Source: an optimization exercise on an open RTL-to-GDS flow (aim: small area, a short achievable clock period and few clock cycles per item). Production flows keep margins and buffers that such runs may drop. In this exercise RTL edits were held to simulation tests only and were not proved equivalent to the original. Some runs may be left out. An edit can pass the tests and still lose a function that they never use.

Fig. 1: run 1, track usage over the die
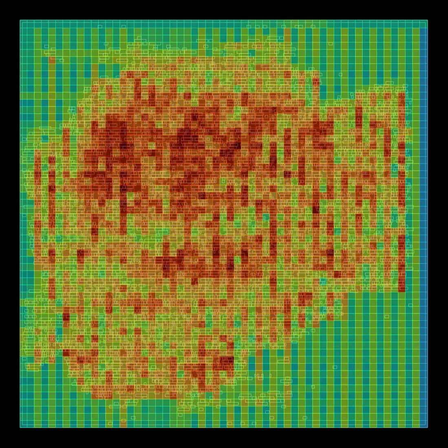
Fig. 2: run 1, nets reached from selected ports
Drawn at 1.5 px/um.
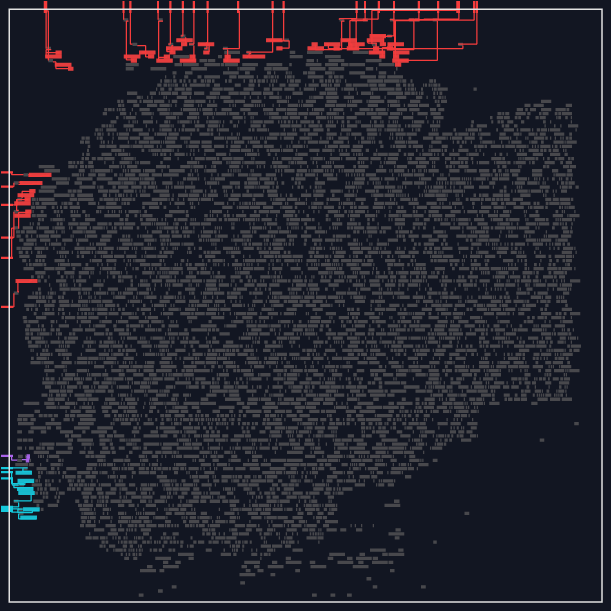
Fig. 3: run 1, routed clock nets over the placement
Drawn at 2 px/um.
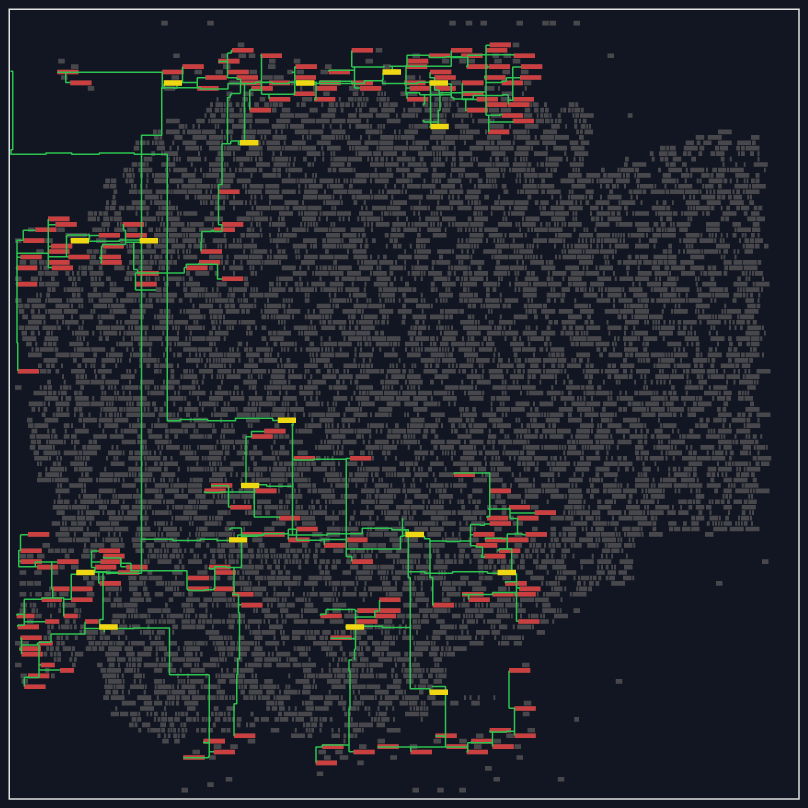
--- flow/design.v: outline only ---
// module PixelSolver: 9798 lines
module PixelSolver (
  input               io_cmd_valid,
  output              io_cmd_ready,
  input      [27:0]   io_cmd_payload_x,
  input      [27:0]   io_cmd_payload_y,
  output              io_rsp_valid,
  input               io_rsp_ready,
  output     [5:0]    io_rsp_payload_iteration,
  input               clk,
  input               reset
);
  // ...
==> flow/run.sh <==
#!/bin/bash
# synth_recipe.tcl (not shown) runs the flow's synth.tcl, then flattens the netlist and writes it again
# the make line also repeats each setting of config.mk as NAME=value (left out here)
make -C /OpenROAD-flow-scripts/flow DESIGN_CONFIG=/design/flow/config.mk WORK_HOME=/design/flow/orfs CLKGATE_MAP_FILE= SYNTH_SCRIPT=/design/flow/synth_recipe.tcl finish
==> flow/config.mk <==
export PLATFORM = sky130hd
export DESIGN_NAME = PixelSolver
export DESIGN_NICKNAME = PixelSolver
export VERILOG_FILES = /design/flow/design.v
export SDC_FILE = /design/flow/constraint.sdc
export NUM_CORES = 4
export LEC_CHECK = 0
export CAP_MARGIN = 20
export CORE_MARGIN = 2
export CORE_UTILIZATION = 40
export SLEW_MARGIN = 20
==> flow/constraint.sdc <==
create_clock -name core_clock -period 12.0 [get_ports {clk}]
set_input_delay 2.4000 -clock core_clock [delete_from_list [all_inputs] [get_ports {clk}]]
set_output_delay 2.4000 -clock core_clock [all_outputs]
set_load 0.01 [all_outputs]
==> results.yml, run 1 <==
clock_tree:
  cts.path.max_buffers: 2
  cts-root-buf: "sky130_fd_sc_hd__clkbuf_16"
  cts_setup_buffers: 0
  tritoncts_clock_tree: "built"
  h-tree-depth: 4
  clock-sinks: 183
  cts_buffers: 17
layout:
  mostFrequentLayoutCell: "sky130_fd_sc_hd__inv_1"
  final_cell_mix: "1723 x sky130_fd_sc_hd__inv_1, 1480 x sky130_fd_sc_hd__fa_1, 880 x sky130_fd_sc_hd__nand2_1"
  diodes: 0
  area_growth_syn_to_layout_pct: 5.77
timing:
  slew_headroom: 0.280
  finalSetupTns_ns: 0
  maxClockFrequency_ghz: 0.0930
  finalHoldWorstSlack_ns: 0.520
  final.min_clock_period_ns: 10.76
  finalMaxSlewViolations: 0
  final_critical_path_setup_slack_ns: 1.24
  transition_at_the_pin_with_the_smallest_max_transition_slack_ns: 1.08
  final_min_period_over_clock_period: 0.897
  finalSetupViolations: 0
  rsz_0062_raised_after_global_routing: "false"
route:
  ant_nets: 0
  route.final.wire_length_um: 173000
  avgViaCountPerCell: 5.09
  routed-wl-met2_um: 85000
  via_count: 42400
  m1WireLength_um: 69600
  remaining_drc_errors: 0
  routed-wl-met3_um: 11500
  highest-signal-layer: "met5"
synth:
  synth.largest_area_cell: "sky130_fd_sc_hd__fa_1"
  synth.cells.most_frequent: "1723 x sky130_fd_sc_hd__inv_1, 1480 x sky130_fd_sc_hd__fa_1, 880 x sky130_fd_sc_hd__nand2_1, 602 x sky130_fd_sc_hd__and2_1, 415 x sky130_fd_sc_hd__ha_1"
  number_of_standard_cells_after_synthesis: 6405
  syn_nets: 8360
  ys_async_sr_fraction: 0.0164
  synth_flop_cell: "sky130_fd_sc_hd__edfxtp_1"
  synthesis.yosys.warnings: 1
  seq_area_frac_synth: 0.0890
  avgSynthCellArea_um2: 9.51
  mappedNetlistArea_mm2: 0.0609
  netlist-cell-type-count: 73
  postSynthRegisterBits: 183
  yosys-top-cells-area: "sky130_fd_sc_hd__fa_1 49%, sky130_fd_sc_hd__inv_1 11%, sky130_fd_sc_hd__edfxtp_1 8.6%"
  yosysTopAreaCellShare: 0.487
  post_synth_edffs: 174
run:
  timing.max_cap.violations: 0
min_path:
  hp-class: "reg2reg"
  min_delay_path_depth: 2
worst_setup_path:
  worst_path_largest_cell_delay_ns: 0.61
  crit_top_cell: "sky130_fd_sc_hd__fa_1"
  critical_path_arrival_ns: 11.05
  r2r_cells: 31
  crit_path_end_kind: "register"
  timing.critical_path.required_ns: 12.29
  timing.critical_path.from_type: "register"
  critical_path.n_buffers_inverters: 7
  path_max_fanout: 34
  setup.worst_path.class: "reg2reg"
  cpMaxStageDelayCell: "sky130_fd_sc_hd__o311ai_0"
  cp.depth: 31
floorplanning:
  die_height_um: 394
  floorplan.initialDensity: 0.402
  placeableCoreArea_mm2: 0.152
  chipWidth_um: 394
  die-area_mm2: 0.155
  rows: 143
global_route:
  grt_pass1_vias: 47200
  grt_remaining_overflow: 0
  maximum_number_of_pins_on_one_net_before_global_route_repair: 60
  global_route.usage.total: 0.234
  grt_antenna_before_repair: 1
  wire_length_of_the_first_global_routing_pass_um: 278000
placement:
  pre_cts_ws_ns: 1.36
  placed_wire_length_estimate_um: 134000
  gpl.final_weighted_congestion: 0.947
run_status:
  status: "timing/DRC/antenna clean"
Testbench counts for the RTL of run 1, summed over its fixed seeds: cycles 16,063, pixels 2,048.
## Picture notes: Fig. 1
fin util: 0.425
most crowded layer after global routing: met2
met2 usage in global routing: 0.394
routed wirelength normalized by instance count: 20.8 um

## Picture notes: Fig. 2
cyan -> io_rsp_payload_iteration  # bits 6, direction output, edge left, end cells 6, wire 148 um
purple -> io_rsp_ready  # bits 1, direction input, edge left, end cells 2, wire 15.6 um
red -> io_cmd_payload_y  # bits 28, direction input, edge 22 top, 6 left, end cells 56, wire 1410 um
count of buffers from port buffering: 67
I/O pin count: 68

## Picture notes: Fig. 3
red -> flip-flops  # count 183
yellow -> cells driving clock nets  # count 17
green -> clock wires  # length 4000 um
routed clock nets = 18
final clock skew: 0.0222 ns
Clock Latency Late Sink: 0.54 ns

-- run 1: final cells by class --
type,count,area (um^2),share of cell area
Multi-Input combinational cell,4163,47700,0.741
Inverter,1728,6490,0.101
Sequential cell,183,5420,0.0842
Timing Repair Buffer,186,1650,0.0256
Clock inverter,13,155,0.00241
Tap cell,2030,2540,0.0394
Clock buffer,19,443,0.00688
-- run 1: routing by layer --
metal	track usage	up-vias
met5	0	-
met2	0.394	1614
met3	0.0324	363
met1	0.307	22200
li1	-	18200
met4	0.0898	2
-- run 1: stage by stage --
stage	instances	area, um^2	util
3_5_place_dp	8290	63800	0.421
3_3_place_gp	8290	63800	0.421
6_report	8322	64400	0.425
2_1_floorplan	6405	60900	-
5_1_grt	8322	64400	0.425
4_1_cts	8322	64400	0.425
-- run 1: worst min-delay path: stages (launching register included) --
cell,delay [ns]
sky130_fd_sc_hd__dfxtp_1,0.34
sky130_fd_sc_hd__o21ai_0,0.08
sky130_fd_sc_hd__a21oi_1,0.06
-- run 1: cell families after synthesis --
logic type,synth area share
compound gates,0.0358
xor+xnor,0.0153
fa+ha+maj,0.572
buf+inv,0.128
flops,0.0890
mux,0.0242
simple gates,0.136
Fig. 4: run 1, signal wires on met4
Drawn at 1.5 px/um. Supply wires on this layer in gray.
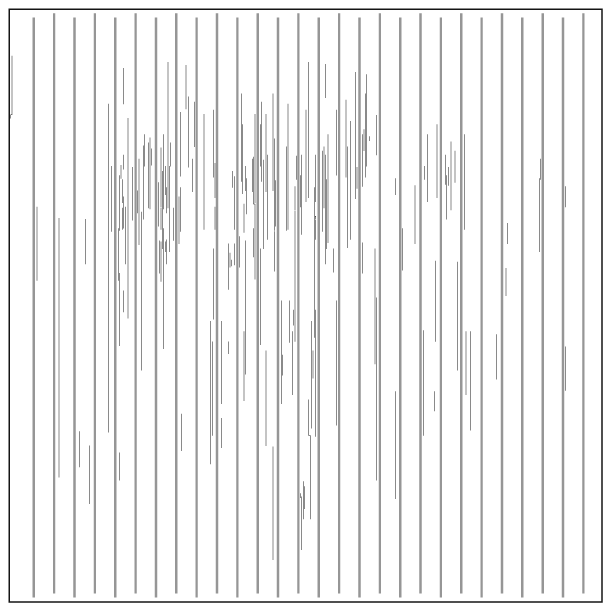

==> run 2, diff against run 1 <==
--- a/flow/config.mk
+++ b/flow/config.mk
@@ -9,3 +9,4 @@
 export CORE_MARGIN = 2
 export CORE_UTILIZATION = 40
+export SETUP_SLACK_MARGIN = 4
 export SLEW_MARGIN = 20
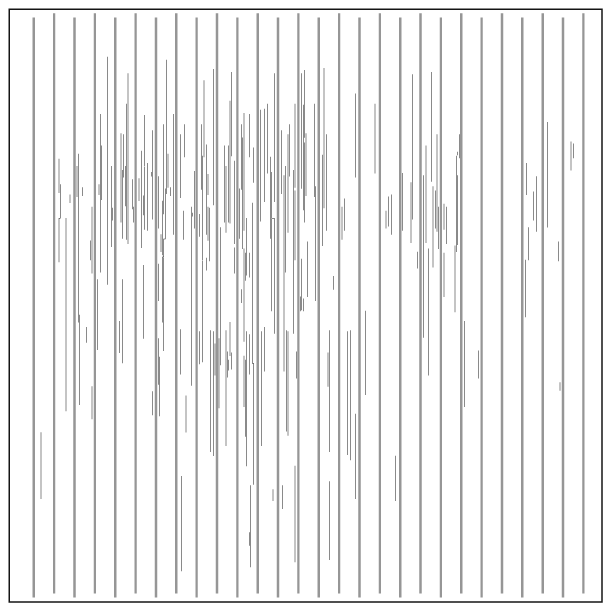
Fig. 5. Signal wires on met4 (run 2).
Drawn at 1.5 px/um. Supply wires on this layer in gray.
wire length on this layer = 8950 um
longest straight run = 152 um
nets with wire on the layer = 157
final routed wirelength across all metal layers: 185000 um
via count: 43900

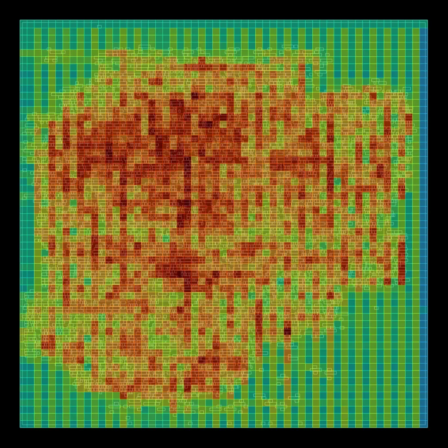
Fig. 6. Track usage over the die (run 2).
met2 usage in global routing: 0.413
global routing met3 resource utilization: 0.0404
routed wirelength normalized by instance count: 21.5 um
met1 track demand over resource in global routing: 0.315
total routing usage reported by global routing: 0.247

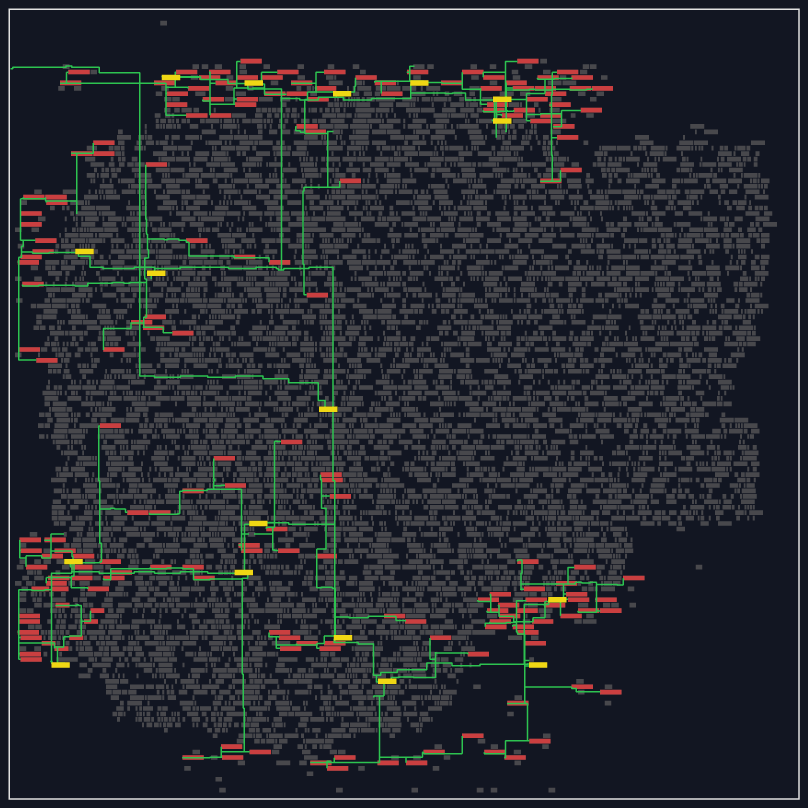
Fig. 7. Routed clock nets over the placement (run 2).
Drawn at 2 px/um.
green -> clock wires  # length 4320 um
yellow -> cells driving clock nets  # count 17
red -> flip-flops  # count 183
flops lie = all over the die
Clock Latency Late Sink: 0.56 ns
final clock skew: 0.0272 ns

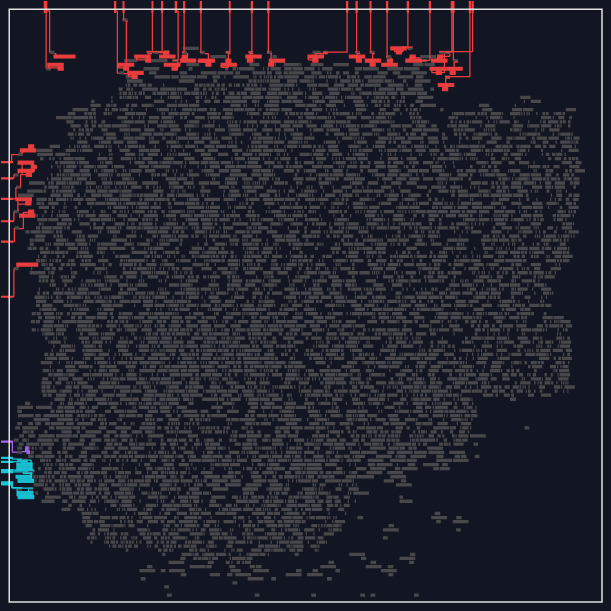
Fig. 8. Nets reached from selected ports (run 2).
Drawn at 1.5 px/um.
purple -> io_rsp_ready  # bits 1, direction input, edge left, end cells 2, wire 17.9 um
red -> io_cmd_payload_y  # bits 28, direction input, edge 22 top, 6 left, end cells 56, wire 1240 um
cyan -> io_rsp_payload_iteration  # bits 6, direction output, edge left, end cells 6, wire 136 um

==> run 2 against run 1 <==
Still clean on timing, DRC and antenna; via count grew 3.7%; sequential share of layout area fell by 0.51 points; utilization rose by 2.7 points; non-clock buffer count rose by 252.
==> results.yml, run 2 <==
global_route:
  wire_length_of_the_first_global_routing_pass_um: 289000
  grt_pass1_vias: 48500
  grt_remaining_overflow: 0
  maximum_number_of_pins_on_one_net_before_global_route_repair: 59
route:
  remaining_drc_errors: 0
  avgViaCountPerCell: 5.12
  count_of_routing_violations_after_the_opening_detailed_route_iteration: 3070
  ant_nets: 0
layout:
  n_all_inverters: 1728
  area.sequential_mm2: 0.00542
  multi_input_area_mm2: 0.0485
  mostFrequentLayoutCell: "sky130_fd_sc_hd__inv_1"
  final_cell_mix: "1680 x sky130_fd_sc_hd__inv_1, 1438 x sky130_fd_sc_hd__fa_1, 873 x sky130_fd_sc_hd__nand2_1"
  final.signal_buffer_count: 438
  area_share_nonclk_buffers: 0.0723
  multi_input_area_share: 0.707
  final-clk-cell-share: 0.00894
  fin_util: 0.452
  diodes: 2
  multiInputCombCellCount: 4164
  finish.cell_count_without_fillers: 8577
  finish.instance_area_mm2: 0.0686
  area_growth_syn_to_layout_pct: 12.6
  largestClassByArea: "multi-input gates"
  layout.sequential_cells: 183
  clockBufferCount: 17
  seq_area_frac: 0.0791
timing:
  finalSetupViolations: 0
  final_critical_path_setup_slack_ns: 2.46
  final_min_period_over_clock_period: 0.795
  slew_headroom: 0.347
  maxClockFrequency_ghz: 0.105
  finalSetupTns_ns: 0
  finalMaxSlewViolations: 0
  finalHoldWorstSlack_ns: 0.524
  transition_at_the_pin_with_the_smallest_max_transition_slack_ns: 0.980
  rsz_0062_raised_after_global_routing: "true"
  final.min_clock_period_ns: 9.54
run_status:
  status: "timing/DRC/antenna clean"
floorplanning:
  io_pins: 68
  die_height_um: 394
  die-area_mm2: 0.155
  floorplan.initialDensity: 0.402
  floorplan.tapcells: 2030
  rows: 143
  chipWidth_um: 394
worst_setup_path:
  timing.critical_path.from_type: "register"
  r2r_cells: 34
  path_max_fanout: 11
  cpMaxStageDelayCell: "sky130_fd_sc_hd__edfxtp_1"
  critical_path_arrival_ns: 9.86
  timing.critical_path.required_ns: 12.31
  setup.worst_path.class: "reg2reg"
  crit_path_end_kind: "register"
  worst_path_largest_cell_delay_ns: 0.73
  crit_top_cell: "sky130_fd_sc_hd__fa_1"
synth:
  synth.cells.most_frequent: "1723 x sky130_fd_sc_hd__inv_1, 1480 x sky130_fd_sc_hd__fa_1, 880 x sky130_fd_sc_hd__nand2_1, 602 x sky130_fd_sc_hd__and2_1, 415 x sky130_fd_sc_hd__ha_1"
  syn_nets: 8360
  post_synth_edffs: 174
  yosys-top-cells-area: "sky130_fd_sc_hd__fa_1 49%, sky130_fd_sc_hd__inv_1 11%, sky130_fd_sc_hd__edfxtp_1 8.6%"
  postSynthRegisterBits: 183
  number_of_standard_cells_after_synthesis: 6405
  synth.largest_area_cell: "sky130_fd_sc_hd__fa_1"
  mappedNetlistArea_mm2: 0.0609
  synth_flop_cell: "sky130_fd_sc_hd__edfxtp_1"
  avgSynthCellArea_um2: 9.51
  ys_async_sr_fraction: 0.0164
  seq_area_frac_synth: 0.0890
  synthesis.yosys.warnings: 1
  netlist-cell-type-count: 73
placement:
  pre_cts_ws_ns: 1.35
  placed_wire_length_estimate_um: 134000
  gpl.final_weighted_congestion: 0.906
  placed_cells_incl_taps: 8293
  post_placement_cell_area_mm2: 0.0641
  place.port_buffers: 67
clock_tree:
  cts.path.max_buffers: 2
  cts_buffers: 17
  clock-sinks: 183
  h-tree-depth: 4
  tritoncts_clock_tree: "built"
  cts-root-buf: "sky130_fd_sc_hd__clkbuf_16"
min_path:
  hp-class: "reg2reg"
  min_delay_path_depth: 2
run:
  timing.max_cap.violations: 0
run 2: timing repair:
item                                    4_1_cts  5_1_grt
endpoints found under the setup margin      189      189
hold buffers                                  0        0
pin swaps                                    75       64
cloned                                       26        0
resized for setup                           233       55
setup buffers                               181       43
hold endpoints to repair                      0        0
run 2: routing by layer:
metal,part of all wire,GRT usage
met5,0,0
met4,0.048,0.108
met3,0.071,0.0404
met2,0.49,0.413
met1,0.39,0.315
run 2: cell families (layout without fill, tap and decap cells):
kind of cell	count (synthesis)	count (layout)	share of synthesized area
compound gates	325	325	0.0358
xor+xnor	105	105	0.0153
fa+ha+maj	1895	1895	0.572
buf+inv	2059	2198	0.128
flops	183	183	0.0890
mux	115	115	0.0242
other cells	0	2	0
simple gates	1723	1724	0.136
run 2: critical path: cells and delay by family (launching register included):
kind                       cells  cell delay (ns)
AOI/OAI and AO/OA              6             1.38
DFF                            1             0.73
adders and majority gates     11             4.92
buffers and inverters         11             1.34
xor gates and xnor gates       1             0.20
muxes                          1             0.33
and+or+nand+nor                4             0.37
--- run 3: outline of the changes from run 2 ---
flow/design.v: 9799 -> 9861 lines; modules unchanged: 0
  PixelSolver: edited, 9798 -> 9860 lines
--- a/flow/config.mk
+++ b/flow/config.mk
@@ -9,4 +9,3 @@
 export CORE_MARGIN = 2
 export CORE_UTILIZATION = 40
-export SETUP_SLACK_MARGIN = 4
 export SLEW_MARGIN = 20
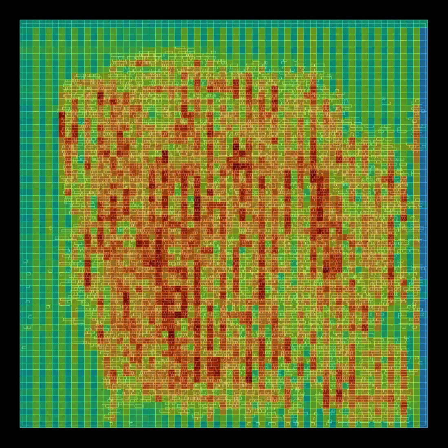
Fig. 9. Track usage over the die (run 3).
fin util: 0.434
total routing usage reported by global routing: 0.215

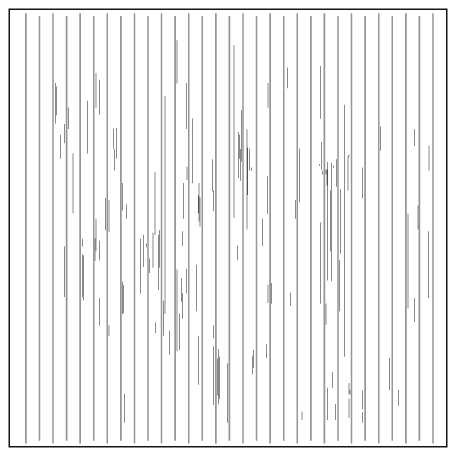
Fig. 10. Signal wires on met4 (run 3).
Drawn at 1 px/um. Supply wires on this layer in gray.
nets with wire on the layer = 72
longest straight run = 252 um
wire length on this layer = 4540 um
final routed wirelength across all metal layers: 199000 um
via count: 47700

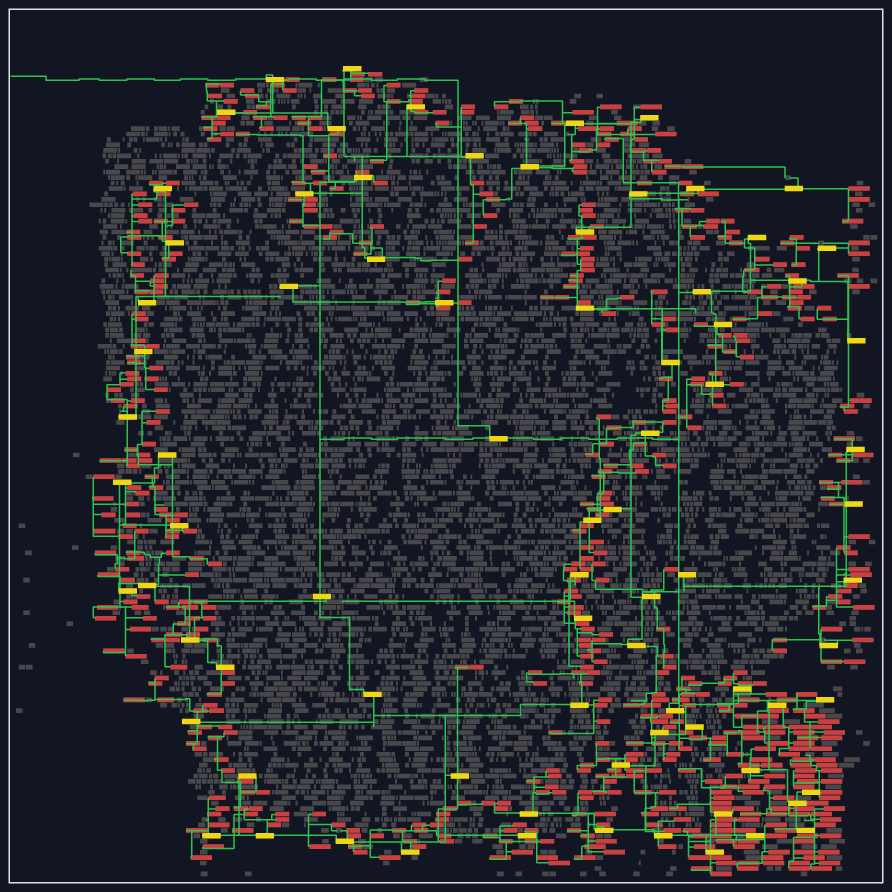
Fig. 11. Routed clock nets over the placement (run 3).
Drawn at 2 px/um.
red -> flip-flops  # count 642
yellow -> cells driving clock nets  # count 80
green -> clock wires  # length 10400 um
flops lie = all over the die
routed clock nets = 81
Clock Latency Late Sink: 0.75 ns
final clock skew: 0.0770 ns

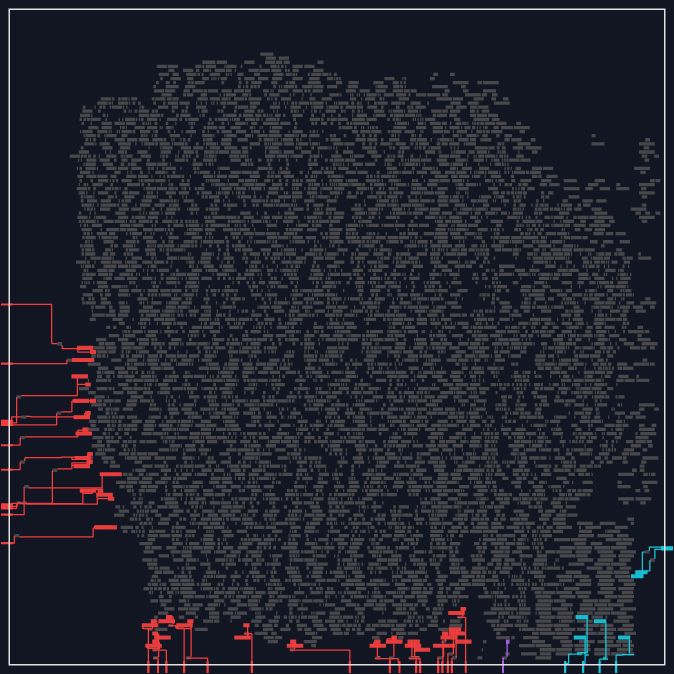
Fig. 12. Nets reached from selected ports (run 3).
Drawn at 1.5 px/um.
cyan -> io_rsp_payload_iteration  # bits 6, direction output, edge 4 bottom, 2 right, end cells 6, wire 180 um
red -> io_cmd_payload_y  # bits 28, direction input, edge 16 bottom, 12 left, end cells 56, wire 1410 um
purple -> io_rsp_ready  # bits 1, direction input, edge bottom, end cells 1, wire 13.9 um

==> run 3 against run 2 <==
Via count up 8.5%; utilization down 1.8 points; critical path depth down 11; hold slack worse by 0.25 ns; fmax up 38%; final cell count up 13%; count of clock-buffer cells in the layout up 86; worst setup slack better by 2.6 ns; area after synthesis up 23%; design area up 17%.
==> results.yml, run 3 <==
worst_setup_path:
  critical_path_arrival_ns: 7.51
  crit_top_cell: "sky130_fd_sc_hd__inv_1"
  timing.critical_path.from_type: "register"
  crit_path_end_kind: "register"
  cpMaxStageDelayCell: "sky130_fd_sc_hd__buf_4"
  setup.worst_path.class: "reg2reg"
  path_max_fanout: 48
  worst_path_largest_cell_delay_ns: 0.67
  critical_path.cell_chain: "ha_1, inv_1, fa_1, inv_1, fa_1, inv_1, ha_1, inv_1, fa_1, inv_1, fa_1, ha_1, nand3_1, a21oi_1, o41ai_1, a21oi_1, o21ai_0, xnor2_1, nor4_4, nand3b_4, nor2_4, buf_4, mux2_2"
  timing.critical_path.required_ns: 12.57
  reg_to_reg_slack_setup_ns: 5.06
  r2r_cells: 23
layout:
  finish.cell_count_without_fillers: 9675
  finish.instance_area_mm2: 0.0805
  mostFrequentLayoutCell: "sky130_fd_sc_hd__inv_1"
  post_route_cells_drive_above_1_share: 0.0608
  number_of_flip_flops_in_the_largest_register: 96
  final_cell_mix: "1876 x sky130_fd_sc_hd__inv_1, 1480 x sky130_fd_sc_hd__fa_1, 1344 x sky130_fd_sc_hd__and2_1"
  nNetsFinal: 9068
  area_growth_syn_to_layout_pct: 7.87
route:
  avgViaCountPerCell: 4.93
  drt_pre_antenna_iters: 6
  count_of_routing_violations_after_the_opening_detailed_route_iteration: 2866
  remaining_drc_errors: 0
  wl_per_cell_um: 20.5
  ant_nets: 0
global_route:
  grt_antenna_before_repair: 16
  wire_length_of_the_first_global_routing_pass_um: 315000
  grt_remaining_overflow: 0
  grt_pass1_vias: 53000
  maximum_number_of_pins_on_one_net_before_global_route_repair: 60
timing:
  final_min_period_over_clock_period: 0.578
  maxClockFrequency_ghz: 0.144
  finalMaxSlewViolations: 0
  transition_at_the_pin_with_the_smallest_max_transition_slack_ns: 1.10
  rsz_0062_raised_after_global_routing: "false"
  final.min_clock_period_ns: 6.94
  slew_headroom: 0.248
  finalSetupViolations: 0
  final_critical_path_setup_slack_ns: 5.06
  finalHoldWorstSlack_ns: 0.274
  hold_viol_final: 0
  finalSetupTns_ns: 0
synth:
  ys_async_sr_fraction: 0.0452
  synth.cells.most_frequent: "1876 x sky130_fd_sc_hd__inv_1, 1480 x sky130_fd_sc_hd__fa_1, 1344 x sky130_fd_sc_hd__and2_1, 461 x sky130_fd_sc_hd__dfxtp_1, 402 x sky130_fd_sc_hd__ha_1"
  syn_nets: 9205
  post_synth_edffs: 152
  number_of_standard_cells_after_synthesis: 7263
  most_frequent_cell_after_synthesis: "sky130_fd_sc_hd__inv_1"
  netlist-cell-type-count: 80
  yosys-top-cells-area: "sky130_fd_sc_hd__fa_1 40%, sky130_fd_sc_hd__dfxtp_1 12%, sky130_fd_sc_hd__and2_1 11%"
  synthesis.yosys.warnings: 1
  seq_area_frac_synth: 0.194
  synth_flop_cell: "sky130_fd_sc_hd__dfxtp_1"
  synth.largest_area_cell: "sky130_fd_sc_hd__fa_1"
  postSynthRegisterBits: 642
  yosysTopAreaCellShare: 0.397
  mappedNetlistArea_mm2: 0.0747
  avgSynthCellArea_um2: 10.3
clock_tree:
  tritoncts_clock_tree: "built"
  postCtsResizedCells: 0
  cts.reportedPaths.clkPinSlew_ns: 0.06
  cts_hold_buffers: 0
  clock-sinks: 642
  cts_buffers: 80
  cts-root-buf: "sky130_fd_sc_hd__clkbuf_16"
  h-tree-depth: 3
  cts_setup_buffers: 0
  cts.path.max_buffers: 3
placement:
  placed_wire_length_estimate_um: 143000
  place.port_buffers: 67
  post_placement_cell_area_mm2: 0.0776
  gpl.final_weighted_congestion: 0.910
  pre_cts_ws_ns: 5.04
  placed_cells_incl_taps: 9524
run:
  timing.max_cap.violations: 0
run_status:
  status: "timing/DRC/antenna clean"
floorplanning:
  placeableCoreArea_mm2: 0.185
  rows: 158
  die_height_um: 436
  io_pins: 68
  die-area_mm2: 0.190
  chipWidth_um: 436
  floorplan.initialDensity: 0.403
min_path:
  min_delay_path_depth: 0
  hp-class: "reg2reg"
Testbench counts for the RTL of run 3, summed over its fixed seeds: cycles 16,379, pixels 2,048.
## run 3: final cells by class
type | count | area [um^2]
antenna | 2 | 5.00
clock buffer | 103 | 2280
sequential | 642 | 14600
multi-input combinational | 4391 | 51700
timing repair buffer | 135 | 1190
tap | 2480 | 3100
fill | 17900 | 105000
inverter | 1876 | 7040
clock inverter | 46 | 657
## run 3: cell families (layout without fill, tap and decap cells)
family,after synthesis,in the layout,synth area share
buffers and inverters,2230,2160,0.114
flip-flops,642,642,0.194
AND/OR/NAND/NOR,1796,1796,0.141
XOR/XNOR,118,118,0.0140
other,0,2,0
AO/OA/AOI/OAI,388,388,0.0344
adder cells (fa/ha/maj),1882,1882,0.464
multiplexers,207,207,0.0380
## run 3: critical path, delay by kind of cell, from the launching register on
kind            cells  cell delay (ns)
fa+ha+maj           7             2.94
buf+inv             6             1.06
xor+xnor            1             0.29
compound gates      4             0.76
flops               1             0.38
mux                 1             0.41
simple gates        4             0.82
## run 3: layer usage
layer | global-route usage | up-vias | routed length (um)
met5 | 0 | - | 18
met4 | 0.0544 | 4 | 4540
met2 | 0.355 | 1226 | 94000
met1 | 0.296 | 25200 | 88600
met3 | 0.0329 | 280 | 11600
li1 | - | 21000 | -
## Run 4: large edit since run 3, in outline
flow/design.v: 9861 -> 10725 lines; modules unchanged: 0
  PixelSolver: edited, 9860 -> 10724 lines
--- a/flow/config.mk
+++ b/flow/config.mk
@@ -9,3 +9,4 @@
 export CORE_MARGIN = 2
 export CORE_UTILIZATION = 40
+export SETUP_SLACK_MARGIN = 5
 export SLEW_MARGIN = 20
==> run 4 against run 3 <==
Final cell count grew 6.6%; count of clock-buffer cells in the layout unchanged; utilization about the same; routed wire length is 13% higher; global-route usage grew 1.3 points; die area is 6.2% higher; non-clock buffer count increased by 26; hold slack improved by 0.046 ns; critical path depth did not move; highest routed layer unchanged.
==> results.yml, run 4 <==
layout:
  mostFrequentLayoutCell: "sky130_fd_sc_hd__inv_1"
  post_route_cells_drive_above_1_share: 0.0549
  finish.instance_area_mm2: 0.0857
  area_growth_syn_to_layout_pct: 8.01
  area.sequential_mm2: 0.0147
  number_of_flip_flops_in_the_largest_register: 96
  final_cell_mix: "2035 x sky130_fd_sc_hd__inv_1, 1620 x sky130_fd_sc_hd__fa_1, 1342 x sky130_fd_sc_hd__and2_1"
  final.fill_count: 18700
  nNetsFinal: 9758
  multi_input_area_mm2: 0.0558
timing:
  slew_headroom: 0.258
  transition_at_the_pin_with_the_smallest_max_transition_slack_ns: 1.11
  maxClockFrequency_ghz: 0.149
  finalSetupTns_ns: 0
  finalHoldWorstSlack_ns: 0.321
  final_critical_path_setup_slack_ns: 5.30
  finalMaxSlewViolations: 0
floorplanning:
  chipWidth_um: 449
  floorplan.initialDensity: 0.402
  die_height_um: 449
  placeableCoreArea_mm2: 0.197
  rows: 163
  io_pins: 68
  die-area_mm2: 0.202
synth:
  synth_top_family_by_area: "adder cells"
  seq_area_frac_synth: 0.185
  yosys-top-cells-area: "sky130_fd_sc_hd__fa_1 41%, sky130_fd_sc_hd__dfxtp_1 12%, sky130_fd_sc_hd__and2_1 11%"
  syn_nets: 9881
  netlist-cell-type-count: 78
  synthesis.yosys.warnings: 1
  synthSimpleGateAreaFrac: 0.132
  synth_compound_gate_area_share: 0.0343
  yosys-mux-area-fraction: 0.0332
  post_synth_edffs: 152
  synth-adder-area-share: 0.484
  synth.cells.most_frequent: "2035 x sky130_fd_sc_hd__inv_1, 1621 x sky130_fd_sc_hd__fa_1, 1342 x sky130_fd_sc_hd__and2_1, 476 x sky130_fd_sc_hd__ha_1, 467 x sky130_fd_sc_hd__dfxtp_1"
  mappedNetlistArea_mm2: 0.0793
  yosysTopAreaCellShare: 0.409
  ys_async_sr_fraction: 0.0448
  synth_flop_cell: "sky130_fd_sc_hd__dfxtp_1"
clock_tree:
  h-tree-depth: 3
  tritoncts_clock_tree: "built"
  cts.reportedPaths.clkPinSlew_ns: 0.06
  cts.path.max_buffers: 3
  clock-sinks: 648
  cts-root-buf: "sky130_fd_sc_hd__clkbuf_16"
  cts_buffers: 79
worst_setup_path:
  path_max_fanout: 32
  crit_path_end_kind: "register"
  worst_path_largest_cell_delay_ns: 0.75
  reg_to_reg_slack_setup_ns: 5.30
  crit_family: "adder cells"
  critical_path_arrival_ns: 7.06
  cpMaxStageDelayCell: "sky130_fd_sc_hd__fa_1"
  cp.depth: 23
  critical_path.cell_chain: "ha_1, inv_1, fa_1, fa_1, inv_1, ha_1, inv_1, fa_1, inv_1, fa_1, ha_1, a21oi_1, nor2_1, a211oi_1, nand3_1, o21ai_0, xnor2_1, nor4_4, a21oi_4, buf_12, and2_1, buf_6, nor4_4"
  r2r_cells: 23
run_status:
  status: "timing/DRC/antenna clean"
route:
  count_of_routing_violations_after_the_opening_detailed_route_iteration: 3069
  avgViaCountPerCell: 4.96
  drt_pre_antenna_iters: 5
min_path:
  min_delay_path_depth: 0
  hp-class: "reg2reg"
placement:
  place.port_buffers: 67
  gpl.final_weighted_congestion: 1.00
  pre_cts_ws_ns: 4.60
global_route:
  grt_antenna_before_repair: 19
  maximum_number_of_pins_on_one_net_before_global_route_repair: 58
Testbench counts for the RTL of run 4, summed over its fixed seeds: cycles 13,265, pixels 2,048.
[run 4: final cells by class]
type,instances,area share
diodes,1,0.0000292
inverters,2035,0.0892
well taps,2640,0.0386
repair buffers,161,0.0164
clock inverters,45,0.00662
flip-flops and latches,648,0.172
clock buffers,103,0.0261
multi-input cells,4676,0.651
[run 4: logic make-up after synthesis]
logic type | count (synthesis)
adder cells (fa/ha/maj) | 2097
multiplexers | 210
buffers and inverters | 2401
XOR/XNOR | 154
AO/OA/AOI/OAI | 418
AND/OR/NAND/NOR | 1796
flip-flops | 648
[run 4: per-layer routing]
layer  share of wire  vias up  global-route usage
li1                -    22300                   -
met1            0.42    27000               0.300
met3           0.055      402              0.0283
met4           0.041        4              0.0851
met2            0.48     1426               0.387
met5         0.00010        -                   0
[run 4: what timing repair did]
item | in CTS | in global routing
buffers inserted | 1 | 4
gates cloned | 1 | 0
setup endpoints to repair | 61 | 116
pin swaps | 0 | 6
resized for setup | 8 | 16
hold buffers | 0 | 0
[run 4: per-stage QoR]
stage	cells
after CTS	10300
after global routing	10300
after global placement	10200
after floorplan	7724
after detailed placement	10200
final	10300
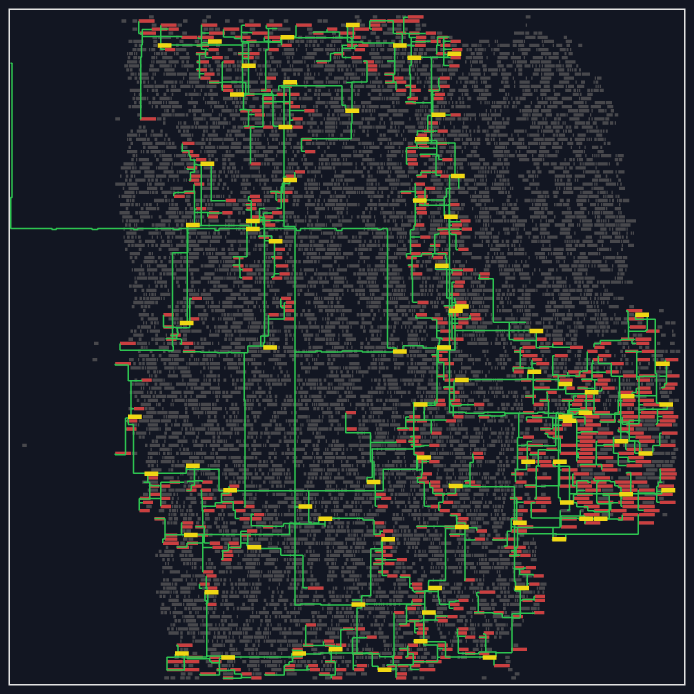
Fig. 13. Routed clock nets over the placement (run 4).
Drawn at 1.5 px/um.
yellow -> cells driving clock nets  # count 79
red -> flip-flops  # count 648
green -> clock wires  # length 10700 um
routed clock nets = 80
flops lie = all over the die
final clock skew: 0.0647 ns
Clock Latency Late Sink: 0.74 ns

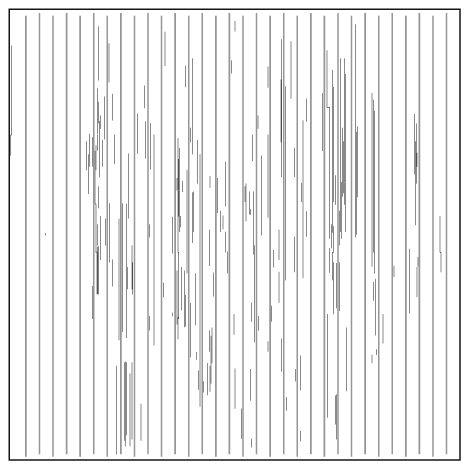
Fig. 14. Signal wires on met4 (run 4).
Drawn at 1 px/um. Supply wires on this layer in gray.
main direction = vertical
nets with wire on the layer = 98
longest straight run = 252 um
share of all routed wire = 4.1%
final routed wirelength across all metal layers: 224000 um
via count: 51100

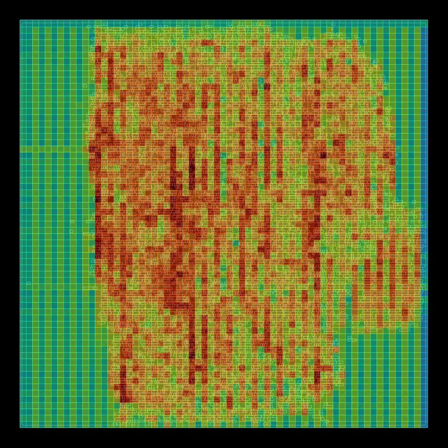
Fig. 15. Track usage over the die (run 4).
routed wirelength normalized by instance count: 21.7 um
met2 usage in global routing: 0.387
met1 track demand over resource in global routing: 0.300

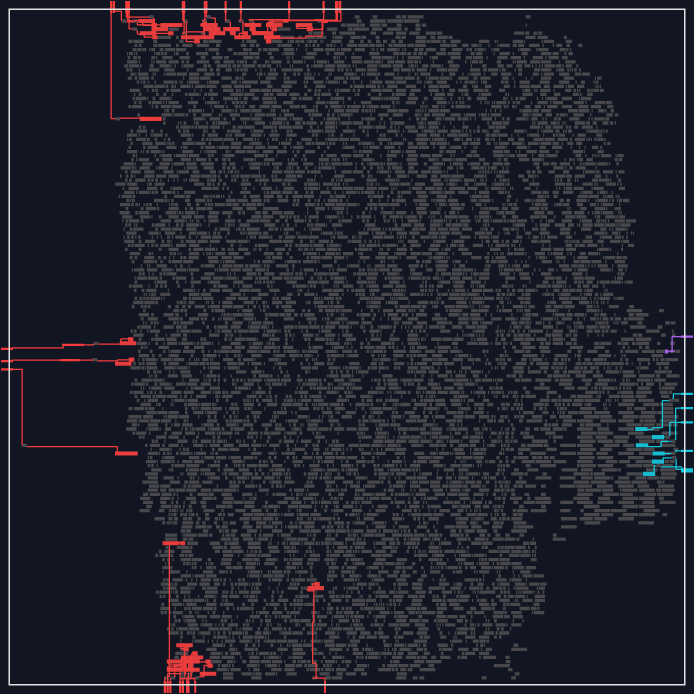
Fig. 16. Nets reached from selected ports (run 4).
Drawn at 1.5 px/um.
red -> io_cmd_payload_y  # bits 28, direction input, edge 16 top, 9 bottom, 3 left, end cells 56, wire 1370 um
purple -> io_rsp_ready  # bits 1, direction input, edge right, end cells 1, wire 25.4 um
cyan -> io_rsp_payload_iteration  # bits 6, direction output, edge right, end cells 6, wire 164 um

==> run 5, diff against run 4 <==
==> flow/flow/run.sh (new file) <==
#!/bin/bash
set -euo pipefail
bash standard.sh SETUP_SLACK_MARGIN=7 finish > standard_flow.log 2>&1
==> flow/standard.sh (new file) <==
#!/bin/bash
# synth_recipe.tcl (not shown) runs the flow's synth.tcl, then flattens the netlist and writes it again
# the make line also repeats each setting of config.mk as NAME=value (left out here)
make -C /OpenROAD-flow-scripts/flow DESIGN_CONFIG=/design/flow/config.mk WORK_HOME=/design/flow/orfs CLKGATE_MAP_FILE= SYNTH_SCRIPT=/design/flow/synth_recipe.tcl "${@:-finish}"
--- a/flow/config.mk
+++ b/flow/config.mk
@@ -9,4 +9,3 @@
 export CORE_MARGIN = 2
 export CORE_UTILIZATION = 40
-export SETUP_SLACK_MARGIN = 5
 export SLEW_MARGIN = 20
removed: flow/run.sh
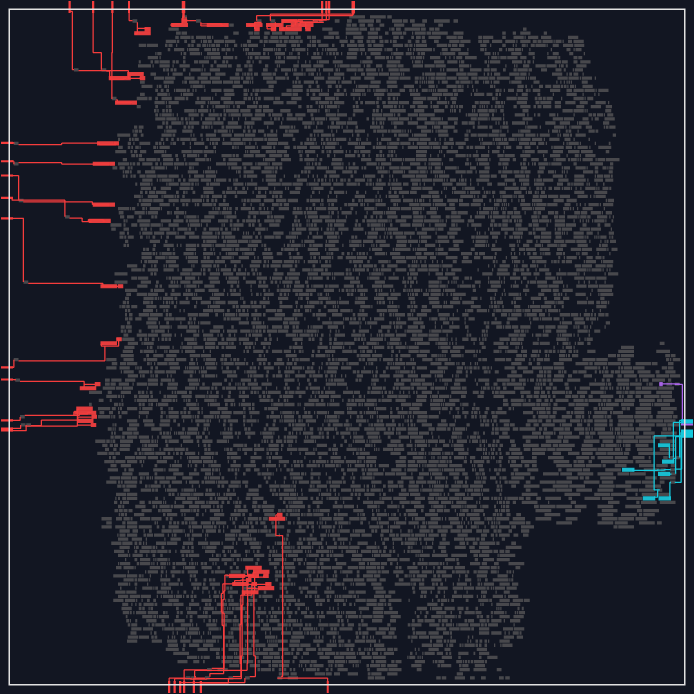
Fig. 17. Nets reached from selected ports (run 5).
Drawn at 1.5 px/um.
cyan -> io_rsp_payload_iteration  # bits 6, direction output, edge right, end cells 6, wire 277 um
red -> io_cmd_payload_y  # bits 28, direction input, edge 11 top, 10 left, 7 bottom, end cells 56, wire 2210 um
purple -> io_rsp_ready  # bits 1, direction input, edge right, end cells 1, wire 45.8 um

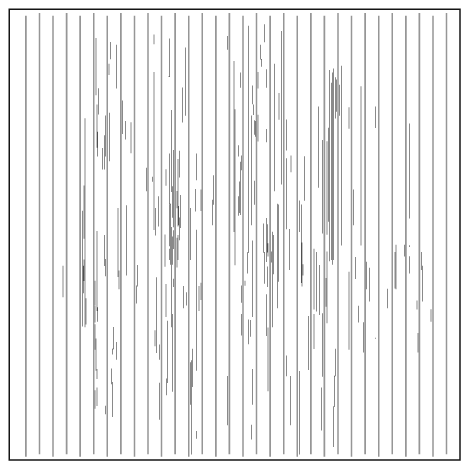
Fig. 18. Signal wires on met4 (run 5).
Drawn at 1 px/um. Supply wires on this layer in gray.
share of all routed wire = 3.9%
main direction = vertical
via count: 52100
final routed wirelength across all metal layers: 230000 um

==> run 5 against run 4 <==
Critical path depth is the same; flip-flop and latch count is the same; non-clock buffer count grew 129; die area is the same; utilization grew 1.2 points; count of clock-buffer cells in the layout shrank 5; register-to-register slack gained 0.78 ns; critical path type unchanged.
==> results.yml, run 5 <==
timing:
  finalHoldWorstSlack_ns: 0.350
  hold_viol_final: 0
  finalSetupTns_ns: 0
  final.min_clock_period_ns: 5.92
  slew_headroom: 0.200
  transition_at_the_pin_with_the_smallest_max_transition_slack_ns: 1.20
  finalMaxSlewViolations: 0
  final_min_period_over_clock_period: 0.494
  final_critical_path_setup_slack_ns: 6.08
  finalSetupViolations: 0
min_path:
  hp-class: "reg2reg"
  min_delay_path_depth: 0
synth:
  synth_compound_gate_area_share: 0.0343
  seq_area_frac_synth: 0.185
  yosysTopAreaCellShare: 0.409
  yosys-mux-area-fraction: 0.0332
  syn_nets: 9881
  synth_area_in_xor_xnor: 0.0174
  avgSynthCellArea_um2: 10.3
  ys_async_sr_fraction: 0.0448
  synth-adder-area-share: 0.484
  mappedNetlistArea_mm2: 0.0793
  synth.largest_area_cell: "sky130_fd_sc_hd__fa_1"
  synth_top_family_by_area: "adder cells"
  synth_flop_cell: "sky130_fd_sc_hd__dfxtp_1"
  synth.cells.most_frequent: "2035 x sky130_fd_sc_hd__inv_1, 1621 x sky130_fd_sc_hd__fa_1, 1342 x sky130_fd_sc_hd__and2_1, 476 x sky130_fd_sc_hd__ha_1, 467 x sky130_fd_sc_hd__dfxtp_1"
  number_of_standard_cells_after_synthesis: 7724
  netlist-cell-type-count: 78
  synthSimpleGateAreaFrac: 0.132
  yosys-top-cells-area: "sky130_fd_sc_hd__fa_1 41%, sky130_fd_sc_hd__dfxtp_1 12%, sky130_fd_sc_hd__and2_1 11%"
  synthesis.yosys.warnings: 1
  post_synth_edffs: 152
  most_frequent_cell_after_synthesis: "sky130_fd_sc_hd__inv_1"
layout:
  multi_input_area_mm2: 0.0566
  final_cell_mix: "2009 x sky130_fd_sc_hd__inv_1, 1600 x sky130_fd_sc_hd__fa_1, 1341 x sky130_fd_sc_hd__and2_1"
  area.sequential_mm2: 0.0148
  nNetsFinal: 9895
  number_of_flip_flops_in_the_largest_register: 96
  finish.instance_area_mm2: 0.0881
  fin_util: 0.447
  post_route_cells_drive_above_1_share: 0.0916
  mostFrequentLayoutCell: "sky130_fd_sc_hd__inv_1"
  area_growth_syn_to_layout_pct: 11.1
  finish.cell_count_without_fillers: 10400
  final.fill_count: 18500
worst_setup_path:
  crit_top_cell: "sky130_fd_sc_hd__fa_1"
  critical_path.cell_chain: "ha_2, inv_2, fa_1, fa_2, clkinv_4, ha_4, inv_2, fa_1, inv_1, fa_1, ha_4, o21ai_2, a2111oi_4, o41ai_4, nand4_1, o211ai_1, xnor2_2, nor4_4, a21oi_4, buf_12, and2_4, nor4_4, buf_4"
  setup.worst_path.class: "reg2reg"
  crit_path_end_kind: "register"
  reg_to_reg_slack_setup_ns: 6.08
  cpMaxStageDelayCell: "sky130_fd_sc_hd__fa_2"
  r2r_cells: 23
  timing.critical_path.from_type: "register"
  path_max_fanout: 8
  timing.critical_path.required_ns: 12.44
  worst_path_largest_cell_delay_ns: 0.68
global_route:
  grt_pass1_vias: 58700
  wire_length_of_the_first_global_routing_pass_um: 355000
  maximum_number_of_pins_on_one_net_before_global_route_repair: 58
  grt_remaining_overflow: 0
  grt_antenna_before_repair: 19
floorplanning:
  floorplan.initialDensity: 0.402
  die-area_mm2: 0.202
  io_pins: 68
  chipWidth_um: 449
  placeableCoreArea_mm2: 0.197
placement:
  gpl.final_weighted_congestion: 0.906
  pre_cts_ws_ns: 4.69
  placed_wire_length_estimate_um: 163000
  place.port_buffers: 67
  post_placement_cell_area_mm2: 0.0830
  placed_cells_incl_taps: 10200
clock_tree:
  h-tree-depth: 3
  cts-root-buf: "sky130_fd_sc_hd__clkbuf_16"
  cts.reportedPaths.clkPinSlew_ns: 0.07
  cts.path.max_buffers: 3
  clock-sinks: 648
  tritoncts_clock_tree: "built"
route:
  count_of_routing_violations_after_the_opening_detailed_route_iteration: 3054
  avgViaCountPerCell: 4.99
  drt_pre_antenna_iters: 6
  ant_nets: 0
run:
  timing.max_cap.violations: 0
run_status:
  status: "timing/DRC/antenna clean"
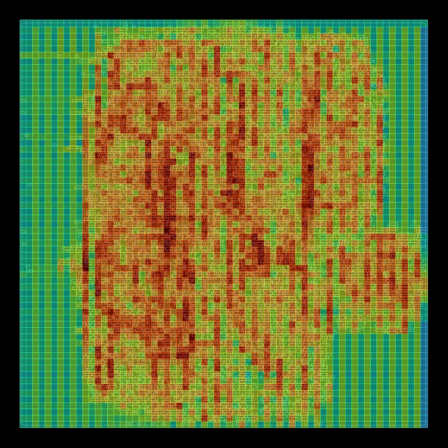
Fig. 19. Track usage over the die (run 5).
total routing usage reported by global routing: 0.232
met1 track demand over resource in global routing: 0.304
global routing met3 resource utilization: 0.0336
met2 usage in global routing: 0.391
routed wirelength normalized by instance count: 22.0 um

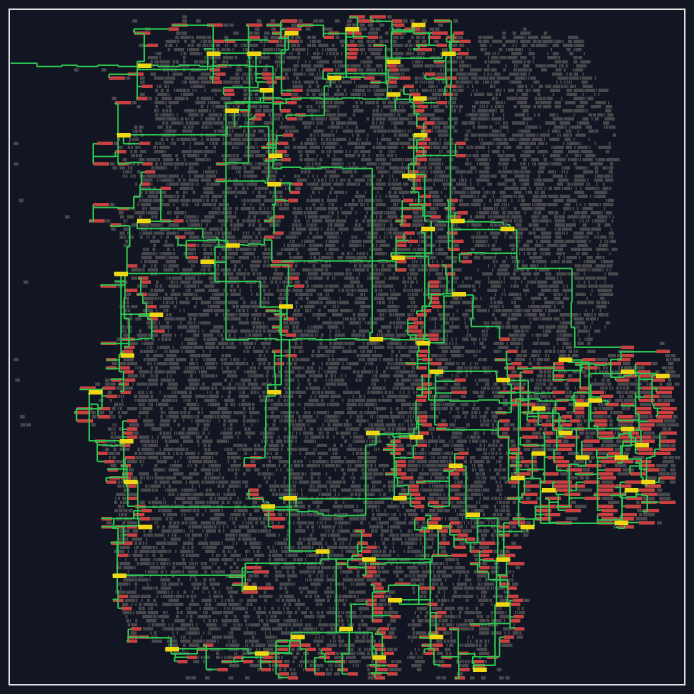
Fig. 20. Routed clock nets over the placement (run 5).
Drawn at 1.5 px/um.
yellow -> cells driving clock nets  # count 79
green -> clock wires  # length 11100 um
red -> flip-flops  # count 648
flops lie = all over the die
Clock Latency Late Sink: 0.76 ns
final clock skew: 0.0746 ns

[run 5: cell counts after synthesis]
No cell type changed its count.
[run 5: area by class of cell]
| cell class | count | share of cell area |
|---|---|---|
| inverters | 2035 | 0.0869 |
| flip-flops and latches | 648 | 0.167 |
| clock buffers | 98 | 0.0245 |
| repair buffers | 290 | 0.0333 |
| well taps | 2640 | 0.0375 |
| multi-input cells | 4684 | 0.642 |
| diodes | 4 | 0.000114 |
| clock inverters | 50 | 0.00784 |
[run 5: repair_timing]
| item | CTS | global route |
|---|---|---|
| buffers inserted | 71 | 53 |
| endpoints found under the setup margin | 287 | 286 |
| resized for setup | 155 | 129 |
| pin swaps | 64 | 47 |
| gates cloned | 9 | 7 |
[run 5: layer usage]
layer	wire (um)	global-route usage
met5	33	0
met4	9050	0.0821
met3	13700	0.0336
met2	111000	0.391
met1	96300	0.304
[run 5: critical path, delay by kind of cell (launching register included)]
kind	cells	cell delay, ns
fa+ha+maj	7	2.85
compound gates	5	0.81
flops	1	0.33
xor+xnor	1	0.19
simple gates	4	0.84
buf+inv	6	0.59
==> run 6, diff against run 5 <==
==> flow/flow/run.sh (replaced) <==
#!/bin/bash
set -euo pipefail
RES="$PWD/orfs/results/sky130hd/PixelSolver/base"
bash standard.sh synth > standard_synth.log 2>&1
cp "$RES/1_2_yosys.v" "$RES/1_2_yosys.std.v"
python3 flow/polarity.py "$RES/1_2_yosys.std.v" "$RES/1_2_yosys.pol.v" > polarity.log 2>&1
sleep 1
cp "$RES/1_2_yosys.pol.v" "$RES/1_2_yosys.v"
touch "$RES/1_2_yosys.v"
bash standard.sh SETUP_SLACK_MARGIN=7 finish > standard_flow.log 2>&1
==> flow/flow/polarity.py (new file) <==
#!/usr/bin/env python3
"""Remove inverters around full adders in a Yosys gate netlist.

A full adder is self-dual: FA(~a, ~b, ~c) = ~FA(a, b, c) for both SUM and
COUT. Every sky130 fa cell may therefore be "flipped": its inputs are fed
the complements and its outputs then carry the complements. This script
collapses the netlist's inverters into (signal, phase) pairs, picks a flip
for every full adder that needs the fewest inverters (greedy passes), and
writes the netlist back with one inverter per signal that is still needed
in the opposite phase. The logic function of every register input and
output port is unchanged; no register is touched.

usage: polarity.py in.v out.v
"""
import re
import sys

OUTPINS = {'X', 'Y', 'Q', 'Q_N', 'SUM', 'COUT', 'HI', 'LO'}
INV_RE = re.compile(r'sky130_fd_sc_hd__(inv|clkinv)_\d+$')
FA_RE = re.compile(r'sky130_fd_sc_hd__fa_\d+$')

src = open(sys.argv[1]).read()
m = re.search(r'\bmodule\s+(\w+)\s*\((.*?)\);', src, re.S)
mod_start = m.end()
end_idx = src.rindex('endmodule')
body = src[mod_start:end_idx]

# ports
ports = set()
for d in re.finditer(r'^\s*(input|output|inout)\s+(\[[^\]]*\]\s*)?([^;]+);', body, re.M):
    for n in d.group(3).split(','):
        ports.add(n.strip())


def net_is_port(n):
    base = n.split('[')[0].strip().lstrip('\\').strip()
    return base in ports or n.strip() in ports


cell_re = re.compile(r'(\(\*[^*]*\*\)\s*)?(sky130_fd_sc_hd__\w+)\s+(\S+)\s*\((.*?)\);', re.S)
pin_re = re.compile(r'\.(\w+)\(\s*(.*?)\s*\)\s*(?:,|$)', re.S)

cells = []   # dict(type, name, pins{pin:net}, span)
for cm in cell_re.finditer(body):
    pins = {}
    for pm in pin_re.finditer(cm.group(4)):
        pins[pm.group(1)] = pm.group(2).strip()
    cells.append({'type': cm.group(2), 'name': cm.group(3), 'pins': pins,
                  'span': (cm.start(), cm.end())})


def norm(n):
    return n.strip()


def is_const(n):
    return re.fullmatch(r"1'[bh][01]", n) is not None


driver = {}
for i, c in enumerate(cells):
    for p, n in c['pins'].items():
        if p in OUTPINS:
            driver[norm(n)] = (i, p)

# collapsible inverters: output not a port
collapse = set()
for i, c in enumerate(cells):
    if INV_RE.match(c['type']) and not net_is_port(c['pins']['Y']):
        collapse.add(i)

memo = {}


def base_of(n):
    n = norm(n)
    if n in memo:
        return memo[n]
    d = driver.get(n)
    if d is not None and d[0] in collapse:
        b, p = base_of(cells[d[0]]['pins']['A'])
        r = (b, p ^ 1)
    else:
        r = (n, 0)
    memo[n] = r
    return r


fa = [i for i, c in enumerate(cells) if FA_RE.match(c['type'])]
fa_idx = {i: k for k, i in enumerate(fa)}
flip = [0] * len(fa)

# loads: (cell index, pin, base, parity)
loads = []
loads_of_base = {}
for i, c in enumerate(cells):
    if i in collapse:
        continue
    for p, n in c['pins'].items():
        if p in OUTPINS or is_const(n):
            continue
        b, par = base_of(n)
        k = len(loads)
        loads.append((i, p, b, par))
        loads_of_base.setdefault(b, []).append(k)
# port nets driven through collapsed inverters: the port itself is a load
# (only if a port net is driven by a collapsible inverter, which we excluded)

fa_out_bases = {}
for k, i in enumerate(fa):
    outs = []
    for p in ('SUM', 'COUT'):
        n = cells[i]['pins'].get(p)
        if n is not None:
            outs.append(norm(n))
    fa_out_bases[k] = outs
base_driver_fa = {}
for k, outs in fa_out_bases.items():
    for b in outs:
        base_driver_fa[b] = k


def need(b):
    """does base b need an inverter under the current flips?"""
    prod = flip[base_driver_fa[b]] if b in base_driver_fa else 0
    for k in loads_of_base.get(b, ()):
        i, p, _, par = loads[k]
        f = flip[fa_idx[i]] if i in fa_idx else 0
        if par ^ f ^ prod:
            return True
    return False


def touched(k):
    i = fa[k]
    s = set(fa_out_bases[k])
    for p, n in cells[i]['pins'].items():
        if p not in OUTPINS and not is_const(n):
            s.add(base_of(n)[0])
    return s


def cost_all():
    return sum(1 for b in loads_of_base if need(b))


before = cost_all()
for it in range(20):
    changed = 0
    for k in range(len(fa)):
        t = touched(k)
        c0 = sum(need(b) for b in t)
        flip[k] ^= 1
        c1 = sum(need(b) for b in t)
        if c1 < c0:
            changed += 1
        else:
            flip[k] ^= 1
    if not changed:
        break
after = cost_all()
orig_inv = len(collapse)
print('inverters: %d collapsible in netlist, %d needed before flips, %d after, %d adders flipped'
      % (orig_inv, before, after, sum(flip)), file=sys.stderr)

# rebuild
newinv = {}
extra_decl = []
extra_cells = []


def inv_net(b):
    if b not in newinv:
        nm = 'polinv_%d' % len(newinv)
        newinv[b] = nm
        extra_decl.append('  wire %s;' % nm)
        extra_cells.append('  sky130_fd_sc_hd__inv_1 %s_c (\n    .A(%s ),\n    .Y(%s )\n  );' % (nm, b, nm))
    return newinv[b]


newpins = {}
for k_, (i, p, b, par) in enumerate(loads):
    prod = flip[base_driver_fa[b]] if b in base_driver_fa else 0
    f = flip[fa_idx[i]] if i in fa_idx else 0
    r = par ^ f ^ prod
    newpins.setdefault(i, {})[p] = inv_net(b) if r else b
# constants on flipped adders
for k, i in enumerate(fa):
    if flip[k]:
        for p, n in cells[i]['pins'].items():
            if p not in OUTPINS and is_const(n):
                newpins.setdefault(i, {})[p] = "1'h1" if n.endswith('0') else "1'h0"

out = []
pos = 0
for i, c in enumerate(cells):
    s, e = c['span']
    out.append(body[pos:s])
    pos = e
    if i in collapse:
        continue
    pins = dict(c['pins'])
    pins.update(newpins.get(i, {}))
    txt = '%s %s (\n%s\n  );' % (c['type'], c['name'],
                                 ',\n'.join('    .%s(%s )' % (p, n) for p, n in pins.items()))
    out.append(txt)
out.append(body[pos:])
newbody = ''.join(out)
# declarations first, then cells
newsrc = src[:mod_start] + '\n' + '\n'.join(extra_decl) + newbody + '\n'.join(extra_cells) + '\n' + src[end_idx:]
open(sys.argv[2], 'w').write(newsrc)
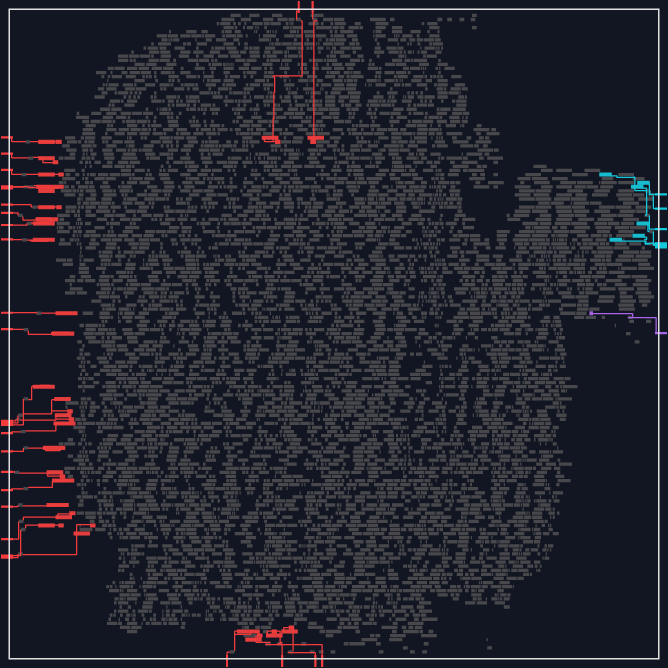
Fig. 21. Nets reached from selected ports (run 6).
Drawn at 1.5 px/um.
red -> io_cmd_payload_y  # bits 28, direction input, edge 22 left, 4 bottom, 2 top, end cells 56, wire 1250 um
cyan -> io_rsp_payload_iteration  # bits 6, direction output, edge right, end cells 6, wire 153 um
purple -> io_rsp_ready  # bits 1, direction input, edge right, end cells 1, wire 60.6 um

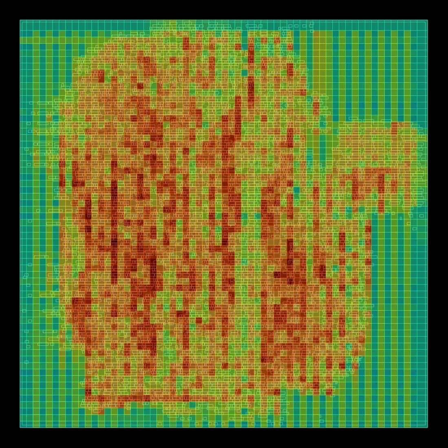
Fig. 22. Track usage over the die (run 6).
routed wirelength normalized by instance count: 24.4 um
fin util: 0.443
global routing met3 resource utilization: 0.0380
met2 usage in global routing: 0.385
met1 track demand over resource in global routing: 0.309

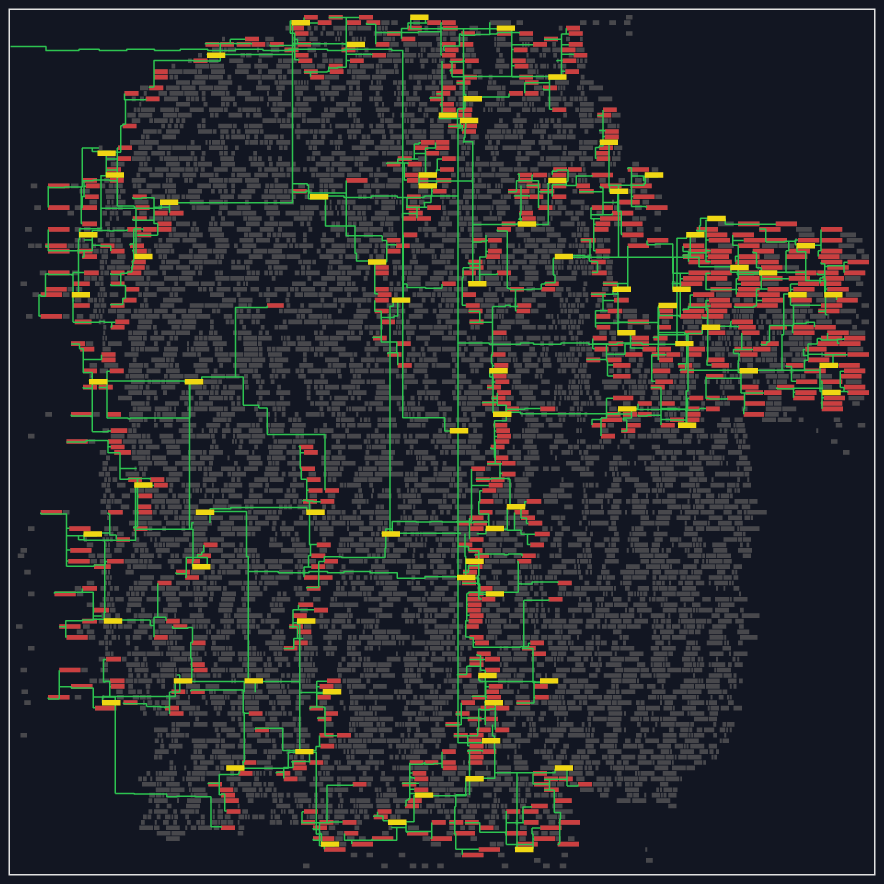
Fig. 23. Routed clock nets over the placement (run 6).
Drawn at 2 px/um.
yellow -> cells driving clock nets  # count 79
green -> clock wires  # length 10200 um
red -> flip-flops  # count 648
flops lie = all over the die
routed clock nets = 80
final clock skew: 0.0590 ns
Clock Latency Late Sink: 0.73 ns

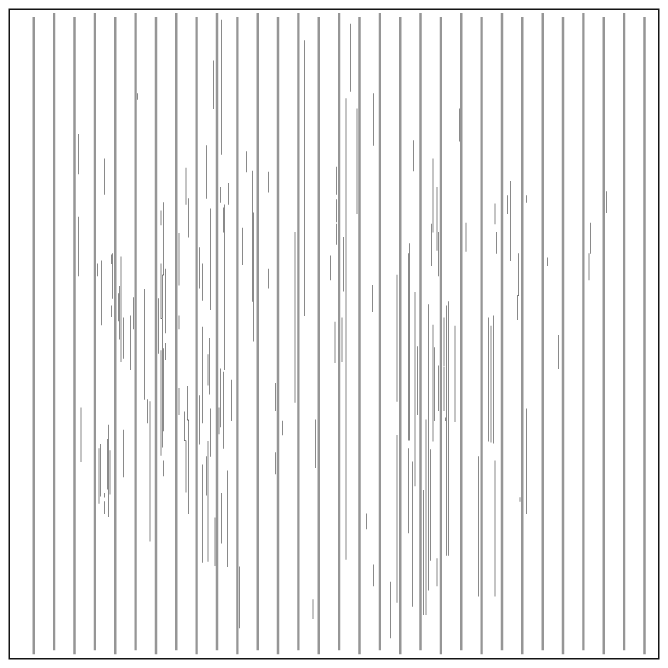
Fig. 24. Signal wires on met4 (run 6).
Drawn at 1.5 px/um. Supply wires on this layer in gray.
main direction = vertical
nets with wire on the layer = 83
via count: 45700
final routed wirelength across all metal layers: 209000 um

==> run 6 against run 5 <==
Still clean on timing, DRC and antenna; register-to-register slack better by 0.13 ns; via count fell by 12%; utilization down 0.34 points; count of clock-buffer cells in the layout rose by 9.
==> results.yml, run 6 <==
floorplanning:
  io_pins: 68
  die-area_mm2: 0.187
  placeableCoreArea_mm2: 0.182
  chipWidth_um: 432
  floorplan.initialDensity: 0.402
  rows: 157
clock_tree:
  cts-root-buf: "sky130_fd_sc_hd__clkbuf_16"
  tritoncts_clock_tree: "built"
  h-tree-depth: 3
  postCtsResizedCells: 149
  cts_setup_buffers: 66
  cts.reportedPaths.clkPinSlew_ns: 0.06
  cts.path.max_buffers: 3
layout:
  area_growth_syn_to_layout_pct: 10.4
  number_of_flip_flops_in_the_largest_register: 96
  nNetsFinal: 8235
  post_route_cells_drive_above_1_share: 0.0972
  final.fill_count: 16500
  mostFrequentLayoutCell: "sky130_fd_sc_hd__fa_1"
  finish.instance_area_mm2: 0.0809
  final_cell_mix: "1601 x sky130_fd_sc_hd__fa_1, 1341 x sky130_fd_sc_hd__and2_1, 459 x sky130_fd_sc_hd__ha_1"
global_route:
  grt_pass1_vias: 52100
  wire_length_of_the_first_global_routing_pass_um: 325000
  grt_remaining_overflow: 0
  grt_antenna_before_repair: 7
placement:
  pre_cts_ws_ns: 4.85
  place.port_buffers: 67
  placed_cells_incl_taps: 8276
  gpl.final_weighted_congestion: 0.911
  placed_wire_length_estimate_um: 144000
  post_placement_cell_area_mm2: 0.0765
route:
  ant_nets: 0
  drt_pre_antenna_iters: 5
  avgViaCountPerCell: 5.35
  remaining_drc_errors: 0
min_path:
  hp-class: "reg2reg"
timing:
  finalHoldWorstSlack_ns: 0.354
  hold_viol_final: 0
  maxClockFrequency_ghz: 0.173
  finalSetupViolations: 0
  finalMaxSlewViolations: 0
  finalSetupTns_ns: 0
  transition_at_the_pin_with_the_smallest_max_transition_slack_ns: 1.06
  final_min_period_over_clock_period: 0.483
  final_critical_path_setup_slack_ns: 6.21
  slew_headroom: 0.295
  final.min_clock_period_ns: 5.79
worst_setup_path:
  cp.depth: 20
  crit_family: "adder cells"
  setup.worst_path.class: "reg2reg"
  timing.critical_path.from_type: "register"
  critical_path.cell_chain: "ha_1, fa_1, fa_2, inv_1, ha_2, a21o_1, fa_1, fa_1, ha_4, nand3_4, a2111oi_4, o41ai_4, nand4_1, o211ai_1, xnor2_2, nor4_4, a21oi_4, and2_4, nor4_4, buf_4"
  cpMaxStageDelayCell: "sky130_fd_sc_hd__fa_2"
  critical_path.n_buffers_inverters: 2
  r2r_cells: 20
  path_max_fanout: 8
  worst_path_largest_cell_delay_ns: 0.68
run_status:
  status: "timing/DRC/antenna clean"
synth:
  avgSynthCellArea_um2: 12.0
  synthesis.yosys.warnings: 1
  syn_nets: 8269
  mappedNetlistArea_mm2: 0.0733
  number_of_standard_cells_after_synthesis: 6112
run 6: changes by cell type in the layout (fill, tap and decap cells not counted), sizes merged:
cell / before / now
inv: 2039 / 435
buf: 226 / 179
clkinv: 27 / 19
clkbuf: 102 / 109
clkinvlp: 9 / 3
bufinv: 10 / 6
and2: 1344 / 1345
run 6: metal layers:
metal,wire [um],track usage,part of all wire
met1,87900,0.309,0.42
met2,101000,0.385,0.48
met3,13100,0.0380,0.063
met4,6770,0.0745,0.032
met5,0,0,0
run 6: cell type report:
type | instances | area (um^2) | share of cell area
Clock inverter | 40 | 490 | 0.00606
Inverter | 423 | 1590 | 0.0197
Multi-Input combinational cell | 4685 | 56300 | 0.696
Clock buffer | 107 | 2270 | 0.0280
Timing Repair Buffer | 241 | 2500 | 0.0308
Sequential cell | 648 | 14700 | 0.182
Antenna cell | 4 | 10.0 | 0.000124
Tap cell | 2385 | 2980 | 0.0369
==> run 7: too many edits to list; what changed since run 6 <==
flow/design.v: 10725 -> 10623 lines; modules unchanged: 0
  PixelSolver: edited, 10724 -> 10622 lines
==> run 7 against run 6 <==
Register-to-register slack gained 0.87 ns; area after synthesis shrank 1.1%; utilization shrank 0.44 points; first-iteration DRC count shrank 6.7%; count of clock-buffer cells in the layout shrank 3; synthesized cell count shrank 0.75%; worst setup slack gained 0.76 ns; final cell count shrank 1.4%; critical path depth shrank 15.
==> results.yml, run 7 <==
run_status:
  status: "timing/DRC/antenna clean"
layout:
  number_of_flip_flops_in_the_largest_register: 96
  final.fill_count: 16600
  layout.sequential_cells: 650
  nNetsFinal: 8105
  multiInputCombCellCount: 4606
  multi_input_area_mm2: 0.0552
  final-clk-cell-share: 0.0343
  finish.cell_count_without_fillers: 8411
  clockBufferCount: 104
  diodes: 6
  final_cell_mix: "1607 x sky130_fd_sc_hd__fa_1, 1346 x sky130_fd_sc_hd__and2_1, 444 x sky130_fd_sc_hd__ha_1"
  largestClassByArea: "multi-input gates"
  mostFrequentLayoutCell: "sky130_fd_sc_hd__fa_1"
  finish.instance_area_mm2: 0.0792
  seq_area_frac: 0.187
  fin_util: 0.439
  final.signal_buffer_count: 189
placement:
  place.port_buffers: 67
  post_placement_cell_area_mm2: 0.0754
  placed_wire_length_estimate_um: 151000
  placed_cells_incl_taps: 8215
floorplanning:
  placeableCoreArea_mm2: 0.180
  io_pins: 68
  chipWidth_um: 430
  die-area_mm2: 0.185
  floorplan.tapcells: 2370
  die_height_um: 430
  floorplan.initialDensity: 0.402
synth:
  avgSynthCellArea_um2: 12.0
  syn_nets: 8199
  number_of_standard_cells_after_synthesis: 6066
  synthesis.yosys.warnings: 1
global_route:
  grt_antenna_before_repair: 13
  grt_pass1_vias: 51100
  maximum_number_of_pins_on_one_net_before_global_route_repair: 79
  global_route.peak_usage_layer: "met2"
clock_tree:
  cts.reportedPaths.clkPinSlew_ns: 0.06
  tritoncts_clock_tree: "built"
  cts-root-buf: "sky130_fd_sc_hd__clkbuf_16"
  h-tree-depth: 3
  cts_buffers: 76
  cts.path.max_buffers: 3
route:
  ant_nets: 0
  remaining_drc_errors: 0
  count_of_routing_violations_after_the_opening_detailed_route_iteration: 2804
  drt_pre_antenna_iters: 5
  avgViaCountPerCell: 5.33
timing:
  finalSetupTns_ns: 0
  rsz_0062_raised_after_global_routing: "true"
  transition_at_the_pin_with_the_smallest_max_transition_slack_ns: 1.05
  hold_viol_final: 0
  finalMaxSlewViolations: 0
  final.min_clock_period_ns: 5.03
  final_min_period_over_clock_period: 0.419
  final_critical_path_setup_slack_ns: 6.97
worst_setup_path:
  timing.critical_path.required_ns: 9.60
  worst_path_largest_cell_delay_ns: 0.54
  path_max_fanout: 7
  critical_path.cell_chain: "buf_12, buf_6, mux4_2, mux4_2, buf_6"
  critical_path.n_buffers_inverters: 3
  critical_path_arrival_ns: 2.63
  crit_path_end_kind: "primary output"
  cpMaxStageDelayCell: "sky130_fd_sc_hd__mux4_2"
  r2r_cells: 14
  reg_to_reg_slack_setup_ns: 7.08
min_path:
  min_delay_path_depth: 0
  hp-class: "reg2reg"
Testbench counts for the RTL of run 7, summed over its fixed seeds: cycles 13,598, pixels 2,048.
run 7: cell count changes in the layout (fill, tap and decap cells not counted), sizes merged, moves of 7 or more:
cell    change
inv        +13
nor2       +24
o41ai       -8
a211oi      -8
nand2      -28
nand3      -12
ha         -26
a21o       +23
a21oi      +11
o211ai     -13
o21ai      +10
mux2i      -60
buf        -52
clkinv      +7
run 7: timing repair:
action,CTS,global route
cloned,3,2
hold buffers,0,0
endpoints found under the hold margin,0,0
resized for setup,112,56
buffers inserted,23,20
endpoints found under the setup margin,72,166
pin swaps,14,33
run 7: per-layer routing:
metal | routed length (um) | vias to the layer above | part of all wire
li1 | - | 18900 | -
met1 | 89500 | 24200 | 0.42
met2 | 101000 | 1419 | 0.48
met3 | 13200 | 350 | 0.063
met4 | 7570 | 4 | 0.036
met5 | 23 | - | 0.00011
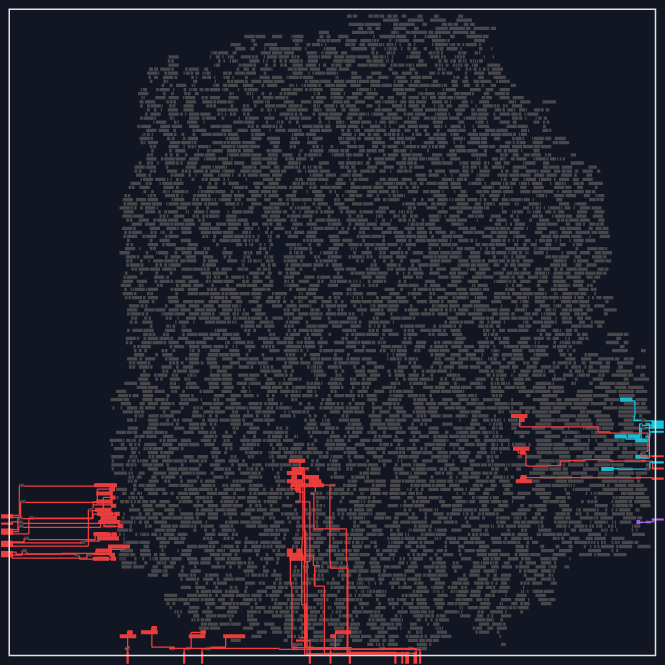
Fig. 25. Nets reached from selected ports (run 7).
Drawn at 1.5 px/um.
red -> io_cmd_payload_y  # bits 28, direction input, edge 13 bottom, 12 left, 3 right, end cells 56, wire 2990 um
purple -> io_rsp_ready  # bits 1, direction input, edge right, end cells 1, wire 16.0 um
cyan -> io_rsp_payload_iteration  # bits 6, direction output, edge right, end cells 6, wire 146 um

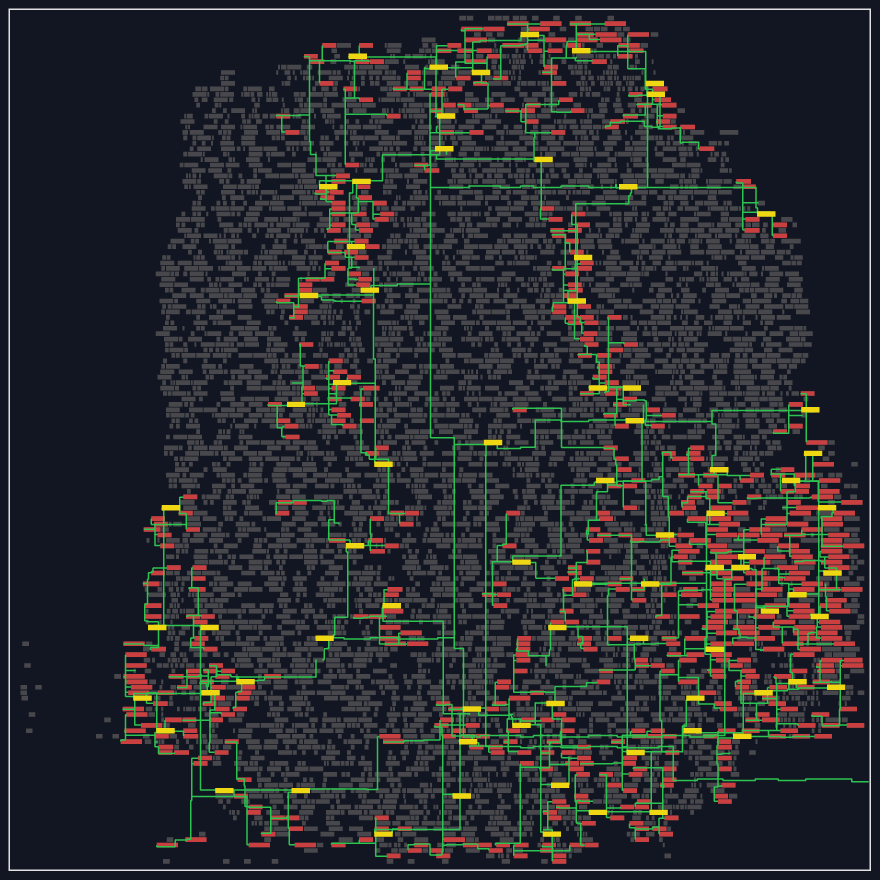
Fig. 26. Routed clock nets over the placement (run 7).
Drawn at 2 px/um.
yellow -> cells driving clock nets  # count 76
green -> clock wires  # length 10300 um
red -> flip-flops  # count 650
routed clock nets = 77
final clock skew: 0.0550 ns
Clock Latency Late Sink: 0.74 ns

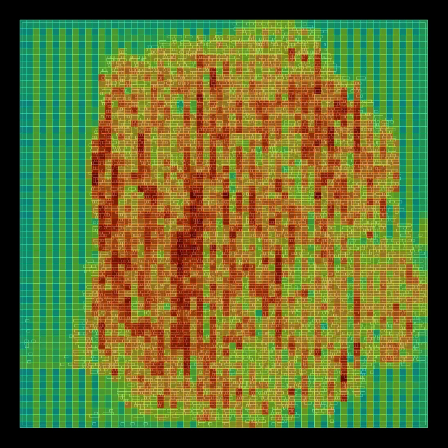
Fig. 27. Track usage over the die (run 7).
routed wirelength normalized by instance count: 25.1 um
global routing met3 resource utilization: 0.0414
met2 usage in global routing: 0.385
total routing usage reported by global routing: 0.235
met1 track demand over resource in global routing: 0.315

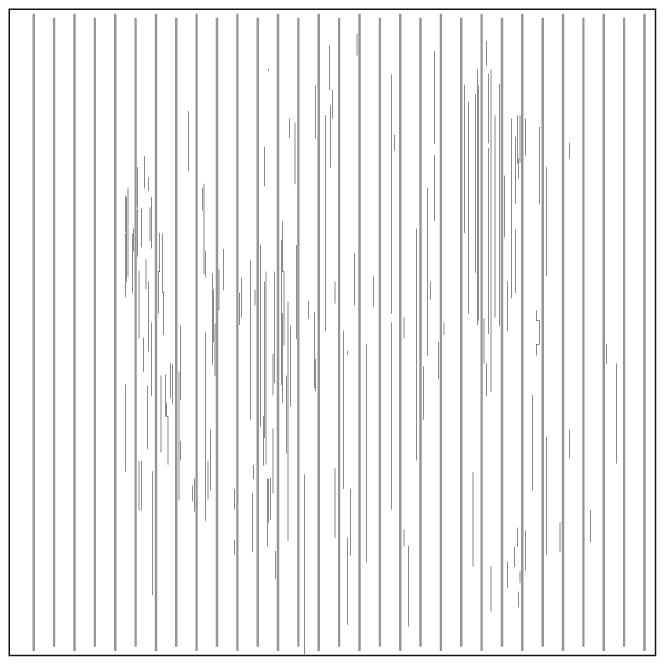
Fig. 28. Signal wires on met4 (run 7).
Drawn at 1.5 px/um. Supply wires on this layer in gray.
longest straight run = 215 um
share of all routed wire = 3.6%
via count: 44800
final routed wirelength across all metal layers: 211000 um

==> run 8, diff against run 7 <==
--- a/flow/flow/polarity.py
+++ b/flow/flow/polarity.py
@@ -19,4 +19,6 @@
 INV_RE = re.compile(r'sky130_fd_sc_hd__(inv|clkinv)_\d+$')
 FA_RE = re.compile(r'sky130_fd_sc_hd__fa_\d+$')
+SWAP = {'sky130_fd_sc_hd__and2_1': 'sky130_fd_sc_hd__nand2_1'}
+INV_AREA, SWAP_GAIN = 3.75, 2.5
 
 src = open(sys.argv[1]).read()
@@ -119,9 +121,22 @@
     for b in outs:
         base_driver_fa[b] = k
+sw = [i for i, c in enumerate(cells) if c['type'] in SWAP]
+gsw = [1] * len(sw)
+base_driver_sw = {}
+for k, i in enumerate(sw):
+    base_driver_sw[norm(cells[i]['pins']['X'])] = k
+
+
+def produced(b):
+    if b in base_driver_fa:
+        return flip[base_driver_fa[b]]
+    if b in base_driver_sw:
+        return gsw[base_driver_sw[b]]
+    return 0
 
 
 def need(b):
     """does base b need an inverter under the current flips?"""
-    prod = flip[base_driver_fa[b]] if b in base_driver_fa else 0
+    prod = produced(b)
     for k in loads_of_base.get(b, ()):
         i, p, _, par = loads[k]
@@ -142,5 +157,5 @@
 
 def cost_all():
-    return sum(1 for b in loads_of_base if need(b))
+    return sum(1 for b in loads_of_base if need(b)) * INV_AREA - sum(gsw) * SWAP_GAIN
 
 
@@ -157,10 +172,19 @@
         else:
             flip[k] ^= 1
+    for k in range(len(sw)):
+        b = norm(cells[sw[k]]['pins']['X'])
+        c0 = need(b) * INV_AREA - gsw[k] * SWAP_GAIN
+        gsw[k] ^= 1
+        c1 = need(b) * INV_AREA - gsw[k] * SWAP_GAIN
+        if c1 < c0:
+            changed += 1
+        else:
+            gsw[k] ^= 1
     if not changed:
         break
 after = cost_all()
 orig_inv = len(collapse)
-print('inverters: %d collapsible in netlist, %d needed before flips, %d after, %d adders flipped'
-      % (orig_inv, before, after, sum(flip)), file=sys.stderr)
+print('inverters: %d collapsible in netlist; cost (um2) before %.0f, after %.0f; %d adders flipped, %d and2 made nand2'
+      % (orig_inv, before, after, sum(flip), sum(gsw)), file=sys.stderr)
 
 # rebuild
@@ -181,5 +205,5 @@
 newpins = {}
 for k_, (i, p, b, par) in enumerate(loads):
-    prod = flip[base_driver_fa[b]] if b in base_driver_fa else 0
+    prod = produced(b)
     f = flip[fa_idx[i]] if i in fa_idx else 0
     r = par ^ f ^ prod
@@ -192,4 +216,5 @@
                 newpins.setdefault(i, {})[p] = "1'h1" if n.endswith('0') else "1'h0"
 
+sw_idx = {i: k for k, i in enumerate(sw)}
 out = []
 pos = 0
@@ -202,5 +227,9 @@
     pins = dict(c['pins'])
     pins.update(newpins.get(i, {}))
-    txt = '%s %s (\n%s\n  );' % (c['type'], c['name'],
+    typ = c['type']
+    if i in sw_idx and gsw[sw_idx[i]]:
+        typ = SWAP[typ]
+        pins = {('Y' if p == 'X' else p): n for p, n in pins.items()}
+    txt = '%s %s (\n%s\n  );' % (typ, c['name'],
                                  ',\n'.join('    .%s(%s )' % (p, n) for p, n in pins.items()))
     out.append(txt)
==> run 8 against run 7 <==
Design area shrank 2.4%; register-to-register slack is essentially flat; first-iteration DRC count shrank 0.21%; critical path depth shrank 1; non-clock buffer count shrank 8; synthesized cell count grew 3.8%; global-route usage shrank 0.96 points; final cell count grew 2.3%; via count grew 1.2%; worst setup slack gained 0.034 ns; area after synthesis shrank 2.6%; critical path type unchanged.
==> results.yml, run 8 <==
placement:
  place.port_buffers: 67
  placed_wire_length_estimate_um: 137000
  gpl.final_weighted_congestion: 0.882
  post_placement_cell_area_mm2: 0.0735
route:
  ant_nets: 0
  wl_per_cell_um: 22.5
  remaining_drc_errors: 0
  drt_pre_antenna_iters: 6
  count_of_routing_violations_after_the_opening_detailed_route_iteration: 2798
  avgViaCountPerCell: 5.27
worst_setup_path:
  cpMaxStageDelayCell: "sky130_fd_sc_hd__mux4_2"
  setup.worst_path.class: "reg2out"
  r2r_cells: 9
  path_max_fanout: 11
  crit_family: "multiplexers"
  crit_top_cell: "sky130_fd_sc_hd__mux4_2"
  cp.depth: 4
  timing.critical_path.required_ns: 9.60
  timing.critical_path.from_type: "register"
  critical_path.n_buffers_inverters: 2
  reg_to_reg_slack_setup_ns: 7.08
  worst_path_largest_cell_delay_ns: 0.55
  crit_path_end_kind: "primary output"
  critical_path_arrival_ns: 2.60
  critical_path.cell_chain: "buf_12, mux4_2, mux4_2, buf_6"
clock_tree:
  cts-root-buf: "sky130_fd_sc_hd__clkbuf_16"
  cts.path.max_buffers: 3
  clock-sinks: 650
  tritoncts_clock_tree: "built"
  cts.reportedPaths.clkPinSlew_ns: 0.06
  h-tree-depth: 3
  cts_hold_buffers: 0
  cts_buffers: 80
global_route:
  grt_antenna_before_repair: 4
  globalRouteMet1Util: 0.294
  grt_remaining_overflow: 0
  grt_pass1_vias: 51900
  global_route.peak_usage_layer: "met2"
  wire_length_of_the_first_global_routing_pass_um: 309000
  global_route.usage.total: 0.225
  maximum_number_of_pins_on_one_net_before_global_route_repair: 64
layout:
  multi_input_area_mm2: 0.0525
  area_growth_syn_to_layout_pct: 9.48
  final.fill_count: 16400
  finish.instance_area_mm2: 0.0773
  post_route_cells_drive_above_1_share: 0.0844
  area.sequential_mm2: 0.0148
  nNetsFinal: 8335
  number_of_flip_flops_in_the_largest_register: 96
  final_cell_mix: "1609 x sky130_fd_sc_hd__fa_1, 1301 x sky130_fd_sc_hd__nand2_1, 668 x sky130_fd_sc_hd__inv_1"
  mostFrequentLayoutCell: "sky130_fd_sc_hd__fa_1"
floorplanning:
  placeableCoreArea_mm2: 0.176
  floorplan.initialDensity: 0.402
  io_pins: 68
  rows: 154
  die_height_um: 424
  chipWidth_um: 424
  die-area_mm2: 0.180
timing:
  rsz_0062_raised_after_global_routing: "true"
  finalSetupTns_ns: 0
  finalSetupViolations: 0
  hold_viol_final: 0
  finalMaxSlewViolations: 0
  slew_headroom: 0.187
  maxClockFrequency_ghz: 0.200
  transition_at_the_pin_with_the_smallest_max_transition_slack_ns: 1.21
  final.min_clock_period_ns: 5.00
  final_min_period_over_clock_period: 0.416
min_path:
  hp-class: "reg2reg"
  min_delay_path_depth: 0
synth:
  avgSynthCellArea_um2: 11.2
  number_of_standard_cells_after_synthesis: 6299
  mappedNetlistArea_mm2: 0.0706
  syn_nets: 8432
  synthesis.yosys.warnings: 1
run:
  timing.max_cap.violations: 0
run_status:
  status: "timing/DRC/antenna clean"
-- run 8: final cells by class --
cell class | count | share of cell area
clock buffers | 111 | 0.0292
flip-flops and latches | 650 | 0.192
clock inverters | 36 | 0.00722
diodes | 1 | 0.0000324
multi-input cells | 4607 | 0.679
well taps | 2340 | 0.0379
repair buffers | 181 | 0.0216
inverters | 682 | 0.0335
-- run 8: what timing repair did --
item | in CTS | in global routing
cloned | 2 | 0
setup endpoints to repair | 57 | 148
resized for setup | 102 | 84
setup buffers | 16 | 28
pin swaps | 14 | 47
-- run 8: metrics by stage --
| step | worst slack (ns) | hold slack, ns | std cells |
|---|---|---|---|
| final | 7.00 | 0.346 | 8608 |
| after global routing | 6.88 | 0.337 | 8608 |
| after CTS | 6.92 | 0.344 | 8579 |
| after detailed placement | 6.17 | 0.336 | 8414 |
| after global placement | 6.22 | 0.334 | 8414 |
| after floorplan | 7.04 | 0.331 | 6299 |
-- run 8: layer usage --
layer,routed length [um],vias to the layer above
li1,-,19300
met5,7,-
met4,8480,2
met1,78400,23900
met2,94500,1687
met3,12600,423
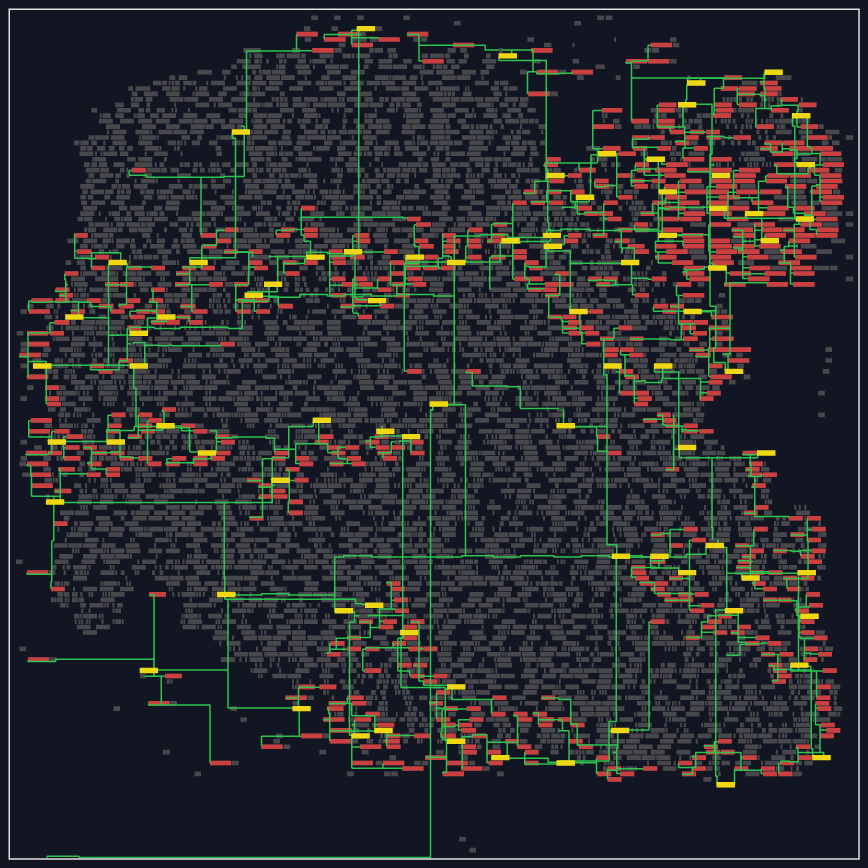
Fig. 29. Routed clock nets over the placement (run 8).
Drawn at 2 px/um.
red -> flip-flops  # count 650
yellow -> cells driving clock nets  # count 80
green -> clock wires  # length 10500 um
routed clock nets = 81
flops lie = all over the die
final clock skew: 0.0436 ns
Clock Latency Late Sink: 0.73 ns

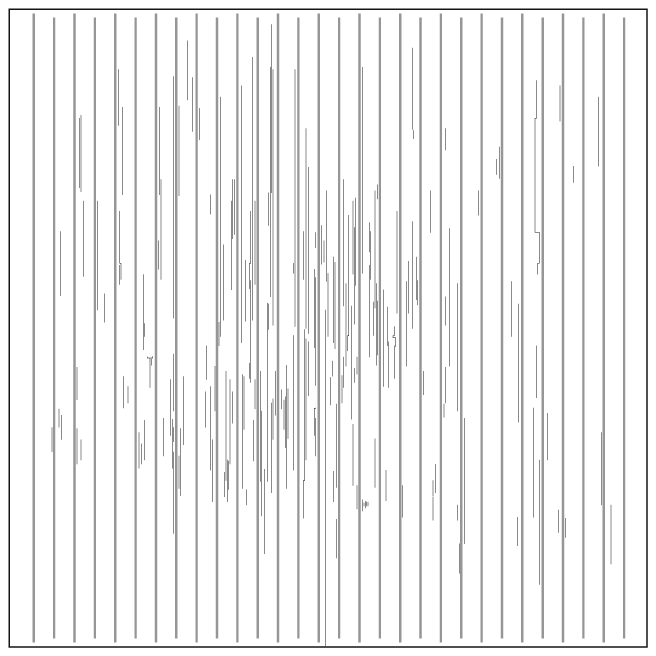
Fig. 30. Signal wires on met4 (run 8).
Drawn at 1.5 px/um. Supply wires on this layer in gray.
nets with wire on the layer = 111
share of all routed wire = 4.4%
wire length on this layer = 8480 um
via count: 45400
final routed wirelength across all metal layers: 194000 um

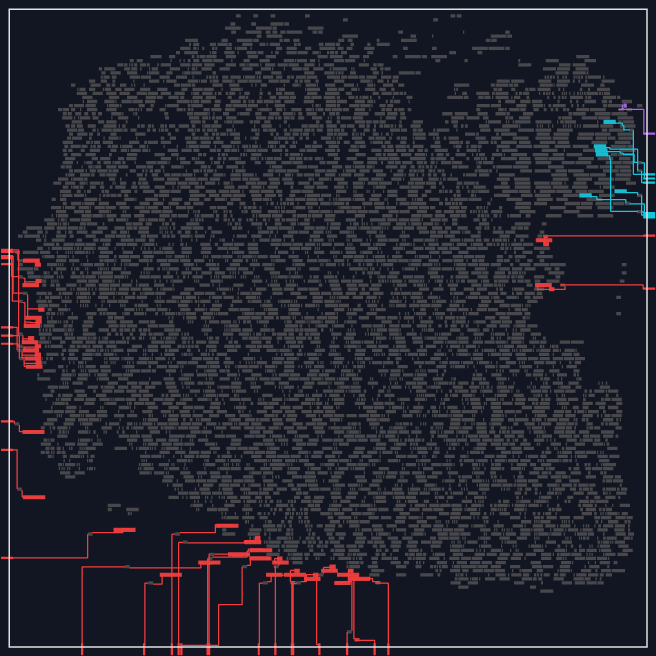
Fig. 31. Nets reached from selected ports (run 8).
Drawn at 1.5 px/um.
cyan -> io_rsp_payload_iteration  # bits 6, direction output, edge right, end cells 6, wire 272 um
purple -> io_rsp_ready  # bits 1, direction input, edge right, end cells 1, wire 38.1 um
red -> io_cmd_payload_y  # bits 28, direction input, edge 15 bottom, 11 left, 2 right, end cells 56, wire 1930 um

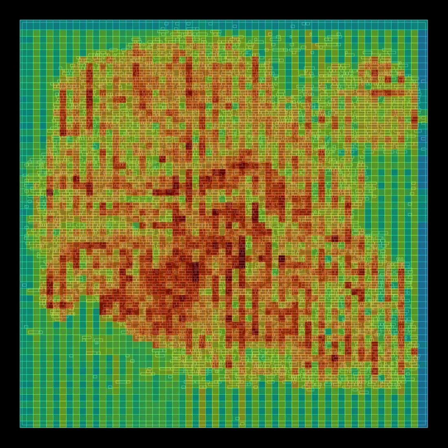
Fig. 32. Track usage over the die (run 8).
fin util: 0.440
met2 usage in global routing: 0.374
global routing met3 resource utilization: 0.0376

==> run 9, diff against run 8 <==
--- a/flow/design.v
+++ b/flow/design.v
@@ -26,4 +26,6 @@
   reg  [5:0]  rb [0:15];
   reg  [4:0]  head, tail;
+  reg         o_v;
+  reg  [5:0]  o_it;
   wire pp_1;
   wire pp_2;
@@ -10573,8 +10575,9 @@
   wire [27:0] lx = b_v ? bx : io_cmd_payload_x;
   wire [27:0] ly = b_v ? by : io_cmd_payload_y;
-  wire rsp_fire = rb_v[head[3:0]] & io_rsp_ready;
+  wire o_free = ~o_v | io_rsp_ready;
+  wire pop = o_free & rb_v[head[3:0]];
   assign io_cmd_ready = ~b_v;
-  assign io_rsp_valid = rb_v[head[3:0]];
-  assign io_rsp_payload_iteration = rb[head[3:0]];
+  assign io_rsp_valid = o_v;
+  assign io_rsp_payload_iteration = o_it;
   always @(posedge clk or posedge reset) begin
     if (reset) begin
@@ -10584,4 +10587,5 @@
       rb_v <= 16'd0;
       head <= 5'd0;
+      o_v <= 1'b0;
       tail <= 5'd0;
     end else begin
@@ -10590,9 +10594,11 @@
       b_v <= b_v ? ~load : (cmd_fire & ~load);
       if (load) tail <= tail + 5'd1;
-      if (rsp_fire) head <= head + 5'd1;
-      rb_v <= (rb_v & ~({{15{1'b0}}, rsp_fire} << head[3:0])) | ({{15{1'b0}}, fin} << tg2);
+      if (pop) head <= head + 5'd1;
+      if (o_free) o_v <= rb_v[head[3:0]];
+      rb_v <= (rb_v & ~({{15{1'b0}}, pop} << head[3:0])) | ({{15{1'b0}}, fin} << tg2);
     end
   end
   always @(posedge clk) begin
+    if (pop) o_it <= rb[head[3:0]];
     if (cmd_fire) begin
       bx <= io_cmd_payload_x;
--- a/flow/flow/run.sh
+++ b/flow/flow/run.sh
@@ -8,3 +8,3 @@
 cp "$RES/1_2_yosys.pol.v" "$RES/1_2_yosys.v"
 touch "$RES/1_2_yosys.v"
-bash standard.sh SETUP_SLACK_MARGIN=7 finish > standard_flow.log 2>&1
+bash standard.sh SETUP_SLACK_MARGIN=8 finish > standard_flow.log 2>&1
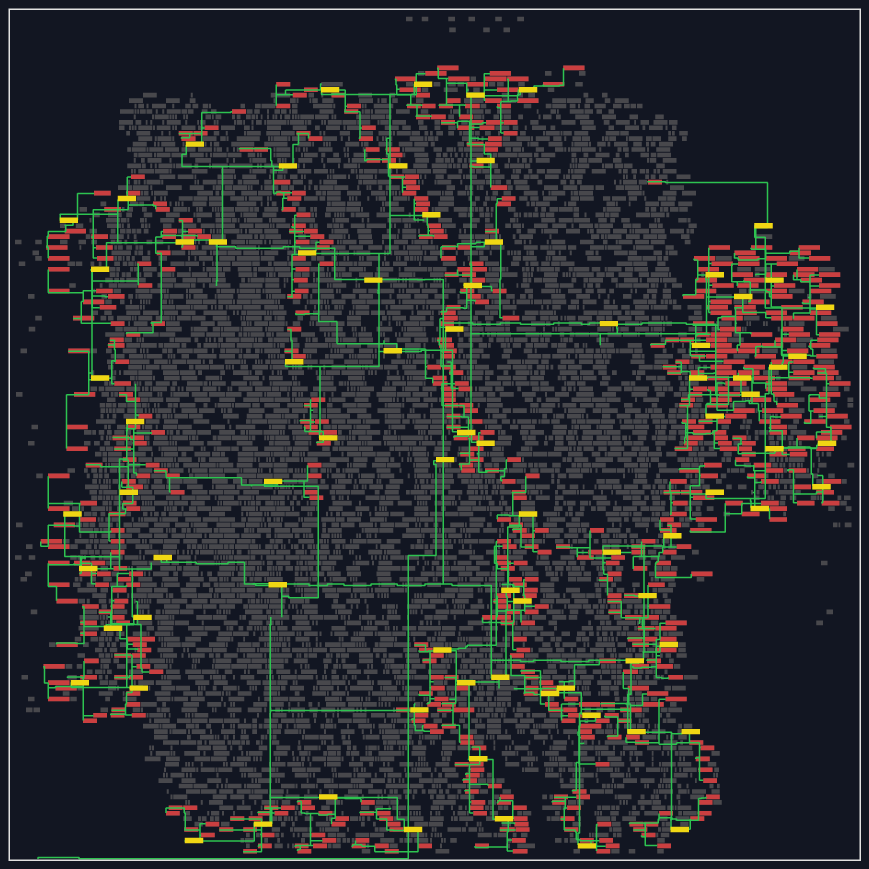
Fig. 33. Routed clock nets over the placement (run 9).
Drawn at 2 px/um.
red -> flip-flops  # count 657
green -> clock wires  # length 10200 um
yellow -> cells driving clock nets  # count 80
routed clock nets = 81
flops lie = all over the die
final clock skew: 0.0434 ns
Clock Latency Late Sink: 0.74 ns

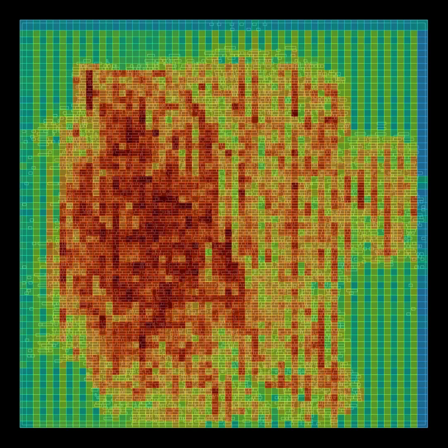
Fig. 34. Track usage over the die (run 9).
routed wirelength normalized by instance count: 26.7 um
fin util: 0.491

==> run 9 against run 8 <==
Still clean on timing, DRC and antenna; non-clock buffer count is 424 higher; largest cell class unchanged; count of clock-buffer cells in the layout is 7 higher; sequential share of layout area is 1.7 points lower; die area is 0.29% higher; first-iteration DRC count is 66% higher; clock skew hardly changed; utilization is 5.1 points higher.
==> results.yml, run 9 <==
route:
  avgViaCountPerCell: 5.55
  remaining_drc_errors: 0
  count_of_routing_violations_after_the_opening_detailed_route_iteration: 4637
  drt_pre_antenna_iters: 6
  ant_nets: 0
global_route:
  grt_remaining_overflow: 0
  maximum_number_of_pins_on_one_net_before_global_route_repair: 58
  grt_antenna_before_repair: 10
  wire_length_of_the_first_global_routing_pass_um: 361000
  global_route.usage.total: 0.272
  grt_pass1_vias: 55500
layout:
  mostFrequentLayoutCell: "sky130_fd_sc_hd__fa_1"
  nNetsFinal: 8777
  final_cell_mix: "1327 x sky130_fd_sc_hd__fa_1, 1269 x sky130_fd_sc_hd__nand2_1, 638 x sky130_fd_sc_hd__inv_1"
  final.fill_count: 15200
  post_route_cells_drive_above_1_share: 0.211
  number_of_flip_flops_in_the_largest_register: 96
  area_growth_syn_to_layout_pct: 21.9
run_status:
  status: "timing/DRC/antenna clean"
clock_tree:
  clock-sinks: 657
  tritoncts_clock_tree: "built"
  cts.path.max_buffers: 3
  cts_hold_buffers: 0
  cts-root-buf: "sky130_fd_sc_hd__clkbuf_16"
  h-tree-depth: 3
  cts.reportedPaths.clkPinSlew_ns: 0.06
  cts_buffers: 80
worst_setup_path:
  setup.worst_path.class: "reg2reg"
  critical_path.n_buffers_inverters: 3
  path_max_fanout: 7
  worst_path_largest_cell_delay_ns: 0.58
  critical_path_arrival_ns: 5.60
  crit_path_end_kind: "register"
  r2r_cells: 17
  crit_family: "adder cells"
  cpMaxStageDelayCell: "sky130_fd_sc_hd__fa_1"
  timing.critical_path.required_ns: 12.60
  reg_to_reg_slack_setup_ns: 6.99
  cp.depth: 17
  timing.critical_path.from_type: "register"
  critical_path.cell_chain: "fa_1, inv_1, fa_2, inv_1, fa_1, inv_1, fa_1, ha_1, a21o_1, a2111oi_2, o31ai_2, a211o_1, a21oi_1, xnor2_1, and3_1, mux2i_1, o22ai_1"
synth:
  avgSynthCellArea_um2: 11.2
  mappedNetlistArea_mm2: 0.0708
  number_of_standard_cells_after_synthesis: 6306
  synthesis.yosys.warnings: 1
  syn_nets: 8439
timing:
  hold_viol_final: 0
  finalMaxSlewViolations: 0
  finalHoldWorstSlack_ns: 0.360
  final_min_period_over_clock_period: 0.417
  finalSetupViolations: 0
  finalSetupTns_ns: 0
  maxClockFrequency_ghz: 0.200
  final.min_clock_period_ns: 5.01
  final_critical_path_setup_slack_ns: 6.99
  transition_at_the_pin_with_the_smallest_max_transition_slack_ns: 1.08
  slew_headroom: 0.282
  rsz_0062_raised_after_global_routing: "true"
run:
  timing.max_cap.violations: 0
placement:
  placed_wire_length_estimate_um: 141000
  place.port_buffers: 67
  gpl.final_weighted_congestion: 0.873
  pre_cts_ws_ns: 5.73
floorplanning:
  floorplan.initialDensity: 0.402
  io_pins: 68
  die_height_um: 425
  placeableCoreArea_mm2: 0.176
  die-area_mm2: 0.180
  chipWidth_um: 425
  rows: 154
min_path:
  hp-class: "reg2reg"
  min_delay_path_depth: 0
Testbench counts for the RTL of run 9, summed over its fixed seeds: cycles 13,606, pixels 2,048.
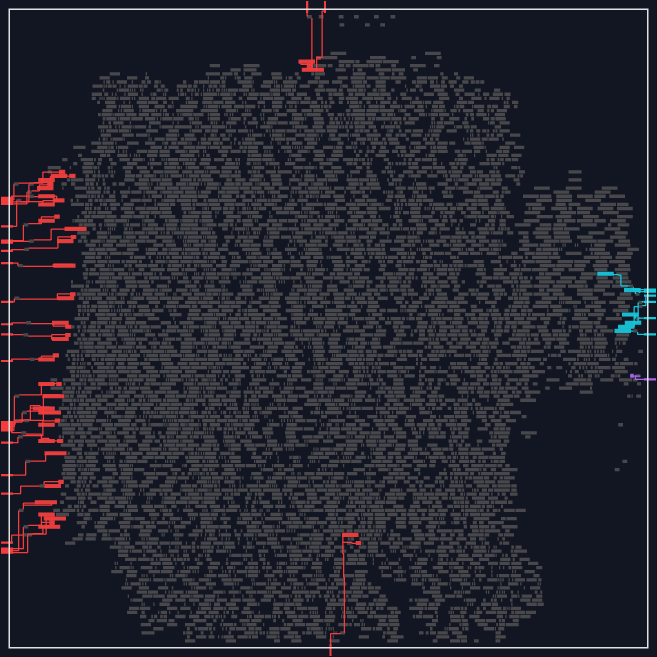
Fig. 35. Nets reached from selected ports (run 9).
Drawn at 1.5 px/um.
purple -> io_rsp_ready  # bits 1, direction input, edge right, end cells 1, wire 16.9 um
cyan -> io_rsp_payload_iteration  # bits 6, direction output, edge right, end cells 6, wire 101 um
red -> io_cmd_payload_y  # bits 28, direction input, edge 25 left, 2 top, 1 bottom, end cells 56, wire 1300 um

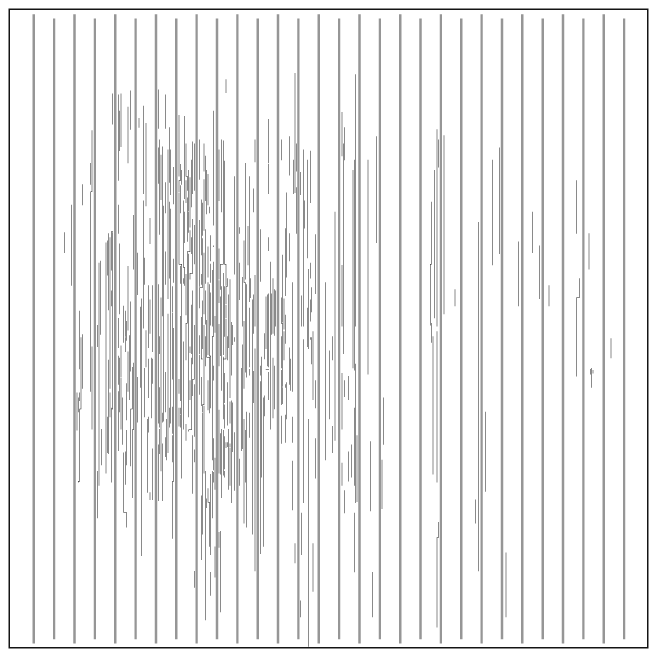
Fig. 36. Signal wires on met4 (run 9).
Drawn at 1.5 px/um. Supply wires on this layer in gray.
longest straight run = 233 um
share of all routed wire = 6.8%
final routed wirelength across all metal layers: 241000 um
via count: 50300

## run 9: final cells by class
class / instances / area (um^2) / area share
antenna: 6 / 15.0 / 0.000174
clock buffer: 118 / 2330 / 0.0270
clock inverter: 31 / 410 / 0.00475
inverter: 680 / 2580 / 0.0299
multi-input combinational: 4620 / 54200 / 0.628
sequential: 657 / 15100 / 0.175
tap: 2340 / 2930 / 0.0339
timing repair buffer: 605 / 8750 / 0.101
## run 9: stage by stage
step	std cells	instance area, um^2	utilization
CTS	8977	84500	0.481
global placement	8426	74000	0.421
global route	9052	86300	0.491
floorplan	6306	72000	-
finish	9057	86300	0.491
detailed placement	8426	74000	0.421
## run 9: repair_timing
action	in CTS	in global routing
setup endpoints to repair	322	254
setup buffers	319	69
cloned	83	5
gates resized for setup	622	349
pin swaps	169	210
## run 9: per-layer routing
metal  up-vias  GRT usage  wire length, um
met5         -          0               53
met4         6      0.142            16400
met3       905     0.0878            27500
met2      2886      0.425           108000
met1     26200      0.338            89000
li1      20300          -                -
==> run 10: too many edits to list; what changed since run 9 <==
flow/design.v: 10629 -> 8194 lines; modules unchanged: 0
  PixelSolver: edited, 10628 -> 8193 lines
--- a/flow/flow/run.sh
+++ b/flow/flow/run.sh
@@ -8,3 +8,3 @@
 cp "$RES/1_2_yosys.pol.v" "$RES/1_2_yosys.v"
 touch "$RES/1_2_yosys.v"
-bash standard.sh SETUP_SLACK_MARGIN=8 finish > standard_flow.log 2>&1
+bash standard.sh SETUP_SLACK_MARGIN=7 finish > standard_flow.log 2>&1
--- a/flow/flow/polarity.py
+++ b/flow/flow/polarity.py
@@ -19,6 +19,11 @@
 INV_RE = re.compile(r'sky130_fd_sc_hd__(inv|clkinv)_\d+$')
 FA_RE = re.compile(r'sky130_fd_sc_hd__fa_\d+$')
-SWAP = {'sky130_fd_sc_hd__and2_1': 'sky130_fd_sc_hd__nand2_1'}
-INV_AREA, SWAP_GAIN = 3.75, 2.5
+SWAP = {'sky130_fd_sc_hd__and2_1': ('sky130_fd_sc_hd__nand2_1', 2.5),
+        'sky130_fd_sc_hd__or2_1': ('sky130_fd_sc_hd__nor2_1', 2.5),
+        'sky130_fd_sc_hd__xor2_1': ('sky130_fd_sc_hd__xnor2_1', 0.0),
+        'sky130_fd_sc_hd__xnor2_1': ('sky130_fd_sc_hd__xor2_1', 0.0),
+        'sky130_fd_sc_hd__nand2_1': ('sky130_fd_sc_hd__and2_1', -2.5),
+        'sky130_fd_sc_hd__nor2_1': ('sky130_fd_sc_hd__or2_1', -2.5)}
+INV_AREA = 3.75
 
 src = open(sys.argv[1]).read()
@@ -121,9 +126,14 @@
     for b in outs:
         base_driver_fa[b] = k
+def outpin(c):
+    return 'X' if 'X' in c['pins'] else 'Y'
+
+
 sw = [i for i, c in enumerate(cells) if c['type'] in SWAP]
-gsw = [1] * len(sw)
+gain = [SWAP[cells[i]['type']][1] for i in sw]
+gsw = [1 if g > 0 else 0 for g in gain]
 base_driver_sw = {}
 for k, i in enumerate(sw):
-    base_driver_sw[norm(cells[i]['pins']['X'])] = k
+    base_driver_sw[norm(cells[i]['pins'][outpin(cells[i])])] = k
 
 
@@ -157,5 +167,5 @@
 
 def cost_all():
-    return sum(1 for b in loads_of_base if need(b)) * INV_AREA - sum(gsw) * SWAP_GAIN
+    return sum(1 for b in loads_of_base if need(b)) * INV_AREA - sum(g for g, s in zip(gain, gsw) if s)
 
 
@@ -173,8 +183,8 @@
             flip[k] ^= 1
     for k in range(len(sw)):
-        b = norm(cells[sw[k]]['pins']['X'])
-        c0 = need(b) * INV_AREA - gsw[k] * SWAP_GAIN
+        b = norm(cells[sw[k]]['pins'][outpin(cells[sw[k]])])
+        c0 = need(b) * INV_AREA - gsw[k] * gain[k]
         gsw[k] ^= 1
-        c1 = need(b) * INV_AREA - gsw[k] * SWAP_GAIN
+        c1 = need(b) * INV_AREA - gsw[k] * gain[k]
         if c1 < c0:
             changed += 1
@@ -185,5 +195,5 @@
 after = cost_all()
 orig_inv = len(collapse)
-print('inverters: %d collapsible in netlist; cost (um2) before %.0f, after %.0f; %d adders flipped, %d and2 made nand2'
+print('inverters: %d collapsible in netlist; cost (um2) before %.0f, after %.0f; %d adders flipped, %d gates swapped for their complement'
       % (orig_inv, before, after, sum(flip), sum(gsw)), file=sys.stderr)
 
@@ -229,6 +239,7 @@
     typ = c['type']
     if i in sw_idx and gsw[sw_idx[i]]:
-        typ = SWAP[typ]
-        pins = {('Y' if p == 'X' else p): n for p, n in pins.items()}
+        typ = SWAP[typ][0]
+        o = outpin(c)
+        pins = {(('Y' if o == 'X' else 'X') if p == o else p): n for p, n in pins.items()}
     txt = '%s %s (\n%s\n  );' % (typ, c['name'],
                                  ',\n'.join('    .%s(%s )' % (p, n) for p, n in pins.items()))
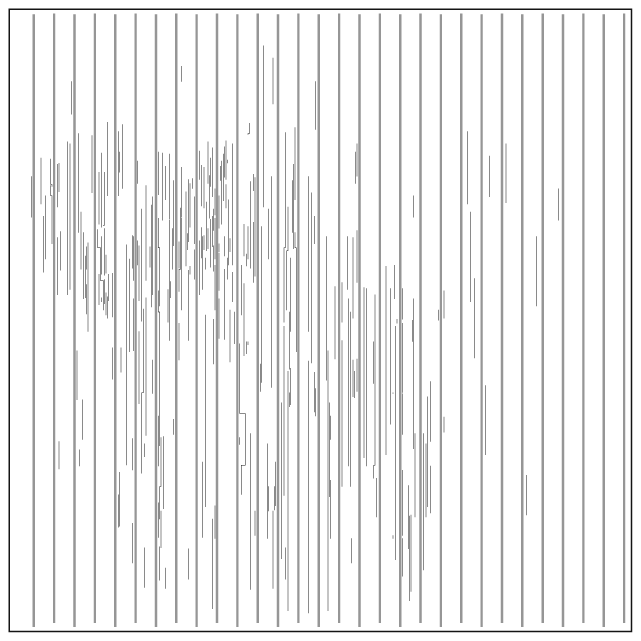
Fig. 37. Signal wires on met4 (run 10).
Drawn at 1.5 px/um. Supply wires on this layer in gray.
wire length on this layer = 10600 um
share of all routed wire = 5.1%
main direction = vertical
longest straight run = 173 um
final routed wirelength across all metal layers: 208000 um
via count: 47300

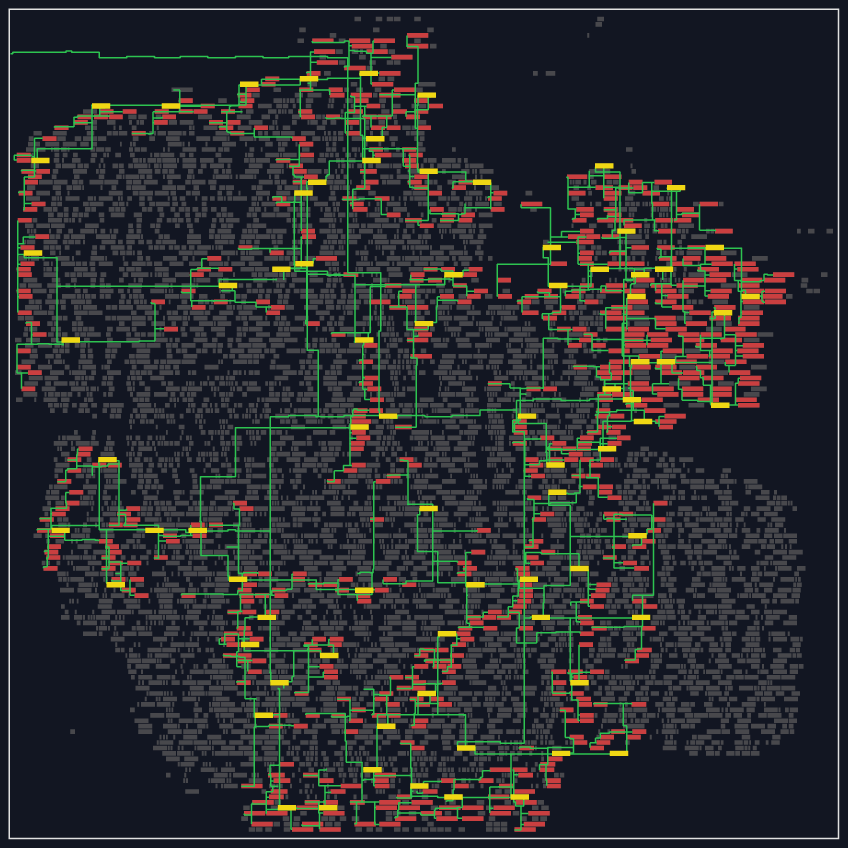
Fig. 38. Routed clock nets over the placement (run 10).
Drawn at 2 px/um.
green -> clock wires  # length 9970 um
yellow -> cells driving clock nets  # count 77
red -> flip-flops  # count 674
routed clock nets = 78
flops lie = all over the die
final clock skew: 0.0451 ns

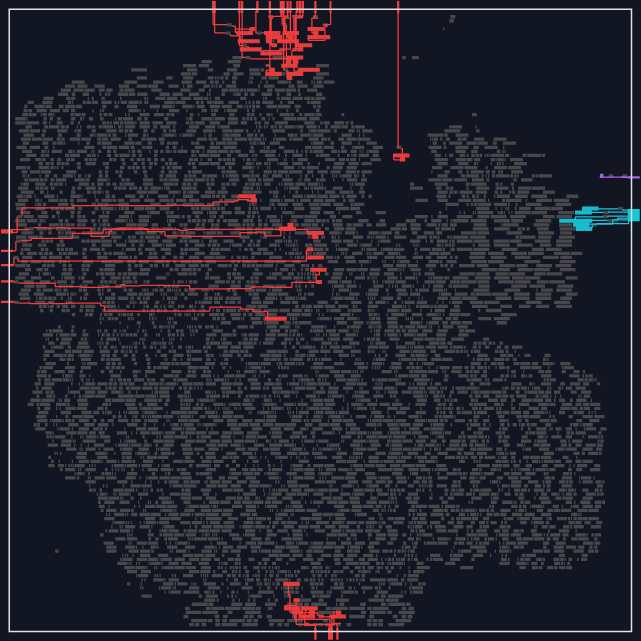
Fig. 39. Nets reached from selected ports (run 10).
Drawn at 1.5 px/um.
red -> io_cmd_payload_y  # bits 28, direction input, edge 17 top, 6 left, 5 bottom, end cells 56, wire 2230 um
purple -> io_rsp_ready  # bits 1, direction input, edge right, end cells 1, wire 24.8 um
cyan -> io_rsp_payload_iteration  # bits 6, direction output, edge right, end cells 6, wire 158 um

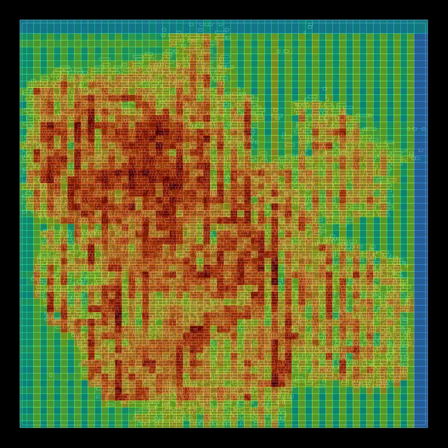
Fig. 40. Track usage over the die (run 10).
met1 track demand over resource in global routing: 0.320
total routing usage reported by global routing: 0.245
routed wirelength normalized by instance count: 24.9 um

==> run 10 against run 9 <==
Sequential share of layout area grew 3.5 points; critical path type unchanged; global-route usage shrank 2.8 points; still clean on timing, DRC and antenna; clock skew grew 0.0016 ns; routed wire length shrank 14%; fmax grew 0.54%; final cell count shrank 7.9%; register-to-register slack gained 0.03 ns.
==> results.yml, run 10 <==
floorplanning:
  floorplan.initialDensity: 0.402
  placeableCoreArea_mm2: 0.167
  rows: 150
  die-area_mm2: 0.171
  io_pins: 68
  die_height_um: 414
  chipWidth_um: 414
timing:
  rsz_0062_raised_after_global_routing: "false"
  final_min_period_over_clock_period: 0.415
  final_critical_path_setup_slack_ns: 7.02
  slew_headroom: 0.185
  finalSetupTns_ns: 0
  finalMaxSlewViolations: 0
  maxClockFrequency_ghz: 0.201
run:
  timing.max_cap.violations: 0
placement:
  pre_cts_ws_ns: 5.91
  placed_wire_length_estimate_um: 143000
  place.port_buffers: 67
  gpl.final_weighted_congestion: 0.888
clock_tree:
  h-tree-depth: 3
  cts.reportedPaths.clkPinSlew_ns: 0.06
  clock_latency_late_sink_ns: 0.71
  cts_hold_buffers: 0
  cts-root-buf: "sky130_fd_sc_hd__clkbuf_16"
  cts_buffers: 77
worst_setup_path:
  cp.depth: 10
  reg_to_reg_slack_setup_ns: 7.02
  critical_path.n_buffers_inverters: 2
  crit_top_cell: "sky130_fd_sc_hd__fa_1"
  r2r_cells: 10
  critical_path_arrival_ns: 5.63
synth:
  syn_nets: 7982
  number_of_standard_cells_after_synthesis: 6258
  mappedNetlistArea_mm2: 0.0672
layout:
  mostFrequentLayoutCell: "sky130_fd_sc_hd__fa_1"
  multi_input_area_mm2: 0.0483
  number_of_flip_flops_in_the_largest_register: 96
global_route:
  grt_remaining_overflow: 0
run_status:
  status: "timing/DRC/antenna clean"
route:
  count_of_routing_violations_after_the_opening_detailed_route_iteration: 3949
  drt_pre_antenna_iters: 6
  avgViaCountPerCell: 5.67
  remaining_drc_errors: 0
Testbench counts for the RTL of run 10, summed over its fixed seeds: cycles 13,606, pixels 2,048.
==> run 10: metrics by stage <==
stage / utilization / instances / instance area (um^2)
after global routing: 0.438 / 8337 / 73200
after detailed placement: 0.419 / 8179 / 69900
after CTS: 0.436 / 8327 / 72800
after global placement: 0.419 / 8179 / 69900
final: 0.438 / 8337 / 73200
after floorplan: - / 6258 / 67200
==> run 10: metal layers <==
metal  up-vias  global-route usage  share of wire
met5         -                   0              0
met4         0               0.113          0.051
met3       585              0.0510          0.087
met2      2271               0.389           0.46
met1     24400               0.320           0.40
li1      20000                   -              -
==> run 10: layout make-up <==
type	count	share of cell area
Sequential cell	674	0.209
Tap cell	2204	0.0377
Multi-Input combinational cell	4518	0.659
Antenna cell	1	0.0000342
Timing Repair Buffer	187	0.0256
Clock inverter	44	0.00752
Clock buffer	99	0.0291
Inverter	610	0.0313

==> separate check: timing with driven ports <==
In the flow no input, the clock included, has a driving cell. The finished layouts below were timed again as built, in two steps.
Step 1 sets driving cells, clkbuf_16 on the clock port and buf_2 on the other inputs (assumed; they add their load-dependent delay and slew).
Step 2 adds t to the input delays and takes it off the output delays; t is the mean of the earliest and latest rising clock arrival at the registers after step 1. Input paths then give back, and output paths get back, about the clock's delay inside the block.
Three values: no drivers, after step 1, after step 2; two values: the first two.
run | t, ns | slack for setup (ns) | clock arrival spread, ns | slew at the worst register clock pin (ns)
run 1 | 0.601 | 1.242 / 1.242 / 1.242 | 0.022 / 0.022 | 0.10 / 0.10
run 2 | 0.629 | 2.456 / 2.456 / 2.456 | 0.027 / 0.027 | 0.10 / 0.10
run 3 | 0.792 | 5.059 / 5.059 / 5.059 | 0.077 / 0.077 | 0.06 / 0.06
run 4 | 0.800 | 5.297 / 5.297 / 5.297 | 0.067 / 0.067 | 0.07 / 0.07
run 5 | 0.820 | 6.077 / 6.077 / 6.077 | 0.076 / 0.075 | 0.10 / 0.10
run 6 | 0.796 | 6.205 / 6.205 / 6.205 | 0.061 / 0.060 | 0.09 / 0.09
run 7 | 0.792 | 6.970 / 6.890 / 7.082 | 0.056 / 0.056 | 0.07 / 0.07
run 8 | 0.794 | 7.004 / 6.920 / 7.080 | 0.047 / 0.047 | 0.07 / 0.07
run 9 | 0.795 | 6.993 / 6.993 / 6.993 | 0.045 / 0.045 | 0.07 / 0.07
run 10 | 0.760 | 7.020 / 7.020 / 7.020 | 0.047 / 0.047 | 0.07 / 0.07
After both steps setup and hold are still met in every run listed.
